What follows belongs to an exercise in optimizing a design on an open flow for small area and a short achievable clock period; a production flow would make more cautious choices.
The RTL was checked by simulation tests, not by an equivalence proof against the original design.
The series may have gaps, and a smaller design here may also do less where the tests do not look.

==> design/flow/design.v <==
module sisaFIR(
  input         clock,
  input         reset,
  input  [63:0] io_in,
  output [63:0] io_out
);
  reg [63:0] z1;  
  reg [63:0] z2;  
  reg [63:0] z3;  
  reg [63:0] z4;  
  reg [63:0] z5;  
  reg [63:0] z6;  
  reg [63:0] z7;  
  reg [63:0] z8;  
  reg [63:0] z9;  
  wire [66:0] _T = io_in * 64'h5;  
  wire [67:0] _T_1 = z1 * 64'hc;  
  wire [67:0] _GEN_0 = {{1'd0}, _T};  
  wire [67:0] _T_3 = _GEN_0 + _T_1;  
  wire [68:0] _T_4 = z2 * 64'h1e;  
  wire [68:0] _GEN_1 = {{1'd0}, _T_3};  
  wire [68:0] _T_6 = _GEN_1 + _T_4;  
  wire [69:0] _T_7 = z3 * 64'h32;  
  wire [69:0] _GEN_2 = {{1'd0}, _T_6};  
  wire [69:0] _T_9 = _GEN_2 + _T_7;  
  wire [69:0] _T_10 = z4 * 64'h3f;  
  wire [69:0] _T_12 = _T_9 + _T_10;  
  wire [69:0] _T_13 = z5 * 64'h3f;  
  wire [69:0] _T_15 = _T_12 + _T_13;  
  wire [69:0] _T_16 = z6 * 64'h32;  
  wire [69:0] _T_18 = _T_15 + _T_16;  
  wire [68:0] _T_19 = z7 * 64'h1e;  
  wire [69:0] _GEN_3 = {{1'd0}, _T_19};  
  wire [69:0] _T_21 = _T_18 + _GEN_3;  
  wire [67:0] _T_22 = z8 * 64'hc;  
  wire [69:0] _GEN_4 = {{2'd0}, _T_22};  
  wire [69:0] _T_24 = _T_21 + _GEN_4;  
  wire [66:0] _T_25 = z9 * 64'h5;  
  wire [69:0] _GEN_5 = {{3'd0}, _T_25};  
  wire [69:0] _T_27 = _T_24 + _GEN_5;  
  assign io_out = _T_27[63:0];  
  always @(posedge clock) begin
    z1 <= io_in;  
    z2 <= z1;  
    z3 <= z2;  
    z4 <= z3;  
    z5 <= z4;  
    z6 <= z5;  
    z7 <= z6;  
    z8 <= z7;  
    z9 <= z8;  
  end
endmodule
==> design/flow/run.sh <==
#!/bin/bash
# synth_recipe.tcl (not shown) runs the flow's synth.tcl, then flattens the netlist and writes it again
# the make line also repeats each setting of config.mk as NAME=value (left out here)
make -C /OpenROAD-flow-scripts/flow DESIGN_CONFIG=/design/flow/config.mk WORK_HOME=/design/flow/orfs CLKGATE_MAP_FILE= SYNTH_SCRIPT=/design/flow/synth_recipe.tcl finish
==> design/flow/config.mk <==
export PLATFORM = sky130hd
export DESIGN_NAME = sisaFIR
export DESIGN_NICKNAME = sisaFIR
export VERILOG_FILES = /design/flow/design.v
export SDC_FILE = /design/flow/constraint.sdc
export NUM_CORES = 4
export LEC_CHECK = 0
export CAP_MARGIN = 20
export CORE_MARGIN = 2
export CORE_UTILIZATION = 40
export SLEW_MARGIN = 20
==> design/flow/constraint.sdc <==
create_clock -name core_clock -period 18.0 [get_ports {clock}]
set_input_delay 3.6000 -clock core_clock [delete_from_list [all_inputs] [get_ports {clock}]]
set_output_delay 3.6000 -clock core_clock [all_outputs]
set_load 0.01 [all_outputs]
==> impl_metrics.yaml, run 1 <==
run_status:
  status: "timing/DRC/antenna clean"
yosys:
  netlist_area_um2: 74910
  synth-edff-count: 0
  avgSynthCellArea_um2: 9.817
  synth_simple_gate_area_share_pct: 5.286
  yosysWarnings: 1
  yosys-top-cells-area: "fa_1, dfxtp_1, ha_1"
  synth_compound_area_share_pct: 10.64
  synth-async-reset-ratio_pct: 0
  syn_inst: 7631
  yosys_register_bits: 576
  yosys.area_share.adder_pct: 51.82
  ys_types: 85
  synth_top_family_by_area: "adder cells"
  yosysSeqAreaShare_pct: 15.39
  synth_ff_type: "dfxtp_1"
  synth.top_cell.area_share_pct: 38.43
  yosysTopAreaCell: "fa_1"
  synthMuxAreaShare_pct: 0.04008
  synth_xor_area_share_pct: 5.134
sta:
  fmax_ghz: 0.05792
  fin_crit_sh_pct: 95.92
  skew_ns: 0.03290
  rsz0062_at_grt: "no"
  setup_viol: 0
  finalCriticalPeriod_ns: 17.27
  setup_tns_ns: 0
  tightestPinTransition_ns: 1.088
  timing.slew.headroom_pct: 27.02
  drv_slew: 0
  finalHoldViolations: 0
clock_tree:
  post_cts_resized: 0
  cts_tree: "done"
  clk_transition_reported_paths_ns: 0.06
  numClockSinks: 576
  cts_max_level: 3
  cts_root_buf: "clkbuf_16"
  cts_setup_buffers: 0
  cts_buffers: 72
  worstSkewPairLatency_ns: 0.70
  clock_path_buffers: 3
  cts_hold_buf: 0
cells_and_area:
  final_common_cell: "inv_1"
  final_cell_mix: "inv_1, fa_1, ha_1"
  post-route-util_pct: 43.95
  area_growth_pct: 9.009
  fillers: 18020
  drive_gt1_share_pct: 2.267
  final_nets: 10110
setup_path:
  cp.required_ns: 14.40
  cp-end-kind: "primary output"
  cp.arrival_ns: 13.67
  crit_path_max_fanout: 8
  crit_path_top_delay_cell: "or4_1"
  start_kind: "flop"
  crit_top_cell: "fa_1"
  max_stage_delay_ns: 0.57
  criticalPathCategory: "flop to primary output"
floorplan:
  die_w_um: 436.8
  start_util_pct: 40.31
  coreArea_um2: 185800
  die_height_um: 436.8
  rows: 158
  pin_count: 130
  die_area_um2: 190800
global_routing:
  grt_max_degree: 14
  grt_overflow: 0
  grt_pass1_wl_mm: 311.0
  first_global_vias: 54020
  antenna_found_initial: 6
run:
  maxCapViolations: 0
detailed_routing:
  wl_met2_mm: 103.9
  via_per_inst: 4.877
  wl_met1_mm: 77.60
  drtIter0Drc: 2616
  routed.top_layer: "met4"
  ant_nets: 0
  dr.pass1.iters: 6
  wl_mm: 198.5
  wl_met3_mm: 6.399
  post_drt_wl_per_cell_um: 19.20
  vias: 50420
  drc: 0
placed_design:
  place.gp.congestion: 0.9289
  dp_hpwl_mm: 178.3
  portBuffers: 128
worst_hold_path:
  hold_path_class: "flop to flop"
## run 1: path summary, 6_finish.rpt
| path | cells past startpoint | slack, ns | to | start |
|---|---|---|---|---|
| setup reg to reg | 0 | 17.21 | z6[42]$_DFF_P_ | z5[42]$_DFF_P_ |
| hold reg to reg | 0 | 0.33 | z9[62]$_DFF_P_ | z8[62]$_DFF_P_ |
| hold / removal | 0 | 0.33 | z9[62]$_DFF_P_ | z8[62]$_DFF_P_ |
| setup / recovery | 44 | 0.73 | io_out[63] | z2[8]$_DFF_P_ |
## run 1: layer usage
layer / vias to the layer above / global-route usage (%)
li1: 23840 / -
met4: 0 / 9.394
met5: - / 0
met1: 25220 / 25.17
met2: 1012 / 39.08
met3: 340 / 2.195
## run 1: metrics by stage
stage	area (um2)	worst slack [ns]	hold WS, ns	std cells
floorplan	74910	3.711	0.3096	7631
finish	81660	0.7342	0.3252	10340
detailed placement	79210	1.383	0.3143	10210
CTS	81610	0.5553	0.3291	10330
global placement	79210	1.435	0.3160	10210
global route	81650	0.006406	0.3301	10330
## run 1: cells in the mapped netlist (13+ instances only)
library cell / n
o211ai_1: 20
clkbuf_1: 40
nor2_1: 178
fa_1: 1438
nand3_1: 95
nand2_1: 209
nand4_1: 39
nor2b_1: 47
o21a_1: 61
nand2b_1: 72
or3_1: 13
o21ai_0: 211
a211oi_1: 23
o21bai_1: 71
xnor2_1: 266
o31ai_1: 16
a31oi_1: 38
or2_2: 16
inv_1: 2286
a21o_1: 247
and3_1: 35
a21oi_1: 402
nor3_1: 42
and2_1: 19
a21boi_0: 14
dfxtp_1: 576
xor2_1: 168
ha_1: 802
## run 1: flip-flops by register name, indices dropped and copies added, names as in the netlist
register  count
z1           64
z2           64
z3           64
z4           64
z5           64
z6           64
z7           64
z8           64
z9           64
## run 1: logic make-up after synthesis
kind of cell,after synthesis
muxes,3
DFF,576
AOI/OAI and AO/OA,1242
and+or+nand+nor,803
adders and majority gates,2240
buffers and inverters,2331
xor gates and xnor gates,436
## run 1: worst max-delay path, delay by kind of cell (launching register included)
kind                       cells  cell delay, ns
xor gates and xnor gates       4            1.10
AOI/OAI and AO/OA             12            2.85
buffers and inverters          8            1.04
and+or+nand+nor                9            2.23
adders and majority gates     11            5.36
DFF                            1            0.37
## run 1: layout make-up
cell class	count	area, um2	area share, %
antenna	7	17.52	0.02145
inverter	2286	8584	10.51
clock inverter	36	424.2	0.5194
sequential	576	11530	14.12
multi-input combinational	4724	54650	66.93
clock buffer	89	1977	2.421
timing repair buffer	140	1371	1.679
tap	2480	3103	3.800
run_1/final_congestion.png
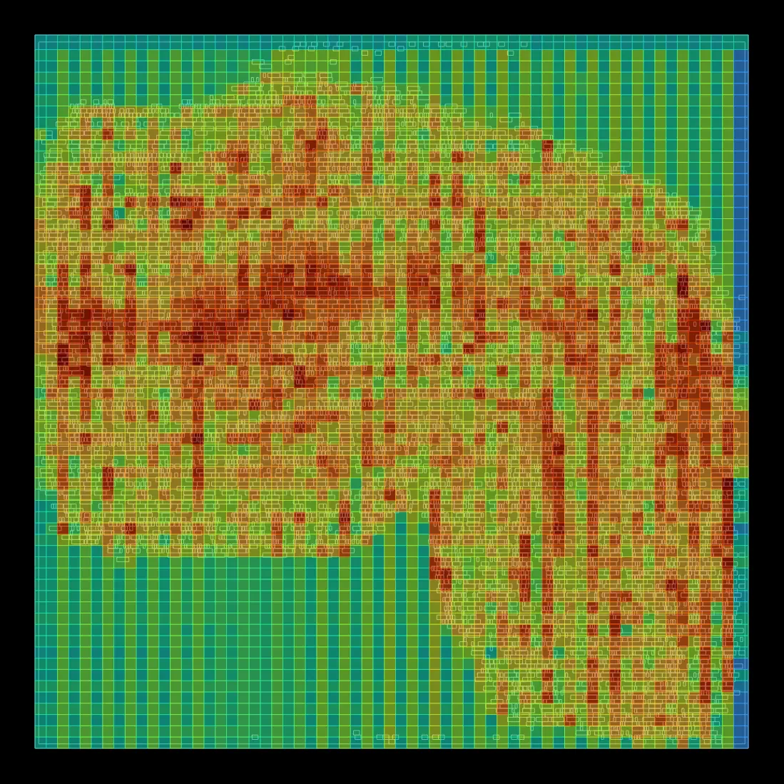
met2 GRT Util: 39.08%
GRT Overall Usage: 21.35%
met3 Resource Use GR: 2.195%

run_1/met3.png
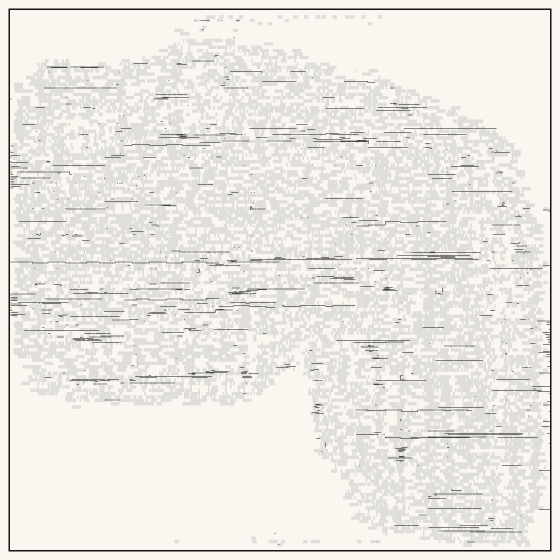
The longest straight run is 94.3 um. The layer holds 3.2% of the routed length.

run_1/met4.png
Supply wires on this layer in gray.
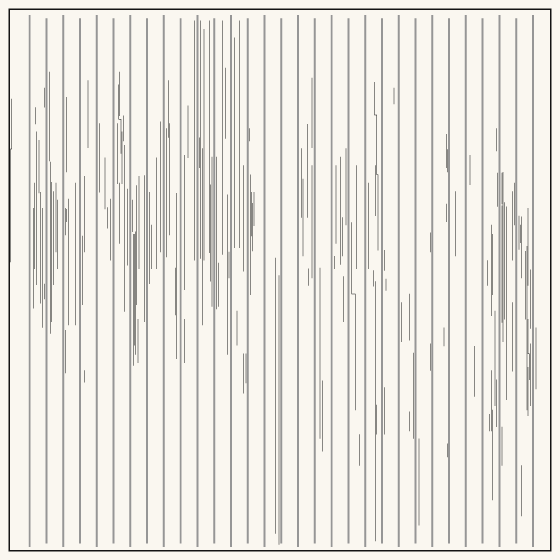
125 nets have wire on it. The layer holds 5.4% of the routed length. The wires run mostly vertical. The longest straight run is 223 um. The layer carries 10600 um of wire.

## Run 2: what changed since run 1
==> design/flow/design.v (replaced) <==
module sisaFIR(
  input         clock,
  input         reset,
  input  [63:0] io_in,
  output [63:0] io_out
);
  reg [63:0] r1, r2, r3, r4, r5, r6, r7, r8, r9;
  wire [63:0] x   = io_in;
  wire [63:0] m3  = x + {x[62:0], 1'b0};           
  wire [63:0] m5  = x + {x[61:0], 2'b0};           
  wire [63:0] m15 = {x[59:0], 4'b0} - x;           
  wire [63:0] m25 = m5 + {m5[61:0], 2'b0};         
  wire [63:0] m63 = {x[57:0], 6'b0} - x;           
  wire [63:0] m12 = {m3[61:0], 2'b0};
  wire [63:0] m30 = {m15[62:0], 1'b0};
  wire [63:0] m50 = {m25[62:0], 1'b0};
  assign io_out = x + {x[61:0], 2'b0} + r1;
  always @(posedge clock) begin
    r1 <= m12 + r2;
    r2 <= m30 + r3;
    r3 <= m50 + r4;
    r4 <= m63 + r5;
    r5 <= m63 + r6;
    r6 <= m50 + r7;
    r7 <= m30 + r8;
    r8 <= m12 + r9;
    r9 <= m5;
  end
endmodule
run_2/cts_layout.png
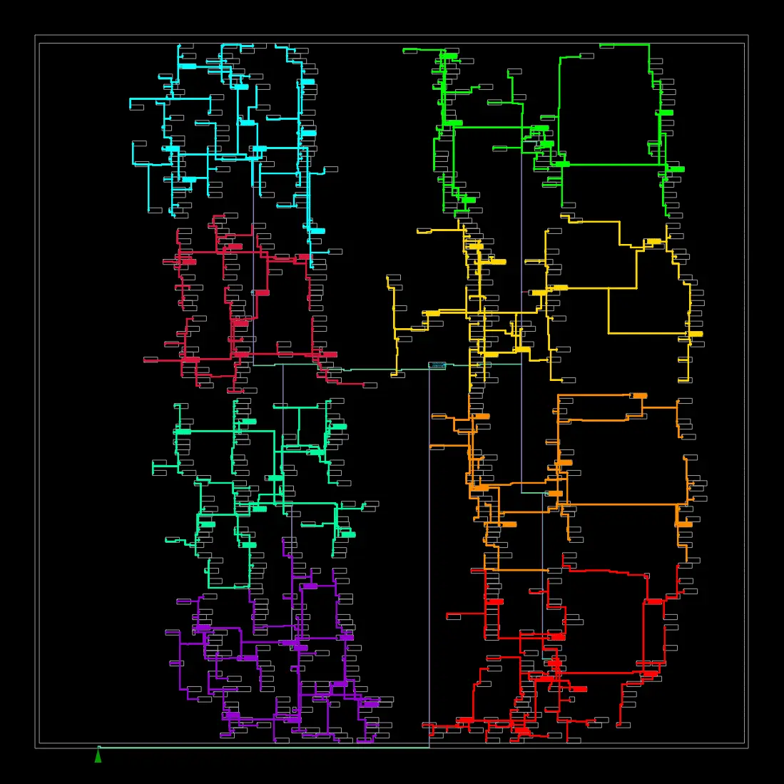
H-tree depth: 3
TritonCTS Sinks: 576
clock root buffer: clkbuf_16
FFs & Latches: 576
CTS buffer count: 70

run_2/final_congestion.png
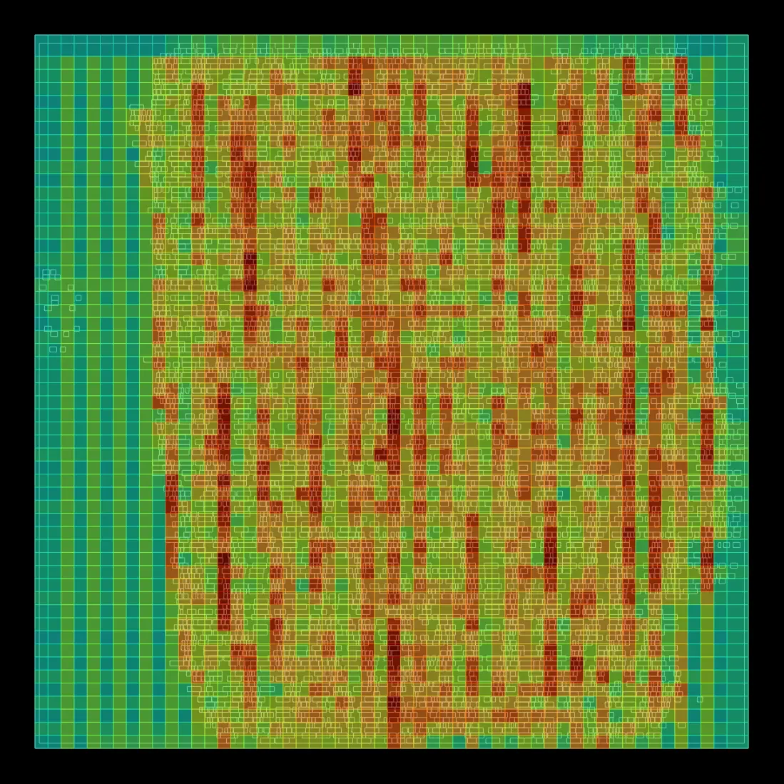
WL/cell: 20.12 um
met2 GRT Util: 34.67%
Finished Core Util: 44.63%
met3 Resource Use GR: 2.028%

run_2/met1.png
Supply wires on this layer in gray.
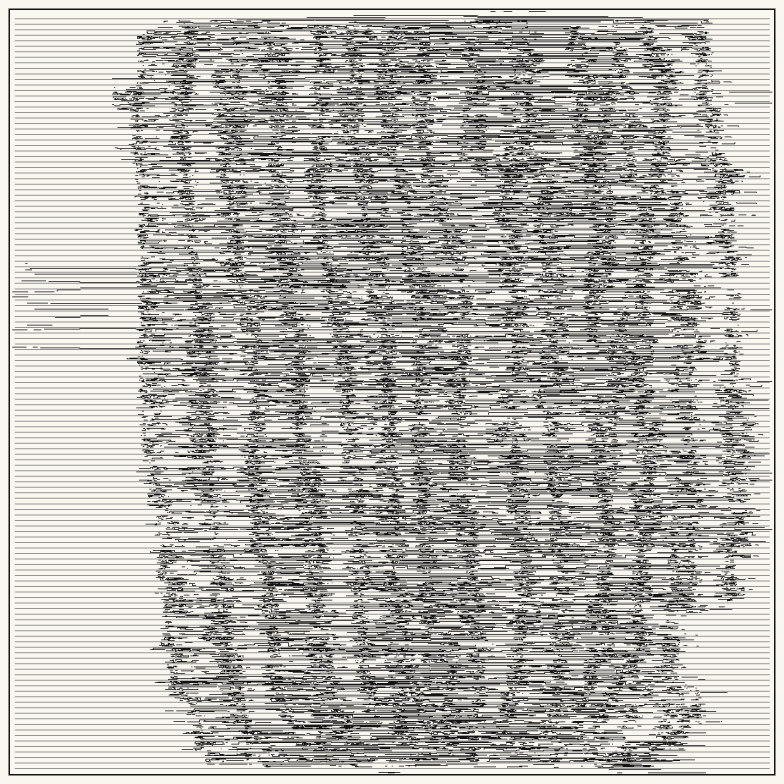
The longest straight run is 98.4 um. The layer holds 52% of the routed length. The layer carries 92.2 mm of wire.

==> impl_metrics.yaml, run 2 <==
floorplan:
  rows: 136
  coreArea_um2: 137800
  pin_count: 130
  start_util_pct: 40.37
  die_area_um2: 142100
  die_w_um: 377.0
  die_height_um: 377.0
placed_design:
  portBuffers: 128
  dp_hpwl_mm: 145.4
  place.gp.congestion: 0.9647
  pre_cts_slack_ns: 2.479
setup_path:
  cp-end-kind: "primary output"
  criticalPathCategory: "input port to primary output"
  crit_path_top_delay_cell: "clkdlybuf4s50_1"
  crit_path_max_fanout: 7
  r2r_slack_ns: 12.96
  reg2reg_depth: 16
  start_kind: "input port"
  r2r-end: "r7[63]$_DFF_P_"
  cp.required_ns: 14.40
  reg2reg_from: "r8[1]$_DFF_P_"
  cp.arrival_ns: 12.06
  max_stage_delay_ns: 0.70
  crit_family: "compound AO/OA/AOI/OAI gates"
  path_buf_inv: 2
sta:
  skew_ns: 0.02413
  fmax_ghz: 0.06386
  finalCriticalPeriod_ns: 15.66
  finalHoldViolations: 0
  rsz0062_at_grt: "no"
  setup_viol: 0
  tightestPinTransition_ns: 0.9925
  fin_crit_sh_pct: 86.99
  timing.slew.headroom_pct: 33.47
  drv_slew: 0
  setup_slack_ns: 2.341
  setup_tns_ns: 0
yosys:
  avgSynthCellArea_um2: 8.192
  yosys-top-cells-area: "dfxtp_1, ha_1, xnor2_1"
  synthMostInstantiatedCell: "ha_1"
  ys_types: 117
  yosysTopAreaCell: "dfxtp_1"
  synth-async-reset-ratio_pct: 0
  synth.top_cells.by_count: "ha_1, a21oi_1, dfxtp_1"
  synth.top_cell.area_share_pct: 20.72
  yosysWarnings: 1
  synth_ff_type: "dfxtp_1"
  yosysSeqAreaShare_pct: 20.72
  syn_inst: 6792
  yosys_register_bits: 576
  netlist_area_um2: 55640
  synth-edff-count: 0
worst_hold_path:
  hold_path.startpoint: "r9[1]$_DFF_P_"
  hold_path_class: "flop to flop"
  hold_end: "r8[1]$_DFF_P_"
  hold_depth: 0
clock_tree:
  post_cts_resized: 0
  clock_path_buffers: 3
  cts_tree: "done"
  cts_hold_buf: 0
  clk_transition_reported_paths_ns: 0.06
  cts_setup_buffers: 0
  worstSkewPairLatency_ns: 0.66
run:
  maxCapViolations: 0
cells_and_area:
  drive_gt1_share_pct: 3.691
  area_growth_pct: 10.54
  fillers: 13550
  final_common_cell: "ha_1"
  final_cell_mix: "ha_1, a21oi_1, dfxtp_1"
  final_nets: 7884
detailed_routing:
  ant_nets: 0
  drc: 0
  wl_mm: 176.8
  drtIter0Drc: 3903
  via_per_inst: 5.809
  vias: 51050
  dr.pass1.iters: 6
run_status:
  status: "timing/DRC/antenna clean"
global_routing:
  antenna_found_initial: 6
  grt_overflow: 0
  first_global_vias: 47810
  track_usage_pct: 23.91
  grt_pass1_wl_mm: 264.3
  grt_max_degree: 21
-- run 2: cell families (layout without fill, tap and decap cells) --
| family | Yosys count | after routing | synth area share (%) |
|---|---|---|---|
| buffers and inverters | 407 | 605 | 2.791 |
| other | 0 | 3 | 0 |
| multiplexers | 3 | 3 | 0.05397 |
| flip-flops | 576 | 576 | 20.72 |
| XOR/XNOR | 796 | 796 | 12.58 |
| AO/OA/AOI/OAI | 2471 | 2471 | 29.32 |
| adder cells (fa/ha/maj) | 884 | 884 | 20.03 |
| AND/OR/NAND/NOR | 1655 | 1655 | 14.50 |
-- run 2: area by class of cell --
type                            instances  area [um2]  share of cell area (%)
Sequential cell                       576       11530                   18.75
Antenna cell                            3       7.507                 0.01221
Tap cell                             1794        2245                   3.649
Timing Repair Buffer                  157        1499                   2.437
Clock buffer                          100        2079                   3.381
Inverter                              322        1216                   1.977
Clock inverter                         26       372.9                  0.6062
Multi-Input combinational cell       5809       42560                   69.19
-- run 2: worst max-delay path by stage --
| stage | start | end | slack, ns | cells past startpoint |
|---|---|---|---|---|
| after global routing | io_in[14] | io_out[63] | 1.77 | 26 |
| final | io_in[13] | io_out[63] | 2.34 | 26 |
| after global placement | io_in[14] | io_out[63] | 2.54 | 26 |
| after detailed placement | io_in[14] | io_out[63] | 2.48 | 26 |
| after CTS | io_in[14] | io_out[63] | 2.47 | 26 |
| after floorplan | io_in[11] | io_out[60] | 5.45 | 25 |
-- run 2: metrics by stage --
stage	instances	hold slack [ns]	area [um2]	util, %
floorplan	6792	0.3096	55640	-
global placement	8658	0.3102	59050	42.84
detailed placement	8658	0.3128	59050	42.84
CTS	8784	0.3255	61500	44.62
global route	8787	0.3327	61510	44.63
finish	8787	0.3249	61510	44.63
-- run 2: metal layers --
metal / wire (um) / GRT usage, % / up-vias
met5: 0 / 0 / -
met4: 3856 / 6.392 / 0
li1: - / - / 25350
met2: 69570 / 34.67 / 1622
met1: 92150 / 37.12 / 23870
met3: 11250 / 2.028 / 203
## Run 3: large edit since run 2, in outline
design/flow/design.v: 29 -> 2534 lines; modules unchanged: 0
  sisaFIR: edited, 29 -> 2526 lines
  fir_fa: new, 4 lines
  fir_ha: new, 4 lines
==> module fir_fa as of run 3 <==
module fir_fa(input a, input b, input c, output s, output co);
  assign s = a ^ b ^ c;
  assign co = (a & b) | (a & c) | (b & c);
endmodule
==> module fir_ha as of run 3 <==
module fir_ha(input a, input b, output s, output co);
  assign s = a ^ b;
  assign co = a & b;
endmodule
--- a/design/flow/config.mk
+++ b/design/flow/config.mk
@@ -10,2 +10,4 @@
 export CORE_UTILIZATION = 40
 export SLEW_MARGIN = 20
+export SYNTH_HIERARCHICAL = 1
+export SYNTH_MINIMUM_KEEP_SIZE = 0
run_3/cts_layout.png
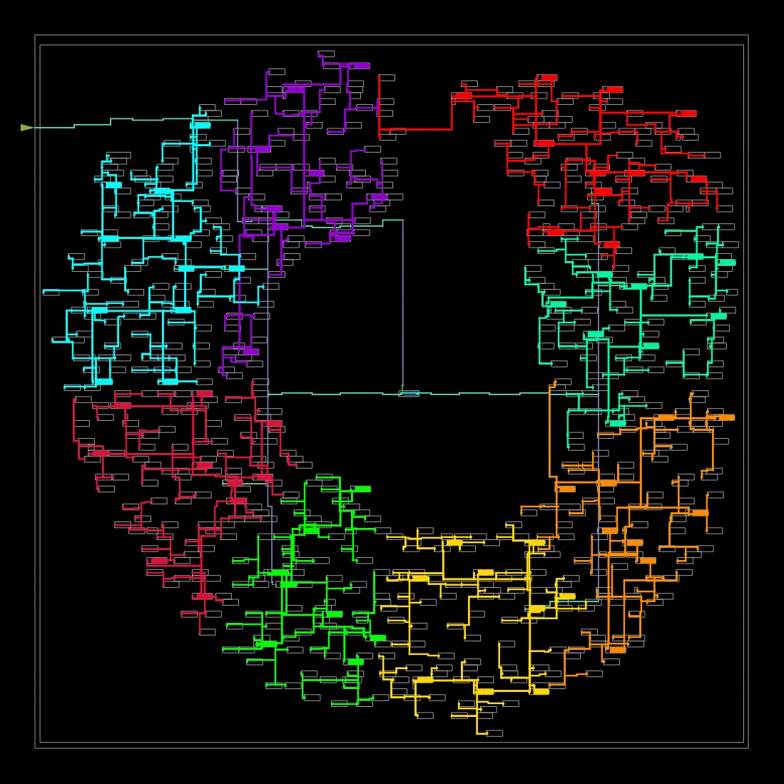
CTS buffer count: 77
FFs & Latches: 639
TritonCTS Sinks: 639

run_3/final_congestion.png
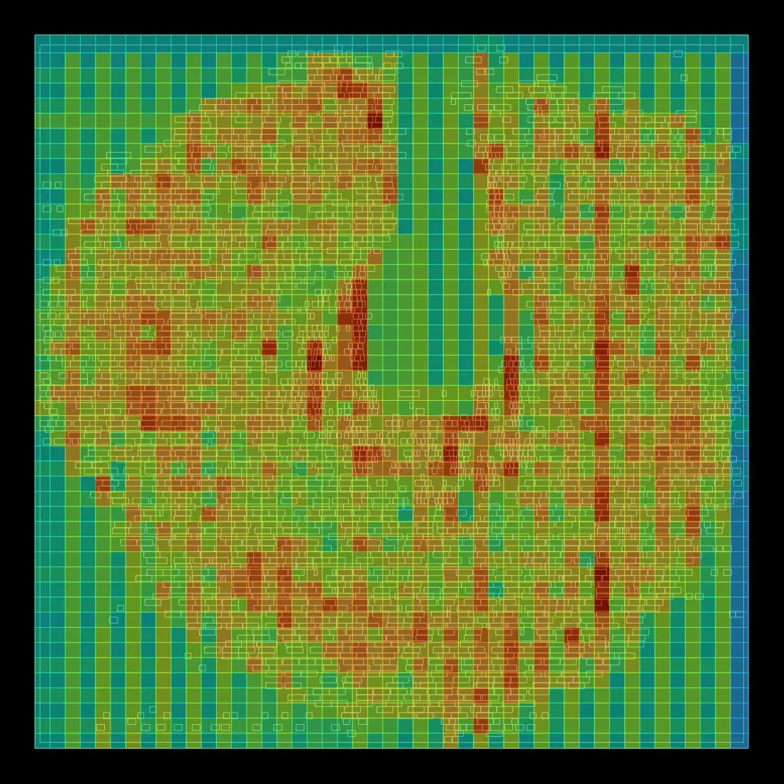
met2 GRT Util: 25.84%
GRT Overall Usage: 16.68%
gr busiest metal: met2

run_3/met2.png
Scale bar: 100 um.
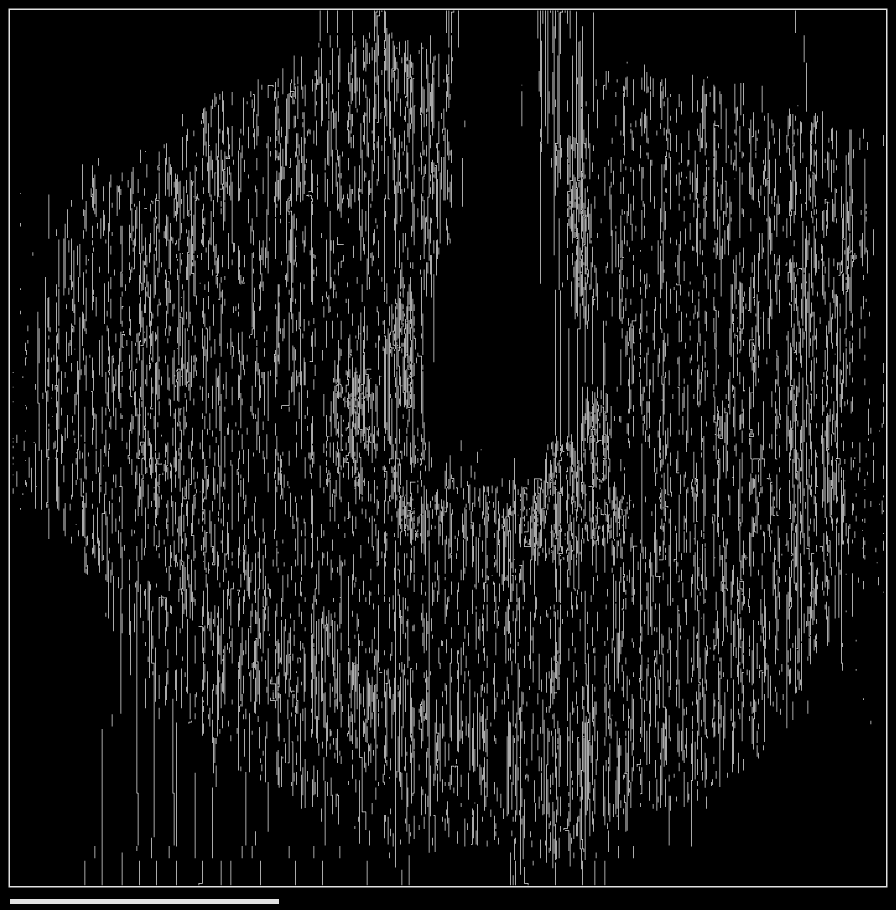
The layer carries 38.1 mm of wire. 3754 nets have wire on it.

==> impl_metrics.yaml, run 3 <==
run_status:
  status: "timing/DRC/antenna clean"
yosys:
  syn_inst: 2567
  ys_types: 69
  yosysSeqAreaShare_pct: 30.94
  yosysWarnings: 7
  synth_ff_type: "dfxtp_1"
  synth-edff-count: 0
  synth.top_cell.area_share_pct: 55.58
  yosys_register_bits: 639
  synth-async-reset-ratio_pct: 0
  yosysTopAreaCell: "fa_1"
  netlist_area_um2: 41350
  synthMostInstantiatedCell: "fa_1"
  synth.top_cells.by_count: "fa_1, dfxtp_1, ha_1"
  avgSynthCellArea_um2: 16.11
  yosys-top-cells-area: "fa_1, dfxtp_1, ha_1"
clock_tree:
  worstSkewPairLatency_ns: 0.64
  cts_setup_buffers: 0
  cts_max_level: 3
  clk_transition_reported_paths_ns: 0.06
  post_cts_resized: 0
  clock_path_buffers: 3
  cts_tree: "done"
  cts_hold_buf: 0
  cts_root_buf: "clkbuf_16"
placed_design:
  dp_cells: 4095
  pre_cts_slack_ns: 5.333
  dp_hpwl_mm: 63.44
  place.gp.congestion: 0.8723
  portBuffers: 128
floorplan:
  pin_count: 130
  die_height_um: 325.5
  die_area_um2: 106000
  coreArea_um2: 102200
  start_util_pct: 40.47
  rows: 117
  die_w_um: 325.5
global_routing:
  grt_overflow: 0
  first_global_vias: 25380
  grt_max_degree: 19
  grt_pass1_wl_mm: 139.3
  antenna_found_initial: 1
sta:
  skew_ns: 0.02143
  finalCriticalPeriod_ns: 12.73
  tightestPinTransition_ns: 0.7969
  fin_crit_sh_pct: 70.71
  fmax_ghz: 0.07857
  setup_tns_ns: 0
  rsz0062_at_grt: "no"
  setup_viol: 0
  drv_slew: 0
  finalHoldViolations: 0
  timing.slew.headroom_pct: 46.55
  setup_slack_ns: 5.272
cells_and_area:
  fillers: 8905
  final_nets: 4175
  final_cell_mix: "fa_1, dfxtp_1, ha_1"
  area_growth_pct: 14.09
  final_common_cell: "fa_1"
  drive_gt1_share_pct: 6.806
  final_cells: 4235
setup_path:
  criticalPathCategory: "input port to primary output"
  start_kind: "input port"
  cp.arrival_ns: 9.13
  crit_path_max_fanout: 16
  cp.required_ns: 14.40
  cp-end-kind: "primary output"
detailed_routing:
  vias: 20560
  via_per_inst: 4.856
  dr.pass1.iters: 7
  ant_nets: 0
  post_drt_wl_per_cell_um: 19.04
  drc: 0
  drtIter0Drc: 1255
  wl_mm: 80.64
worst_hold_path:
  hold_path_class: "flop to flop"
run:
  maxCapViolations: 0
-- run 3: cell count changes in the layout (fill, tap and decap cells not counted), sizes merged, moves of 122 or more --
cell / delta
nand3: -137
xnor2: -514
o21ai: -326
nand2: -322
a21oi: -686
inv: -241
a21o: -491
o21a: -122
ha: -715
fa: +1136
nor2: -419
o21bai: -132
xor2: -226
-- run 3: area by class of cell --
type | count | area, um2 | share of cell area, %
Sequential cell | 639 | 12790 | 27.12
Antenna cell | 2 | 5.005 | 0.01061
Tap cell | 1368 | 1712 | 3.628
Clock buffer | 114 | 2257 | 4.785
Inverter | 77 | 289.0 | 0.6127
Multi-Input combinational cell | 1822 | 28120 | 59.61
Clock inverter | 24 | 259.0 | 0.5490
Timing Repair Buffer | 189 | 1739 | 3.687
-- run 3: cell families (layout without fill, tap and decap cells) --
family          count (synthesis)  in the layout  synth area share [%]
other cells                     1              6              0.009069
buf+inv                       109            404                 1.080
compound gates                250            250                 3.928
fa+ha+maj                    1303           1303                 60.27
xor+xnor                       55             55                 1.165
simple gates                  210            210                 2.608
flops                         639            639                 30.94
-- run 3: layer usage --
metal  up-vias  part of all wire, %  global-route usage, %  wire length (um)
met2       388                   47                  25.84             38070
met5         -                    0                      0                 0
met3       100                  4.4                  2.890              3548
met4         0                  1.8                  3.947              1465
met1     11280                   47                  24.64             37560
li1       8796                    -                      -                 -
-- run 3: worst paths after layout --
path	startpoint	endpoint	slack, ns	depth (start not counted)
worst max-delay path	io_in[24]	io_out[58]	5.27	14
worst min-delay path	r9[0]$_DFF_P_	r8[0]$_DFF_P_	0.33	0
worst min register to register	r9[0]$_DFF_P_	r8[0]$_DFF_P_	0.33	0
worst max register to register	r9[56]$_DFF_P_	r8[63]$_DFF_P_	13.61	9
-- run 3: per-module statistics from Yosys (local to each module, per instance) --
module	flops+latches	cell area, um2	copies in the design
fir_fa	0	20.02	1147
fir_ha	0	12.51	92
sisaFIR	639	17240	1
-- run 3: critical path, stage by stage --
cell	delay (ns)
clkdlybuf4s50_1	0.45
buf_4	0.32
fa_1	0.50
fa_1	0.45
ha_1	0.37
o21ai_0	0.33
o211ai_1	0.15
a2111oi_0	0.68
or4b_1	0.33
nand3_1	0.19
o21ai_1	0.40
o21ai_0	0.18
xor2_1	0.50
clkdlybuf4s50_1	0.66
-- run 3: through the flow --
step	instance area [um2]	hold slack [ns]	utilization, %
final	47170	0.3271	46.17
after global routing	47170	0.3314	46.16
after CTS	47170	0.3279	46.16
after detailed placement	44650	0.3121	43.70
after global placement	44650	0.3097	43.70
after floorplan	41360	0.3096	-
## Run 4: large edit since run 3, in outline
design/flow/design.v: 2534 -> 2517 lines; modules unchanged: 2
  sisaFIR: edited, 2526 -> 2509 lines
==> design/flow/flow/run.sh (new file) <==
#!/bin/bash
# Standard ORFS layout, with timing repair aimed at a setup slack of
# SETUP_SLACK_MARGIN ns (the standard flow only repairs negative slack).
set -e
bash standard.sh SETUP_SLACK_MARGIN=7.5 finish > standard.log 2>&1
==> design/flow/standard.sh (new file) <==
#!/bin/bash
# synth_recipe.tcl (not shown) runs the flow's synth.tcl, then flattens the netlist and writes it again
# the make line also repeats each setting of config.mk as NAME=value (left out here)
make -C /OpenROAD-flow-scripts/flow DESIGN_CONFIG=/design/flow/config.mk WORK_HOME=/design/flow/orfs CLKGATE_MAP_FILE= SYNTH_SCRIPT=/design/flow/synth_recipe.tcl "${@:-finish}"
removed: design/flow/run.sh
run_4/cts_layout.png
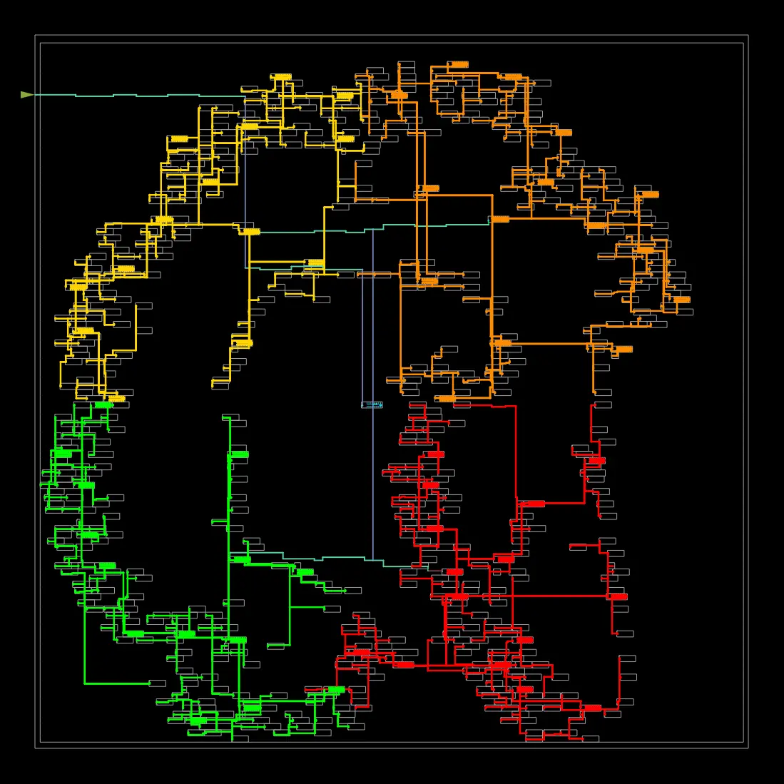
TritonCTS Sinks: 583
H-tree depth: 2
CTS buffer count: 59
FFs & Latches: 583

run_4/met3.png
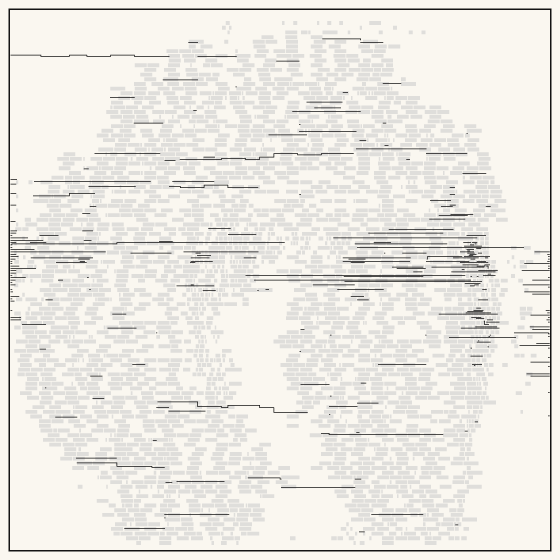
The wires run mostly horizontal. The layer carries 3770 um of wire. The longest straight run is 127 um. The layer holds 4.4% of the routed length. 195 nets have wire on it.

run_4/met4.png
Supply wires on this layer in gray.
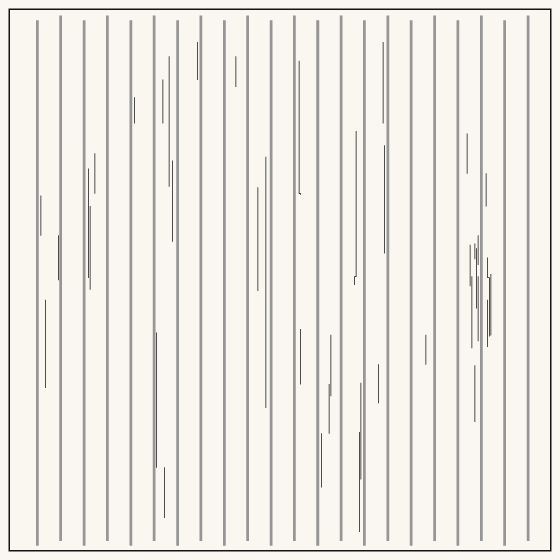
The longest straight run is 146 um. The layer holds 1.9% of the routed length. The wires run mostly vertical. The layer carries 1650 um of wire.

==> impl_metrics.yaml, run 4 <==
sta:
  drv_slew: 0
  rsz0062_at_grt: "yes"
  skew_ns: 0.03662
  setup_slack_ns: 7.178
  fmax_ghz: 0.09240
  finalHoldViolations: 0
  setup_viol: 0
  whs_ns: 0.3264
  finalCriticalPeriod_ns: 10.82
  fin_crit_sh_pct: 60.12
  tightestPinTransition_ns: 0.6201
  setup_tns_ns: 0
  timing.slew.headroom_pct: 58.41
setup_path:
  r2r-end: "t[63]$_DFF_P_"
  cp_cell_sequence: "buf_12 > fa_2 > fa_1 > ha_4 > a21o_1 > a31oi_1 > o21ai_0 > a31oi_2 > buf_4 > a21oi_4 > o21ba_4 > a211o_1 > a21oi_2 > xnor2_2 > buf_2"
  start_kind: "input port"
  reg2reg_depth: 22
  r2r_slack_ns: 8.88
  crit_path_max_fanout: 4
  cp-end-kind: "primary output"
  max_stage_delay_ns: 0.54
  crit_path_top_delay_cell: "fa_2"
  criticalPathCategory: "input port to primary output"
  cp.arrival_ns: 7.22
  reg2reg_from: "z3[48]$_DFF_P_"
  cp.required_ns: 14.40
floorplan:
  pin_count: 130
  start_util_pct: 40.35
  coreArea_um2: 95010
  die_height_um: 313.6
  die_w_um: 313.6
  die_area_um2: 98330
  rows: 113
yosys:
  yosysWarnings: 7
  synth-edff-count: 0
  netlist_area_um2: 38330
  synth-async-reset-ratio_pct: 0
  synth_top_family_by_area: "adder cells"
  synth_ff_type: "dfxtp_1"
  avgSynthCellArea_um2: 15.79
  yosysSeqAreaShare_pct: 30.45
  yosysTopAreaCell: "fa_1"
  synth.top_cell.area_share_pct: 54.36
  yosys-top-cells-area: "fa_1, dfxtp_1, ha_1"
  synthMuxAreaShare_pct: 0
  synth.top_cells.by_count: "fa_1, dfxtp_1, ha_1"
  synth_simple_gate_area_share_pct: 1.877
  syn_inst: 2427
  yosys.area_share.adder_pct: 60.53
  yosys_register_bits: 583
  synth_compound_area_share_pct: 3.969
  ys_types: 57
  synthMostInstantiatedCell: "fa_1"
  synth_xor_area_share_pct: 1.439
global_routing:
  grt_pass1_wl_mm: 135.2
  track_usage_pct: 18.05
  grt_overflow: 0
  grt_max_degree: 17
  antenna_found_initial: 2
  first_global_vias: 23720
placed_design:
  pre_cts_slack_ns: 5.377
  place.gp.congestion: 0.9600
  dp_cells: 3839
  portBuffers: 128
  dp_hpwl_mm: 71.45
worst_hold_path:
  hold_end: "z8[62]$_DFF_P_"
  hold_depth: 0
  hold_path.startpoint: "z7[62]$_DFF_P_"
  hold_path_class: "flop to flop"
clock_tree:
  clock_path_buffers: 3
  cts_tree: "done"
  cts_hold_buf: 0
  cts_root_buf: "clkbuf_16"
  clk_transition_reported_paths_ns: 0.06
  worstSkewPairLatency_ns: 0.64
detailed_routing:
  via_per_inst: 4.815
  wl_mm: 85.57
  vias: 19380
  dr.pass1.iters: 6
  drc: 0
  drtIter0Drc: 862
  post_drt_wl_per_cell_um: 21.26
  ant_nets: 0
cells_and_area:
  final_nets: 4005
  final_cell_mix: "fa_1, dfxtp_1, inv_1"
  final_cells: 4025
  area_growth_pct: 18.26
  final_common_cell: "fa_1"
  drive_gt1_share_pct: 16.79
run_status:
  status: "timing/DRC/antenna clean"
run:
  maxCapViolations: 0
[run 4: cell count changes in the layout (fill, tap and decap cells not counted), sizes merged, moves of 11 or more]
cell / change
fa: -107
a21o: +20
o21ai: -13
buf: +82
dfxtp: -56
nand2: -20
clkdlybuf4s50: -104
inv: +73
clkbuf: -29
conb: +41
nor3: -11
ha: +34
xnor2: +12
a21oi: -12
[run 4: cells by family (layout without fill, tap and decap cells)]
group / Yosys count / in the layout
AO/OA/AOI/OAI: 225 / 225
XOR/XNOR: 63 / 63
AND/OR/NAND/NOR: 150 / 150
adder cells (fa/ha/maj): 1230 / 1230
other: 1 / 47
flip-flops: 583 / 583
buffers and inverters: 175 / 462
[run 4: metal layers]
metal | part of all wire (%) | vias to the layer above | routed length [um] | track usage (%)
met4 | 1.9 | 0 | 1654 | 3.806
met2 | 49 | 406 | 42250 | 29.93
met1 | 44 | 10620 | 37890 | 25.28
li1 | - | 8253 | - | -
met5 | 0 | - | 0 | 0
met3 | 4.4 | 100 | 3774 | 2.863
[run 4: critical path, delay by kind of cell]
kind,cells,cell delay (ns)
compound gates,8,1.76
fa+ha+maj,3,1.20
buf+inv,3,0.47
xor+xnor,1,0.17
[run 4: worst max-delay path by stage]
stage	slack, ns	endpoint	cells after the start	from
5_1_grt	7.12	io_out[60]	15	io_in[16]
4_1_cts	7.16	io_out[62]	13	io_in[24]
3_5_place_dp	5.38	io_out[60]	14	io_in[9]
2_1_floorplan	7.77	io_out[63]	13	io_in[16]
6_report	7.18	io_out[60]	15	io_in[16]
3_3_place_gp	5.32	io_out[60]	14	io_in[9]
[run 4: what timing repair did]
action                                 in CTS  in global routing
endpoints found under the hold margin       0                  0
setup buffers                              42                 32
gates resized for setup                   569                170
pin swaps                                  68                 78
setup endpoints to repair                  55                 45
[run 4: modules after synthesis, one instance, submodules excluded]
module,flip-flops and latches,area [um2],times used
fir_ha,0,12.51,126
fir_fa,0,20.02,1040
sisaFIR,583,15940,1
[run 4: final cells by class]
class                      instances  area [um2]
multi-input combinational       1713       27760
sequential                       583       11670
timing repair buffer             202        1715
fill                            8097       49680
clock buffer                      74        1645
tap                             1265        1583
inverter                         150       563.0
antenna                            2       5.005
clock inverter                    36       389.1
[run 4: through the flow]
stage                     instance area, um2  utilization, %
after floorplan                        38500               -
after global placement                 41260           43.43
after detailed placement               41260           43.43
after CTS                              44570           46.91
after global routing                   45330           47.71
final                                  45330           47.71
## Run 5: what changed since run 4
==> design/flow/flow/run.sh (replaced) <==
#!/bin/bash
# Standard ORFS layout, with timing repair aimed at a setup slack of
# SETUP_SLACK_MARGIN ns (the standard flow only repairs negative slack).
set -e
bash standard.sh SETUP_SLACK_MARGIN=8.5 finish > standard.log 2>&1
run_5/met4.png
Supply wires on this layer in gray.
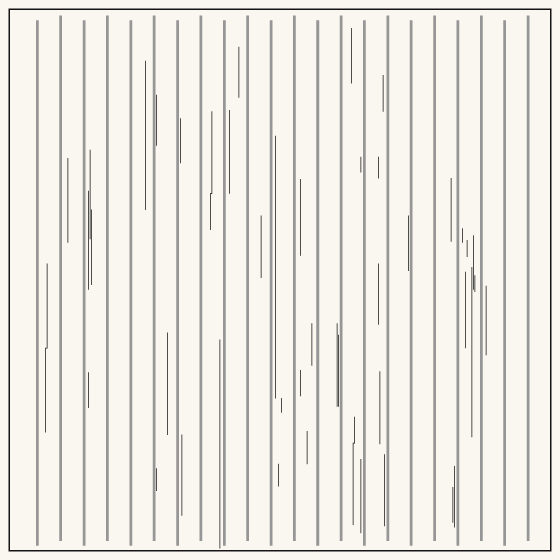
The layer holds 2.2% of the routed length. The longest straight run is 152 um. The wires run mostly vertical.

run_5/final_congestion.png
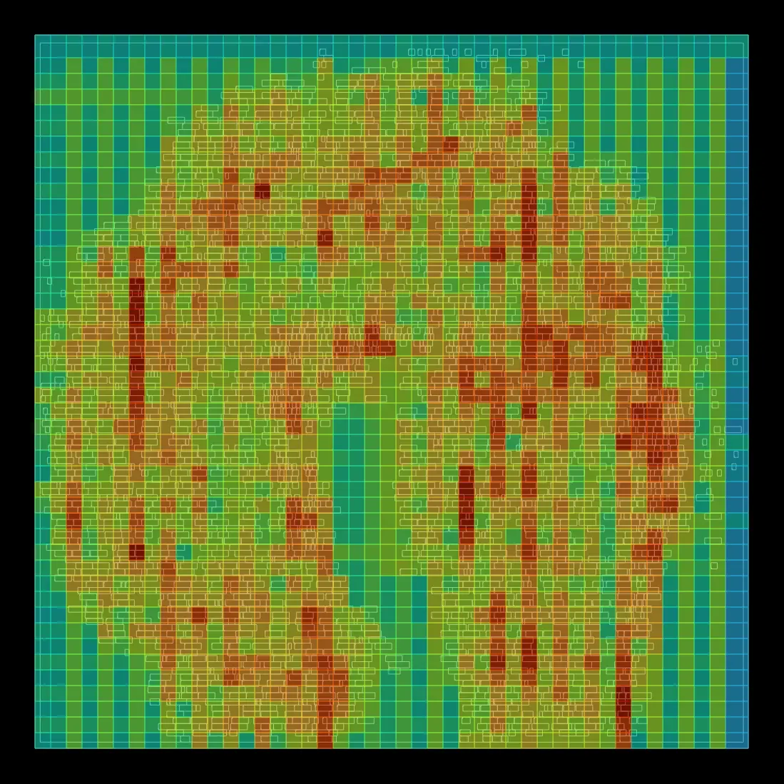
Finished Core Util: 48.26%
met1 Track Usage GR: 25.20%
met2 GRT Util: 29.87%
WL/cell: 21.15 um

run_5/cts_layout.png
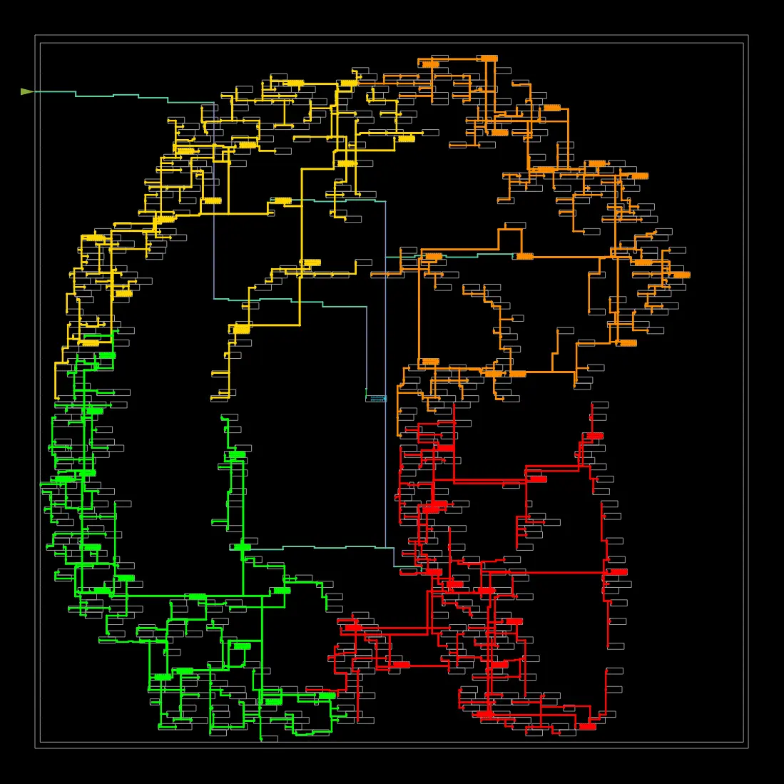
CTS buffer count: 61

==> impl_metrics.yaml, run 5 <==
run_status:
  status: "timing/DRC/antenna clean"
placed_design:
  dp_hpwl_mm: 71.54
  place.gp.congestion: 0.9179
  pre_cts_slack_ns: 5.662
  portBuffers: 128
sta:
  fmax_ghz: 0.09174
  fin_crit_sh_pct: 60.56
  drv_slew: 0
  setup_tns_ns: 0
  rsz0062_at_grt: "yes"
  setup_viol: 0
  timing.slew.headroom_pct: 66.30
  finalHoldViolations: 0
  tightestPinTransition_ns: 0.5002
  finalCriticalPeriod_ns: 10.90
  setup_slack_ns: 7.100
  skew_ns: 0.01347
yosys:
  ys_types: 57
  yosysSeqAreaShare_pct: 30.45
  syn_inst: 2427
  synth-async-reset-ratio_pct: 0
  synth.top_cells.by_count: "fa_1, dfxtp_1, ha_1"
  synthMuxAreaShare_pct: 0
  yosys_register_bits: 583
  synth_compound_area_share_pct: 3.969
  synthMostInstantiatedCell: "fa_1"
  avgSynthCellArea_um2: 15.79
  yosysWarnings: 7
  yosys-top-cells-area: "fa_1, dfxtp_1, ha_1"
  synth.top_cell.area_share_pct: 54.36
  netlist_area_um2: 38330
  synth_xor_area_share_pct: 1.439
  synth-edff-count: 0
  yosysTopAreaCell: "fa_1"
  synth_top_family_by_area: "adder cells"
  yosys.area_share.adder_pct: 60.53
  synth_ff_type: "dfxtp_1"
  synth_simple_gate_area_share_pct: 1.877
floorplan:
  start_util_pct: 40.35
  die_height_um: 313.6
  die_w_um: 313.6
  rows: 113
  die_area_um2: 98330
  coreArea_um2: 95010
  pin_count: 130
detailed_routing:
  via_per_inst: 4.792
  dr.pass1.iters: 5
  drtIter0Drc: 764
  ant_nets: 0
  wl_mm: 85.65
  drc: 0
  vias: 19410
setup_path:
  crit_path_top_delay_cell: "fa_1"
  crit_top_cell: "fa_1"
  reg2reg_from: "z3[48]$_DFF_P_"
  path_buf_inv: 3
  cp.required_ns: 14.40
  start_kind: "input port"
  crit_family: "adder cells"
  cp_cell_sequence: "buf_12 > fa_1 > fa_1 > ha_4 > nand4_1 > nor2_2 > nand3_2 > a211oi_4 > o211ai_4 > buf_6 > a2111oi_4 > nor2_4 > o31ai_4 > xnor2_2 > buf_2"
  cp.arrival_ns: 7.30
  max_stage_delay_ns: 0.50
  crit_path_max_fanout: 5
  cp-startpoint: "io_in[16]"
  criticalPathCategory: "input port to primary output"
  cp-end-kind: "primary output"
worst_hold_path:
  hold_path_class: "flop to flop"
  hold_path.startpoint: "z7[62]$_DFF_P_"
global_routing:
  grt_pass1_wl_mm: 135.7
  grt_overflow: 0
  grt_max_degree: 16
  first_global_vias: 23680
  track_usage_pct: 18.11
  antenna_found_initial: 3
run:
  maxCapViolations: 0
cells_and_area:
  fillers: 8077
  drive_gt1_share_pct: 18.68
  final_cell_mix: "fa_1, dfxtp_1, inv_1"
  final_common_cell: "fa_1"
  final_nets: 4032
  area_growth_pct: 19.61
clock_tree:
  clk_transition_reported_paths_ns: 0.06
  cts_tree: "done"
  worstSkewPairLatency_ns: 0.63
  numClockSinks: 583
  cts_hold_buf: 0
  cts_max_level: 2
  clock_path_buffers: 3
  cts_root_buf: "clkbuf_16"
## run 5: cell types whose count changed in the layout (fill, tap and decap cells not counted), sizes merged, moves of 4 or more
cell | previous run | this run
clkdlybuf4s50 | 24 | 10
dlymetal6s2s | 6 | 1
inv | 156 | 152
clkinv | 15 | 7
dlygate4sd2 | 9 | 5
clkinvlp | 9 | 5
buf | 143 | 189
clkbuf | 85 | 97
## run 5: what timing repair did
item | CTS | global route
setup buffers | 52 | 47
cloned | 0 | 0
gates resized for setup | 682 | 162
setup endpoints to repair | 62 | 57
pin swaps | 81 | 100
## run 5: metal layers
layer  track usage [%]  vias up  part of all wire (%)  wire length (um)
li1                  -     8323                     -                 -
met1             25.20    10570                    44             37890
met2             29.87      400                    49             42010
met3             3.101      113                   4.5              3827
met4             4.154        0                   2.2              1916
met5                 0        -                     0                 0
## run 5: per-module statistics from Yosys, one instance, submodules excluded
module / cell area (um2) / cells inside / flops+latches
fir_fa: 20.02 / 1 / 0
fir_ha: 12.51 / 1 / 0
sisaFIR: 15940 / 1261 / 583
## run 5: cell type report
type / instances / area [um2] / area share (%)
Multi-Input combinational cell: 1713 / 27990 / 61.04
Sequential cell: 583 / 11670 / 25.45
Timing Repair Buffer: 227 / 1904 / 4.153
Clock buffer: 87 / 1767 / 3.853
Tap cell: 1265 / 1583 / 3.452
Inverter: 150 / 563.0 / 1.228
Clock inverter: 23 / 370.4 / 0.8077
Antenna cell: 2 / 5.005 / 0.01092
## run 5: worst register-to-register path: cells and delay by family (launching register included)
kind / cells / cell delay, ns
fa+ha+maj: 21 / 8.67
flops: 1 / 0.31
buf+inv: 1 / 0.08
## run 5: stage by stage
| stage | instance area, um2 | cells | hold slack, ns |
|---|---|---|---|
| 4_1_cts | 44980 | 4001 | 0.3260 |
| 3_5_place_dp | 41520 | 3839 | 0.3144 |
| 3_3_place_gp | 41520 | 3839 | 0.3137 |
| 6_report | 45850 | 4050 | 0.3249 |
| 2_1_floorplan | 38790 | 2471 | 0.3096 |
| 5_1_grt | 45850 | 4049 | 0.3316 |
## run 5: kinds of logic after synthesis
kind of cell	count (synthesis)
and+or+nand+nor	150
AOI/OAI and AO/OA	225
DFF	583
adders and majority gates	1230
xor gates and xnor gates	63
other	1
buffers and inverters	175
## run 5: worst paths after layout
check                   endpoint  cells after the start  slack, ns
hold reg to reg   z8[62]$_DFF_P_                      0       0.32
setup reg to reg   t[63]$_DFF_P_                     22       8.82
hold / removal    z8[62]$_DFF_P_                      0       0.32
setup / recovery      io_out[63]                     15       7.10
## Run 6: what changed since run 5
==> design/flow/run.sh (new file) <==
#!/bin/bash
# synth_recipe.tcl (not shown) runs the flow's synth.tcl, then flattens the netlist and writes it again
# the make line also repeats each setting of config.mk as NAME=value (left out here)
make -C /OpenROAD-flow-scripts/flow DESIGN_CONFIG=/design/flow/config.mk WORK_HOME=/design/flow/orfs CLKGATE_MAP_FILE= SYNTH_SCRIPT=/design/flow/synth_recipe.tcl finish
removed: design/flow/flow/run.sh
removed: design/flow/standard.sh
run_6/met1.png
Supply wires on this layer in gray.
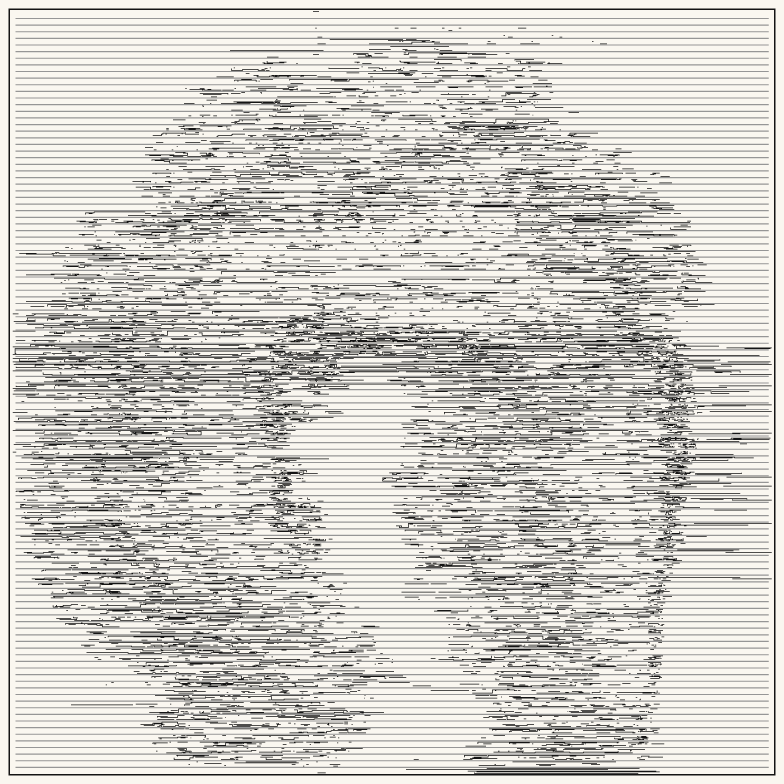
The wires run mostly horizontal. The layer holds 45% of the routed length. The layer carries 36.8 mm of wire. The longest straight run is 103 um. 3659 nets have wire on it.
via count: 18890
met1 Track Usage GR: 24.94%

run_6/cts_layout.png
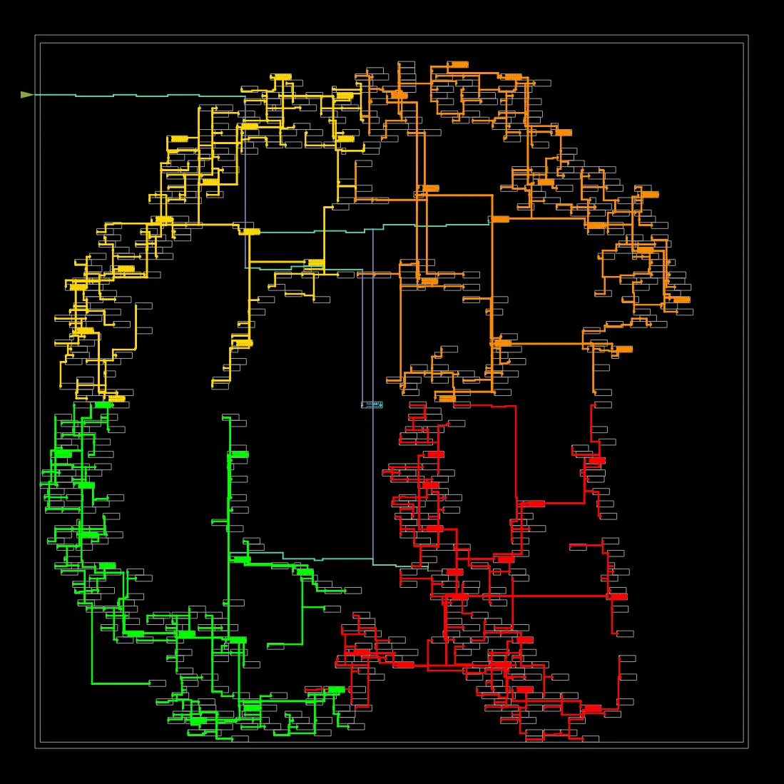
CTS buffer count: 59

run_6/met4.png
Supply wires on this layer in gray.
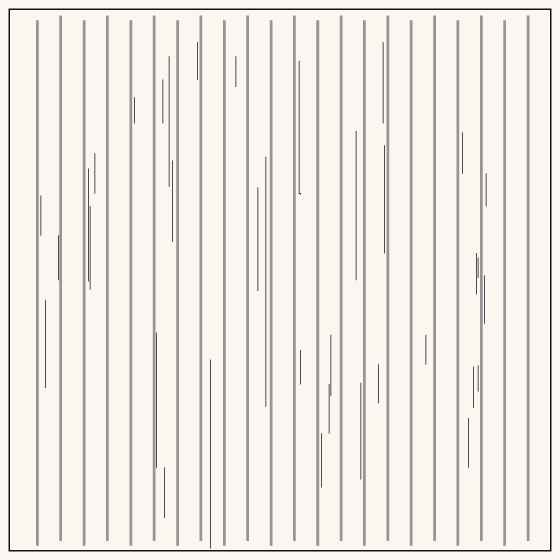
The layer holds 1.8% of the routed length. 18 nets have wire on it. The layer carries 1520 um of wire.

==> impl_metrics.yaml, run 6 <==
floorplan:
  die_w_um: 313.6
  coreArea_um2: 95010
  die_height_um: 313.6
  start_util_pct: 40.35
  rows: 113
  pin_count: 130
  die_area_um2: 98330
worst_hold_path:
  hold_end: "z8[62]$_DFF_P_"
  hold_path_class: "flop to flop"
  hold_depth: 0
  hold_path.startpoint: "z7[62]$_DFF_P_"
setup_path:
  reg2reg_depth: 22
  crit_path_top_delay_cell: "a2111oi_0"
  cp.required_ns: 14.40
  r2r-end: "t[63]$_DFF_P_"
  r2r_slack_ns: 8.89
  start_kind: "input port"
  crit_path_max_fanout: 7
  max_stage_delay_ns: 0.77
  cp-end-kind: "primary output"
  cp.arrival_ns: 9.16
  criticalPathCategory: "input port to primary output"
  reg2reg_from: "z3[48]$_DFF_P_"
  cp_cell_sequence: "clkdlybuf4s50_1 > ha_1 > fa_1 > ha_1 > nand2_1 > or3_1 > a2111oi_0 > a211oi_1 > a21oi_1 > nand2b_1 > a21oi_1 > o21ai_1 > xor2_1 > clkdlybuf4s50_1"
sta:
  finalHoldViolations: 0
  drv_slew: 0
  skew_ns: 0.04073
  rsz0062_at_grt: "no"
  fin_crit_sh_pct: 70.89
  fmax_ghz: 0.07837
  setup_tns_ns: 0
  setup_viol: 0
  tightestPinTransition_ns: 0.8021
  finalCriticalPeriod_ns: 12.76
  timing.slew.headroom_pct: 45.15
yosys:
  syn_inst: 2427
  synth-async-reset-ratio_pct: 0
  synth.top_cell.area_share_pct: 54.36
  yosys_register_bits: 583
  synth.top_cells.by_count: "fa_1, dfxtp_1, ha_1"
  ys_types: 57
  synth_ff_type: "dfxtp_1"
  netlist_area_um2: 38330
  synthMostInstantiatedCell: "fa_1"
  yosysWarnings: 7
  yosys-top-cells-area: "fa_1, dfxtp_1, ha_1"
  avgSynthCellArea_um2: 15.79
  yosysTopAreaCell: "fa_1"
  yosysSeqAreaShare_pct: 30.45
  synth-edff-count: 0
cells_and_area:
  final_cell_mix: "fa_1, dfxtp_1, ha_1"
  drive_gt1_share_pct: 4.508
  fillers: 8291
  area_growth_pct: 12.96
  final_area_um2: 43300
  final_common_cell: "fa_1"
  final_nets: 3931
detailed_routing:
  dr.pass1.iters: 7
  post_drt_wl_per_cell_um: 20.73
  via_per_inst: 4.781
  drc: 0
  ant_nets: 0
  wl_mm: 81.88
  drtIter0Drc: 851
run:
  maxCapViolations: 0
global_routing:
  grt_overflow: 0
  grt_pass1_wl_mm: 131.5
  antenna_found_initial: 1
  track_usage_pct: 17.57
  first_global_vias: 23160
  grt_max_degree: 17
clock_tree:
  post_cts_resized: 0
  worstSkewPairLatency_ns: 0.64
  cts_hold_buf: 0
  clock_path_buffers: 3
  cts_root_buf: "clkbuf_16"
  clk_transition_reported_paths_ns: 0.06
  cts_max_level: 2
  numClockSinks: 583
  cts_tree: "done"
  cts_setup_buffers: 0
placed_design:
  place.gp.congestion: 0.9600
  post_dp_cell_area_um2: 41260
  portBuffers: 128
  dp_hpwl_mm: 71.45
run_status:
  status: "timing/DRC/antenna clean"
==> run 6: cell counts after synthesis <==
Identical to the previous run, type by type.
==> run 6: per-module statistics from Yosys, one instance, submodules excluded <==
module | cells | flip-flops and latches | times used
fir_fa | 1 | 0 | 1040
fir_ha | 1 | 0 | 126
sisaFIR | 1261 | 583 | 1
==> run 6: cell families after synthesis <==
logic type | share of synthesized area, %
other | 0.009782
buffers and inverters | 1.727
flip-flops | 30.45
XOR/XNOR | 1.439
AND/OR/NAND/NOR | 1.877
AO/OA/AOI/OAI | 3.969
adder cells (fa/ha/maj) | 60.53
==> run 6: worst max-delay path by stage <==
stage / from / to / slack [ns] / cells after the start
after floorplan: io_in[16] / io_out[63] / 7.77 / 13
after global placement: io_in[9] / io_out[60] / 5.32 / 14
after detailed placement: io_in[9] / io_out[60] / 5.38 / 14
after CTS: io_in[9] / io_out[60] / 5.33 / 14
after global routing: io_in[9] / io_out[44] / 5.15 / 14
final: io_in[9] / io_out[44] / 5.24 / 14
==> run 6: per-stage QoR <==
step | setup slack (ns) | hold slack, ns | cells | util [%]
final | 5.239 | 0.3257 | 3950 | 45.58
after global routing | 5.152 | 0.3316 | 3949 | 45.57
after CTS | 5.329 | 0.3273 | 3949 | 45.57
after detailed placement | 5.377 | 0.3136 | 3839 | 43.43
after global placement | 5.316 | 0.3137 | 3839 | 43.43
after floorplan | 7.771 | 0.3096 | 2471 | -
==> run 6: final cells by class <==
class | count | area (um2) | area share (%)
Multi-Input combinational cell | 1713 | 26170 | 60.43
Antenna cell | 1 | 2.502 | 0.005779
Clock inverter | 36 | 389.1 | 0.8986
Sequential cell | 583 | 11670 | 26.95
Clock buffer | 74 | 1645 | 3.800
Tap cell | 1265 | 1583 | 3.655
Inverter | 150 | 563.0 | 1.300
Timing Repair Buffer | 128 | 1281 | 2.959
==> run 6: critical path: cells and delay by family <==
kind,cells,cell delay (ns)
compound gates,5,1.82
xor+xnor,1,0.42
fa+ha+maj,3,1.20
buf+inv,2,1.32
simple gates,3,0.78
==> run 6: metal layers <==
metal / GRT usage (%) / routed length, um / up-vias
li1: - / - / 8116
met3: 2.731 / 3822 / 89
met2: 28.81 / 39770 / 421
met1: 24.94 / 36760 / 10260
met5: 0 / 0 / -
met4: 3.697 / 1518 / 0
## Run 7: large edit since run 6, in outline
design/flow/design.v: 2517 -> 2475 lines; modules unchanged: 2
  sisaFIR: edited, 2509 -> 2467 lines
==> design/flow/flow/run.sh (new file) <==
#!/bin/bash
# Standard ORFS layout (standard.sh) with two changes to how it is made:
# timing repair aims at a setup slack of SETUP_SLACK_MARGIN ns instead of 0,
# and the port buffers are buf_2 cells, which repair may resize.
set -e
bash standard.sh SETUP_SLACK_MARGIN=7.5 BUFFER_PORTS_ARGS="-buffer_cell sky130_fd_sc_hd__buf_2" finish > standard.log 2>&1
==> design/flow/standard.sh (new file) <==
#!/bin/bash
# synth_recipe.tcl (not shown) runs the flow's synth.tcl, then flattens the netlist and writes it again
# the make line also repeats each setting of config.mk as NAME=value (left out here)
make -C /OpenROAD-flow-scripts/flow DESIGN_CONFIG=/design/flow/config.mk WORK_HOME=/design/flow/orfs CLKGATE_MAP_FILE= SYNTH_SCRIPT=/design/flow/synth_recipe.tcl "${@:-finish}"
--- a/design/flow/config.mk
+++ b/design/flow/config.mk
@@ -8,5 +8,6 @@
 export CAP_MARGIN = 20
 export CORE_MARGIN = 2
-export CORE_UTILIZATION = 40
+export CORE_UTILIZATION = 65
+export CTS_BUF_LIST = sky130_fd_sc_hd__clkbuf_4 sky130_fd_sc_hd__clkbuf_8
 export SLEW_MARGIN = 20
 export SYNTH_HIERARCHICAL = 1
removed: design/flow/run.sh
run_7/met4.png
Supply wires on this layer in gray.
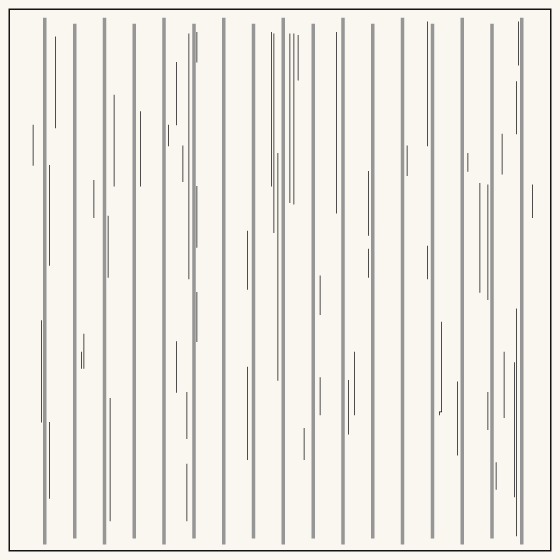
The wires run mostly vertical. The longest straight run is 112 um. 30 nets have wire on it.

run_7/met3.png
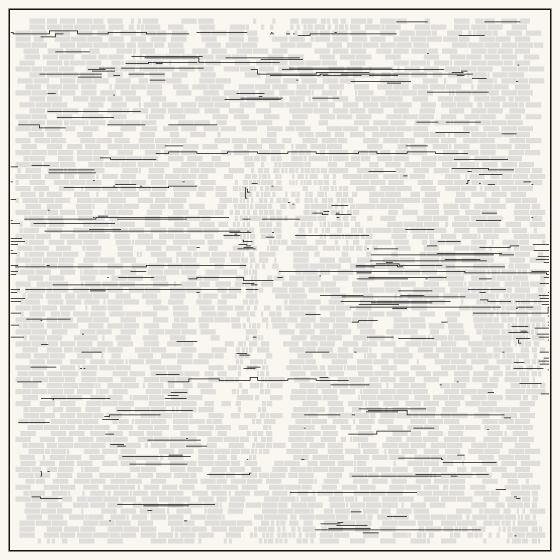
219 nets have wire on it. The layer holds 5.7% of the routed length. The wires run mostly horizontal.
WL final: 79.65 mm
met3 Resource Use GR: 5.588%
via count: 19220

run_7/met2.png
Scale bar: 50 um.
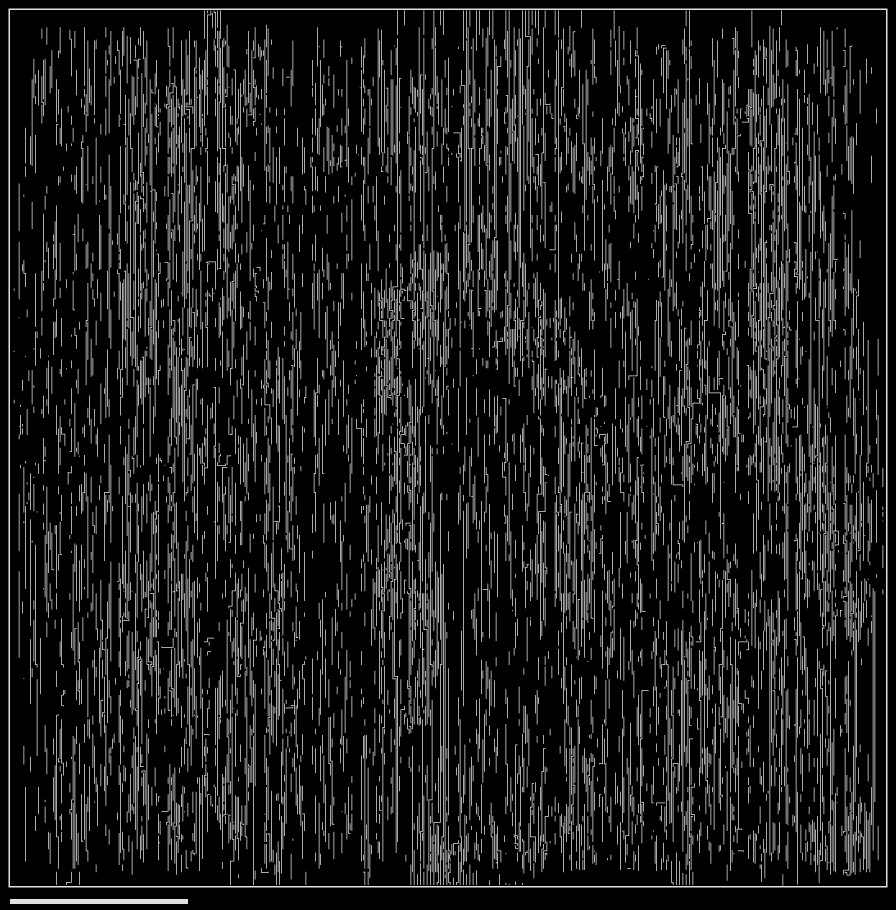
The layer carries 37.0 mm of wire. The longest straight run is 82.7 um.
met2 GRT Util: 43.36%

==> impl_metrics.yaml, run 7 <==
floorplan:
  start_util_pct: 65.75
  coreArea_um2: 57810
  die_w_um: 245.8
  die_height_um: 245.8
  rows: 88
  pin_count: 130
  die_area_um2: 60420
placed_design:
  place.gp.congestion: 0.8986
  post_dp_cell_area_um2: 39520
  pre_cts_slack_ns: 6.480
  dp_hpwl_mm: 66.72
  dp_cells: 3270
  portBuffers: 128
setup_path:
  r2r_slack_ns: 8.87
  start_kind: "input port"
  cp.required_ns: 14.40
  r2r-end: "t[55]$_DFF_P_"
  crit_path_max_fanout: 6
  reg2reg_from: "z3[40]$_DFF_P_"
  cp-end-kind: "primary output"
  criticalPathCategory: "input port to primary output"
  reg2reg_depth: 22
  cp.arrival_ns: 7.07
yosys:
  yosysSeqAreaShare_pct: 30.71
  netlist_area_um2: 38010
  synth-edff-count: 0
  yosysTopAreaCell: "fa_1"
  synth_ff_type: "dfxtp_1"
  syn_inst: 2400
  ys_types: 52
  avgSynthCellArea_um2: 15.84
  yosys-top-cells-area: "fa_1, dfxtp_1, ha_1"
  yosys_register_bits: 583
  synth.top_cells.by_count: "fa_1, dfxtp_1, ha_1"
  synthMostInstantiatedCell: "fa_1"
  yosysWarnings: 7
  synth-async-reset-ratio_pct: 0
  synth.top_cell.area_share_pct: 54.83
cells_and_area:
  final_area_um2: 43140
  fillers: 3576
  final_nets: 3932
  final_cell_mix: "fa_1, dfxtp_1, inv_1"
  area_growth_pct: 13.51
  seq_area_um2: 11670
  drive_gt1_share_pct: 17.85
  multi_input_area_um2: 26710
  final_cells: 3490
  final_common_cell: "fa_1"
  post-route-util_pct: 74.63
global_routing:
  grt_overflow: 0
  grt_max_degree: 14
  first_global_vias: 23170
  antenna_found_initial: 5
  grt_pass1_wl_mm: 128.3
  track_usage_pct: 28.61
clock_tree:
  numClockSinks: 583
  worstSkewPairLatency_ns: 0.70
  cts_root_buf: "clkbuf_8"
  cts_max_level: 3
  cts_buffers: 94
  cts_hold_buf: 0
  clk_transition_reported_paths_ns: 0.06
  clock_path_buffers: 3
  cts_tree: "done"
worst_hold_path:
  hold_path_class: "flop to flop"
  hold_depth: 0
  hold_end: "z3[63]$_DFF_P_"
  hold_path.startpoint: "z2[63]$_DFF_P_"
sta:
  setup_viol: 0
  finalCriticalPeriod_ns: 10.67
  drv_slew: 0
  timing.slew.headroom_pct: 62.65
  tightestPinTransition_ns: 0.5585
  skew_ns: 0.04137
  setup_slack_ns: 7.328
  whs_ns: 0.3280
  rsz0062_at_grt: "yes"
  fmax_ghz: 0.09370
  fin_crit_sh_pct: 59.29
  setup_tns_ns: 0
  finalHoldViolations: 0
detailed_routing:
  post_drt_wl_per_cell_um: 22.82
  via_per_inst: 5.506
  drc: 0
  ant_nets: 0
  dr.pass1.iters: 7
  drtIter0Drc: 898
run:
  maxCapViolations: 0
run_status:
  status: "timing/DRC/antenna clean"
[run 7: changes by cell type in the layout (fill, tap and decap cells not counted), sizes merged, moves of 8 or more]
cell,change
buf,+173
a21oi,+8
clkdlybuf4s50,-128
inv,-12
clkbuf,+71
nand3,+8
a21o,-19
conb,-45
ha,-15
o21a,+10
[run 7: how the worst max path moves through the flow]
stage	from	to	slack, ns	cells past startpoint
after global routing	io_in[16]	io_out[58]	7.23	17
after floorplan	io_in[32]	io_out[63]	7.61	11
after CTS	io_in[20]	io_out[63]	7.36	14
after global placement	io_in[9]	io_out[56]	6.53	15
after detailed placement	io_in[9]	io_out[56]	6.48	15
final	io_in[16]	io_out[58]	7.33	17
[run 7: area by class of cell]
cell class | count | area share (%)
sequential | 583 | 27.05
clock buffer | 139 | 4.072
tap | 765 | 2.219
antenna | 3 | 0.01740
timing repair buffer | 179 | 2.718
multi-input combinational | 1652 | 61.91
inverter | 141 | 1.227
clock inverter | 28 | 0.7831
[run 7: cell families (layout without fill, tap and decap cells)]
| logic type | count (synthesis) | after routing | share of synthesized area (%) |
|---|---|---|---|
| XOR/XNOR | 60 | 60 | 1.383 |
| AND/OR/NAND/NOR | 162 | 162 | 2.087 |
| other | 0 | 3 | 0 |
| adder cells (fa/ha/maj) | 1215 | 1215 | 60.56 |
| AO/OA/AOI/OAI | 215 | 215 | 3.618 |
| buffers and inverters | 165 | 487 | 1.640 |
| flip-flops | 583 | 583 | 30.71 |
[run 7: worst max-delay path, stage by stage]
cell,delay (ns)
buf_12,0.10
fa_2,0.54
fa_2,0.46
ha_4,0.33
nand2_4,0.07
buf_4,0.14
buf_4,0.13
o21ai_4,0.14
a21oi_2,0.09
nand2_4,0.15
a41o_4,0.23
nand2_2,0.06
a21oi_4,0.27
buf_6,0.16
a31oi_2,0.11
xnor2_2,0.29
buf_2,0.19
[run 7: timing repair]
item                       4_1_cts  5_1_grt
pin swaps                       61       39
resized for setup              166       66
setup endpoints to repair       34       25
gates cloned                     0        0
setup buffers                   28       22
[run 7: modules after synthesis (local to each module, per instance)]
module / flops+latches / copies in the design
sisaFIR: 583 / 1
fir_ha: 0 / 111
fir_fa: 0 / 1040
[run 7: layer usage]
metal  global-route usage [%]  share of wire, %  vias up
met3                    5.588               5.7      129
met2                    43.36                46      508
met5                        0                 0        -
met4                    7.718               2.5        0
met1                    43.30                45    10420
li1                         -                 -     8159
## Run 8: what changed since run 7
==> design/flow/run.sh (new file) <==
#!/bin/bash
# synth_recipe.tcl (not shown) runs the flow's synth.tcl, then flattens the netlist and writes it again
# the make line also repeats each setting of config.mk as NAME=value (left out here)
make -C /OpenROAD-flow-scripts/flow DESIGN_CONFIG=/design/flow/config.mk WORK_HOME=/design/flow/orfs CLKGATE_MAP_FILE= SYNTH_SCRIPT=/design/flow/synth_recipe.tcl finish
removed: design/flow/flow/run.sh
removed: design/flow/standard.sh
run_8/met1.png
Supply wires on this layer in gray.
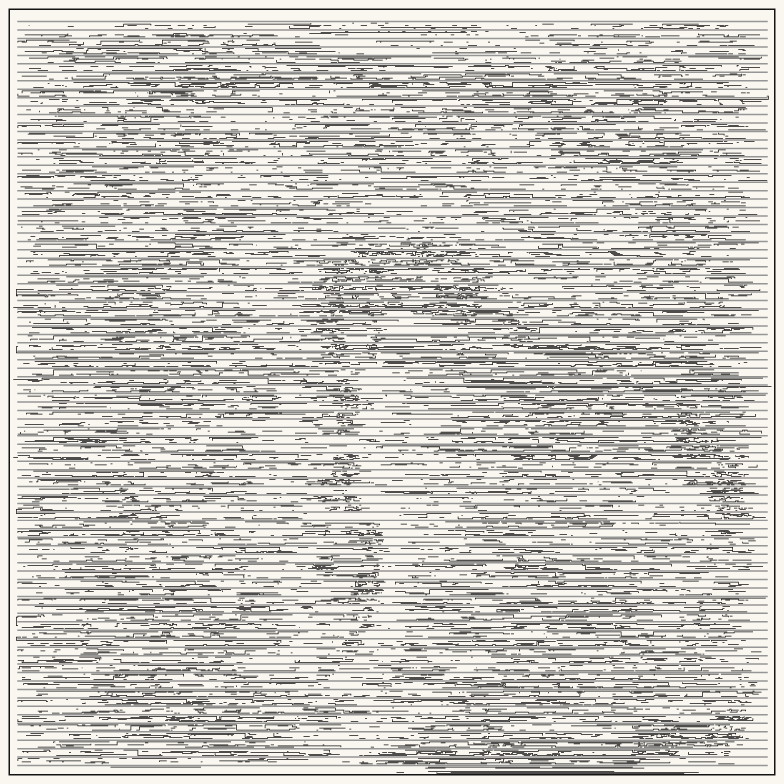
The layer carries 34.6 mm of wire. The layer holds 44% of the routed length. The longest straight run is 99.4 um. The wires run mostly horizontal. 3622 nets have wire on it.
via count: 18780
met1 Track Usage GR: 41.22%

run_8/cts_layout.png
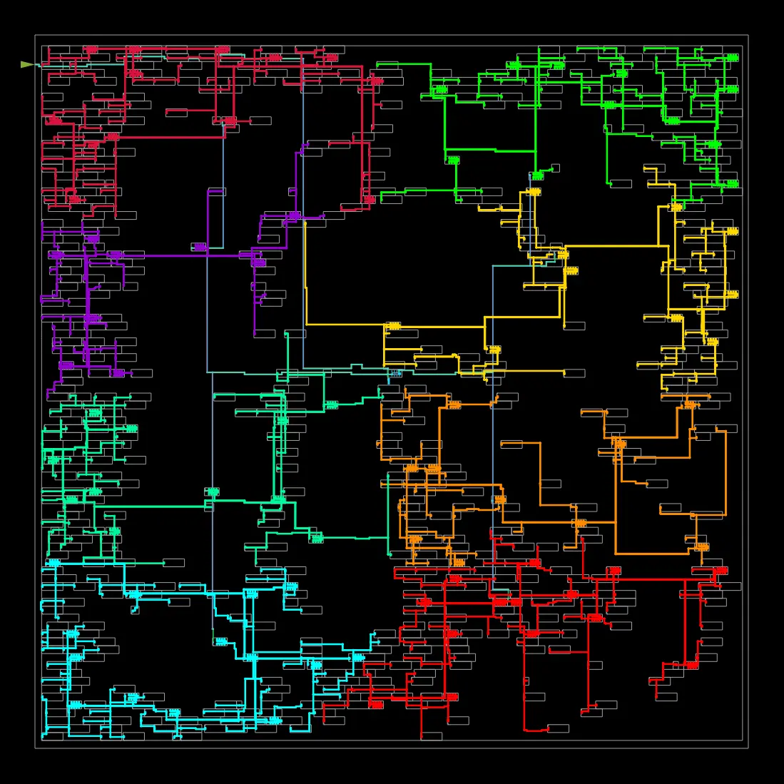
H-tree depth: 3
CTS buffer count: 94
clock root buffer: clkbuf_8

run_8/met4.png
Supply wires on this layer in gray.
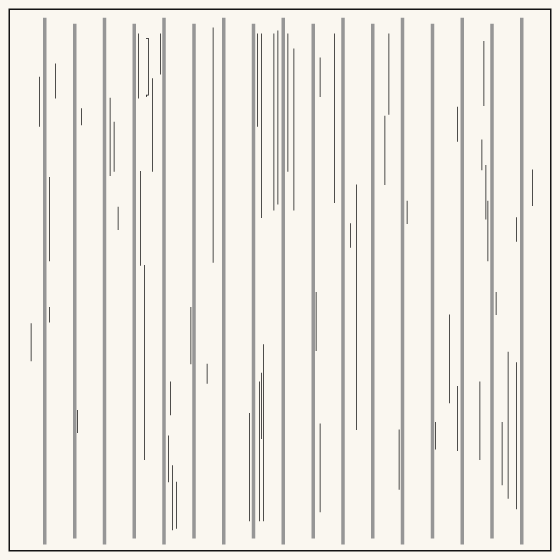
The wires run mostly vertical. The layer holds 2.7% of the routed length. The longest straight run is 112 um. 37 nets have wire on it.
WL final: 78.13 mm

==> impl_metrics.yaml, run 8 <==
setup_path:
  crit_path_top_delay_cell: "clkdlybuf4s50_1"
  cp-end-kind: "primary output"
  max_stage_delay_ns: 0.74
  cp.required_ns: 14.40
  cp_cell_sequence: "clkdlybuf4s50_1 > ha_1 > fa_1 > ha_1 > a211oi_1 > nand2_1 > a31oi_1 > a21o_1 > nand2_1 > a41oi_1 > a21oi_1 > a221oi_1 > o21ai_0 > xor2_1 > clkdlybuf4s50_1"
  cp.arrival_ns: 8.81
  crit_path_max_fanout: 7
  start_kind: "input port"
cells_and_area:
  final_common_cell: "fa_1"
  area_growth_pct: 11.06
  final_nets: 3882
  drive_gt1_share_pct: 6.674
  fillers: 3729
detailed_routing:
  dr.pass1.iters: 5
  ant_nets: 0
  post_drt_wl_per_cell_um: 22.74
  drc: 0
yosys:
  yosysWarnings: 7
  synth_ff_type: "dfxtp_1"
  yosysSeqAreaShare_pct: 30.71
  netlist_area_um2: 38010
  ys_types: 52
  synth-async-reset-ratio_pct: 0
  synth.top_cells.by_count: "fa_1, dfxtp_1, ha_1"
  yosys_register_bits: 583
  synth.top_cell.area_share_pct: 54.83
  yosysTopAreaCell: "fa_1"
  synth-edff-count: 0
clock_tree:
  cts_tree: "done"
  cts_hold_buf: 0
  cts_setup_buffers: 0
  worstSkewPairLatency_ns: 0.70
  clock_path_buffers: 3
  numClockSinks: 583
  clk_transition_reported_paths_ns: 0.06
placed_design:
  dp_hpwl_mm: 67.53
  portBuffers: 128
global_routing:
  grt_max_degree: 14
  grt_pass1_wl_mm: 126.3
  antenna_found_initial: 1
  first_global_vias: 22850
  grt_overflow: 0
floorplan:
  die_area_um2: 60420
  rows: 88
  die_height_um: 245.8
  coreArea_um2: 57810
  die_w_um: 245.8
sta:
  tightestPinTransition_ns: 0.6313
  fin_crit_sh_pct: 68.94
  fmax_ghz: 0.08059
  timing.slew.headroom_pct: 57.91
  setup_tns_ns: 0
  setup_viol: 0
  skew_ns: 0.03683
  whs_ns: 0.3279
  finalHoldViolations: 0
  finalCriticalPeriod_ns: 12.41
run_status:
  status: "timing/DRC/antenna clean"
worst_hold_path:
  hold_depth: 0
[run 8: worst paths after layout]
path | startpoint | slack, ns | end
worst min register to register | z1[63]$_DFF_P_ | 0.33 | z2[63]$_DFF_P_
worst min-delay path | z1[63]$_DFF_P_ | 0.33 | z2[63]$_DFF_P_
worst max register to register | z3[48]$_DFF_P_ | 8.82 | t[63]$_DFF_P_
worst max-delay path | io_in[9] | 5.59 | io_out[56]
[run 8: area by class of cell]
class | count | area [um2] | share of cell area [%]
timing repair buffer | 129 | 1289 | 3.053
multi-input combinational | 1652 | 25710 | 60.91
antenna | 3 | 7.507 | 0.01779
inverter | 141 | 529.3 | 1.254
clock buffer | 138 | 1737 | 4.114
sequential | 583 | 11670 | 27.65
clock inverter | 24 | 307.8 | 0.7292
tap | 765 | 957.2 | 2.268
[run 8: modules after synthesis, one instance, submodules excluded]
module,flops+latches,times used
sisaFIR,583,1
fir_fa,0,1040
fir_ha,0,111
[run 8: cells by family (layout without fill, tap and decap cells)]
kind of cell,Yosys count,in the layout,synth area share [%]
AOI/OAI and AO/OA,215,215,3.618
buffers and inverters,165,432,1.640
DFF,583,583,30.71
and+or+nand+nor,162,162,2.087
other,0,3,0
xor gates and xnor gates,60,60,1.383
adders and majority gates,1215,1215,60.56
[run 8: worst max-delay path, delay by kind of cell]
kind                       cells  cell delay, ns
buffers and inverters          2            1.33
and+or+nand+nor                2            0.31
xor gates and xnor gates       1            0.28
adders and majority gates      3            1.16
AOI/OAI and AO/OA              7            2.12
[run 8: per-layer routing]
metal / track usage [%] / routed length [um] / vias up
li1: - / - / 8061
met1: 41.22 / 34620 / 10100
met2: 43.09 / 36130 / 488
met3: 7.126 / 5257 / 131
met4: 8.824 / 2121 / 0
met5: 0 / 0 / -
[run 8: through the flow]
stage	std cells	area, um2	util [%]	setup WS [ns]
global placement	3270	40160	69.47	5.527
finish	3435	42210	73.02	5.591
CTS	3432	42200	73.01	5.508
floorplan	2400	38010	-	7.606
global route	3433	42200	73.01	5.364
detailed placement	3270	40160	69.47	5.523

==> layout pictures side by side <==
Routing congestion map.
(a)
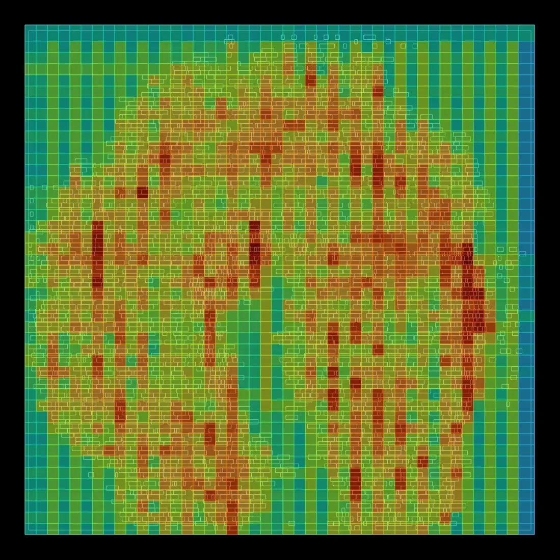
(b)
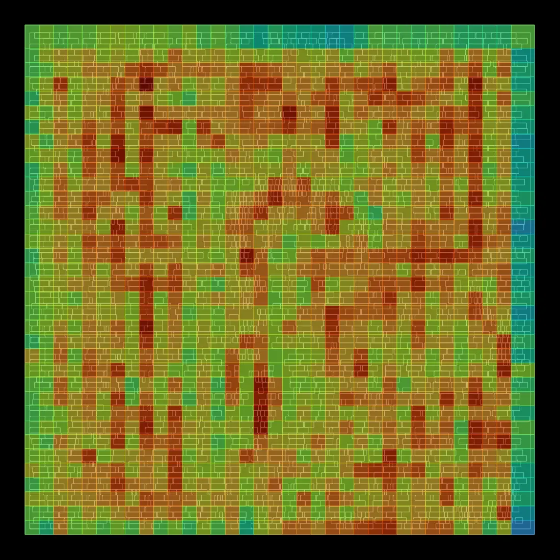
For run 4, see (a).
For run 8, see (b).


==> notes/layouts.md <==
Pictures saved along the way, in no particular order.

The metal 2 layer.
Plate I
Scale bar: 100 um.
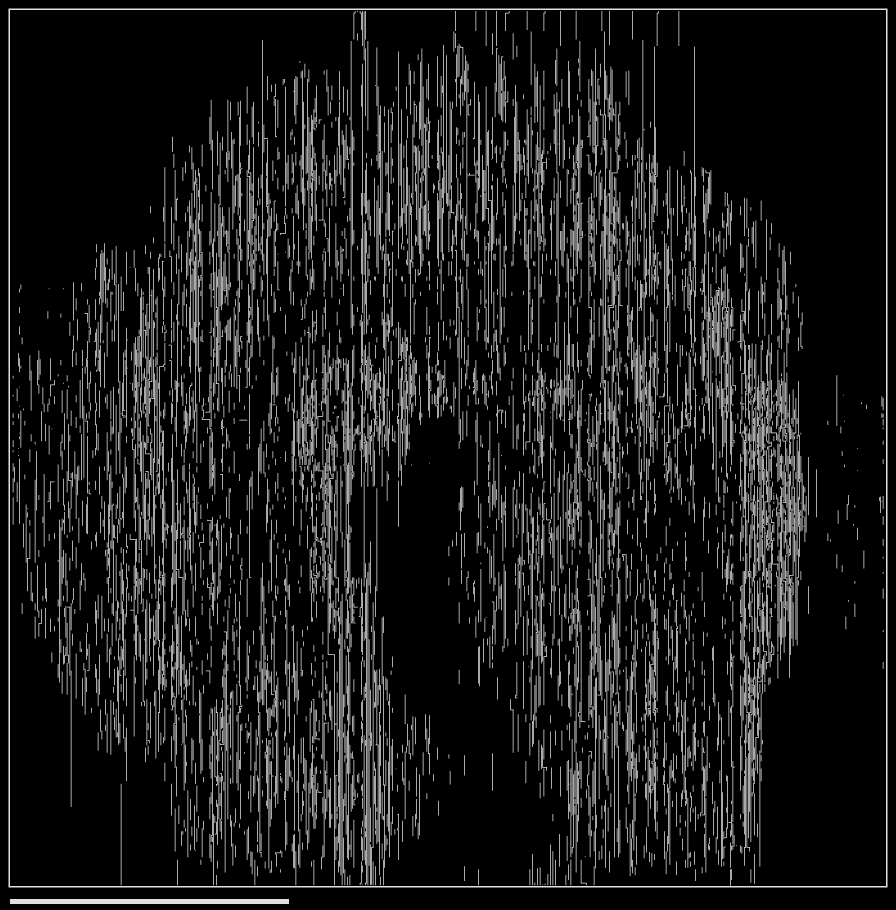
Plate II
Scale bar: 50 um.
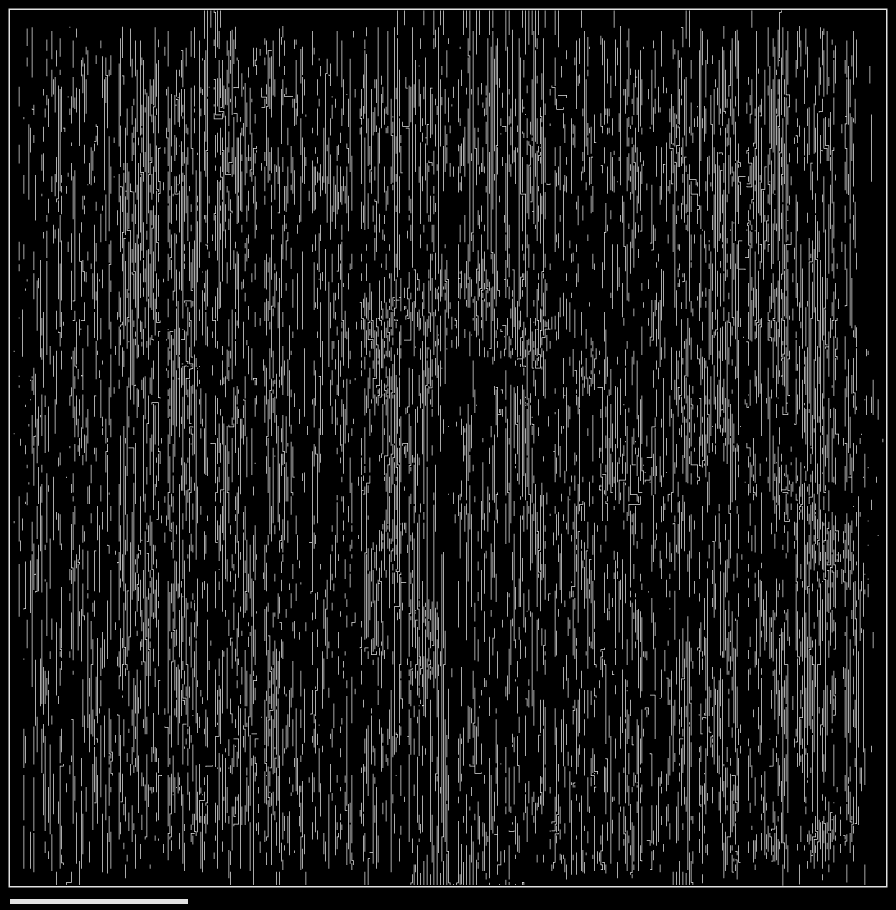
Plate III
Scale bar: 100 um.
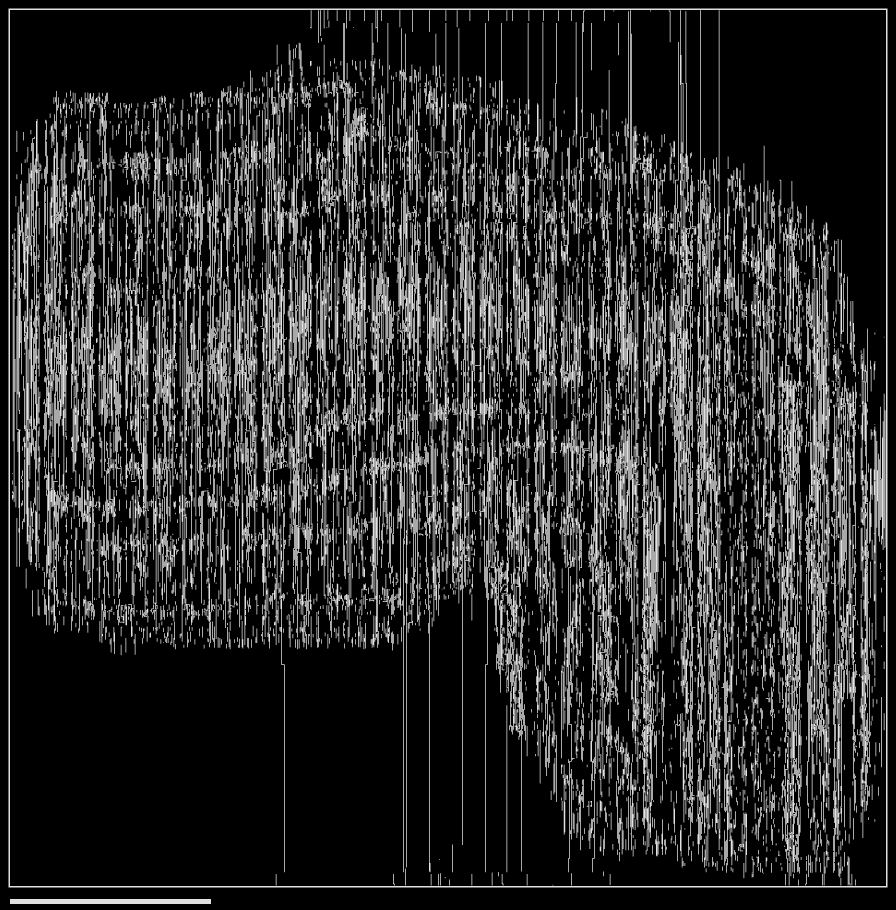
The one with the smallest die is Plate II.
Plate II comes from run 8.
Plate I comes from run 4.
Plate III comes from run 1.

[re-timing with driven ports]
The results above use ideal ports. As a check the final layouts listed here were re-extracted and re-timed, cells and wires unchanged.
Step 1, drivers: a clkbuf_16 drives clock and a buf_2 each remaining input, both assumed.
Step 2 times the ports against the registers' clock, not the clock port: input delays grow and output delays shrink by t, the midpoint of the rising clock arrivals with the driver on.
Slacks: ideal ports / drivers / drivers and shift; pairs: ideal ports / drivers.
| run | shift t [ns] | slack for setup (ns) | worst setup path after step 2 | worst data-port slew with drivers (ns) | pins driven straight from the clock port |
|---|---|---|---|---|---|
| run 1 | 0.770 | 0.734 / 0.649 / 1.420 | register to output | 0.12 | 1 |
| run 2 | 0.724 | 2.341 / 2.280 / 2.280 | input to output | 0.10 | 1 |
| run 3 | 0.693 | 5.272 / 5.250 / 5.250 | input to output | 0.05 | 1 |
| run 4 | 0.685 | 7.178 / 7.123 / 7.123 | input to output | 0.07 | 1 |
| run 5 | 0.686 | 7.100 / 7.052 / 7.052 | input to output | 0.07 | 1 |
| run 6 | 0.685 | 5.239 / 5.208 / 5.208 | input to output | 0.04 | 1 |
| run 7 | 0.740 | 7.328 / 7.279 / 7.279 | input to output | 0.08 | 1 |
| run 8 | 0.742 | 5.591 / 5.565 / 5.565 | input to output | 0.04 | 1 |
After both steps every run listed still meets setup and hold. For run 2, which loses most, drivers alone change the setup slack by -0.061 ns; drivers and shift together by -0.061 ns.
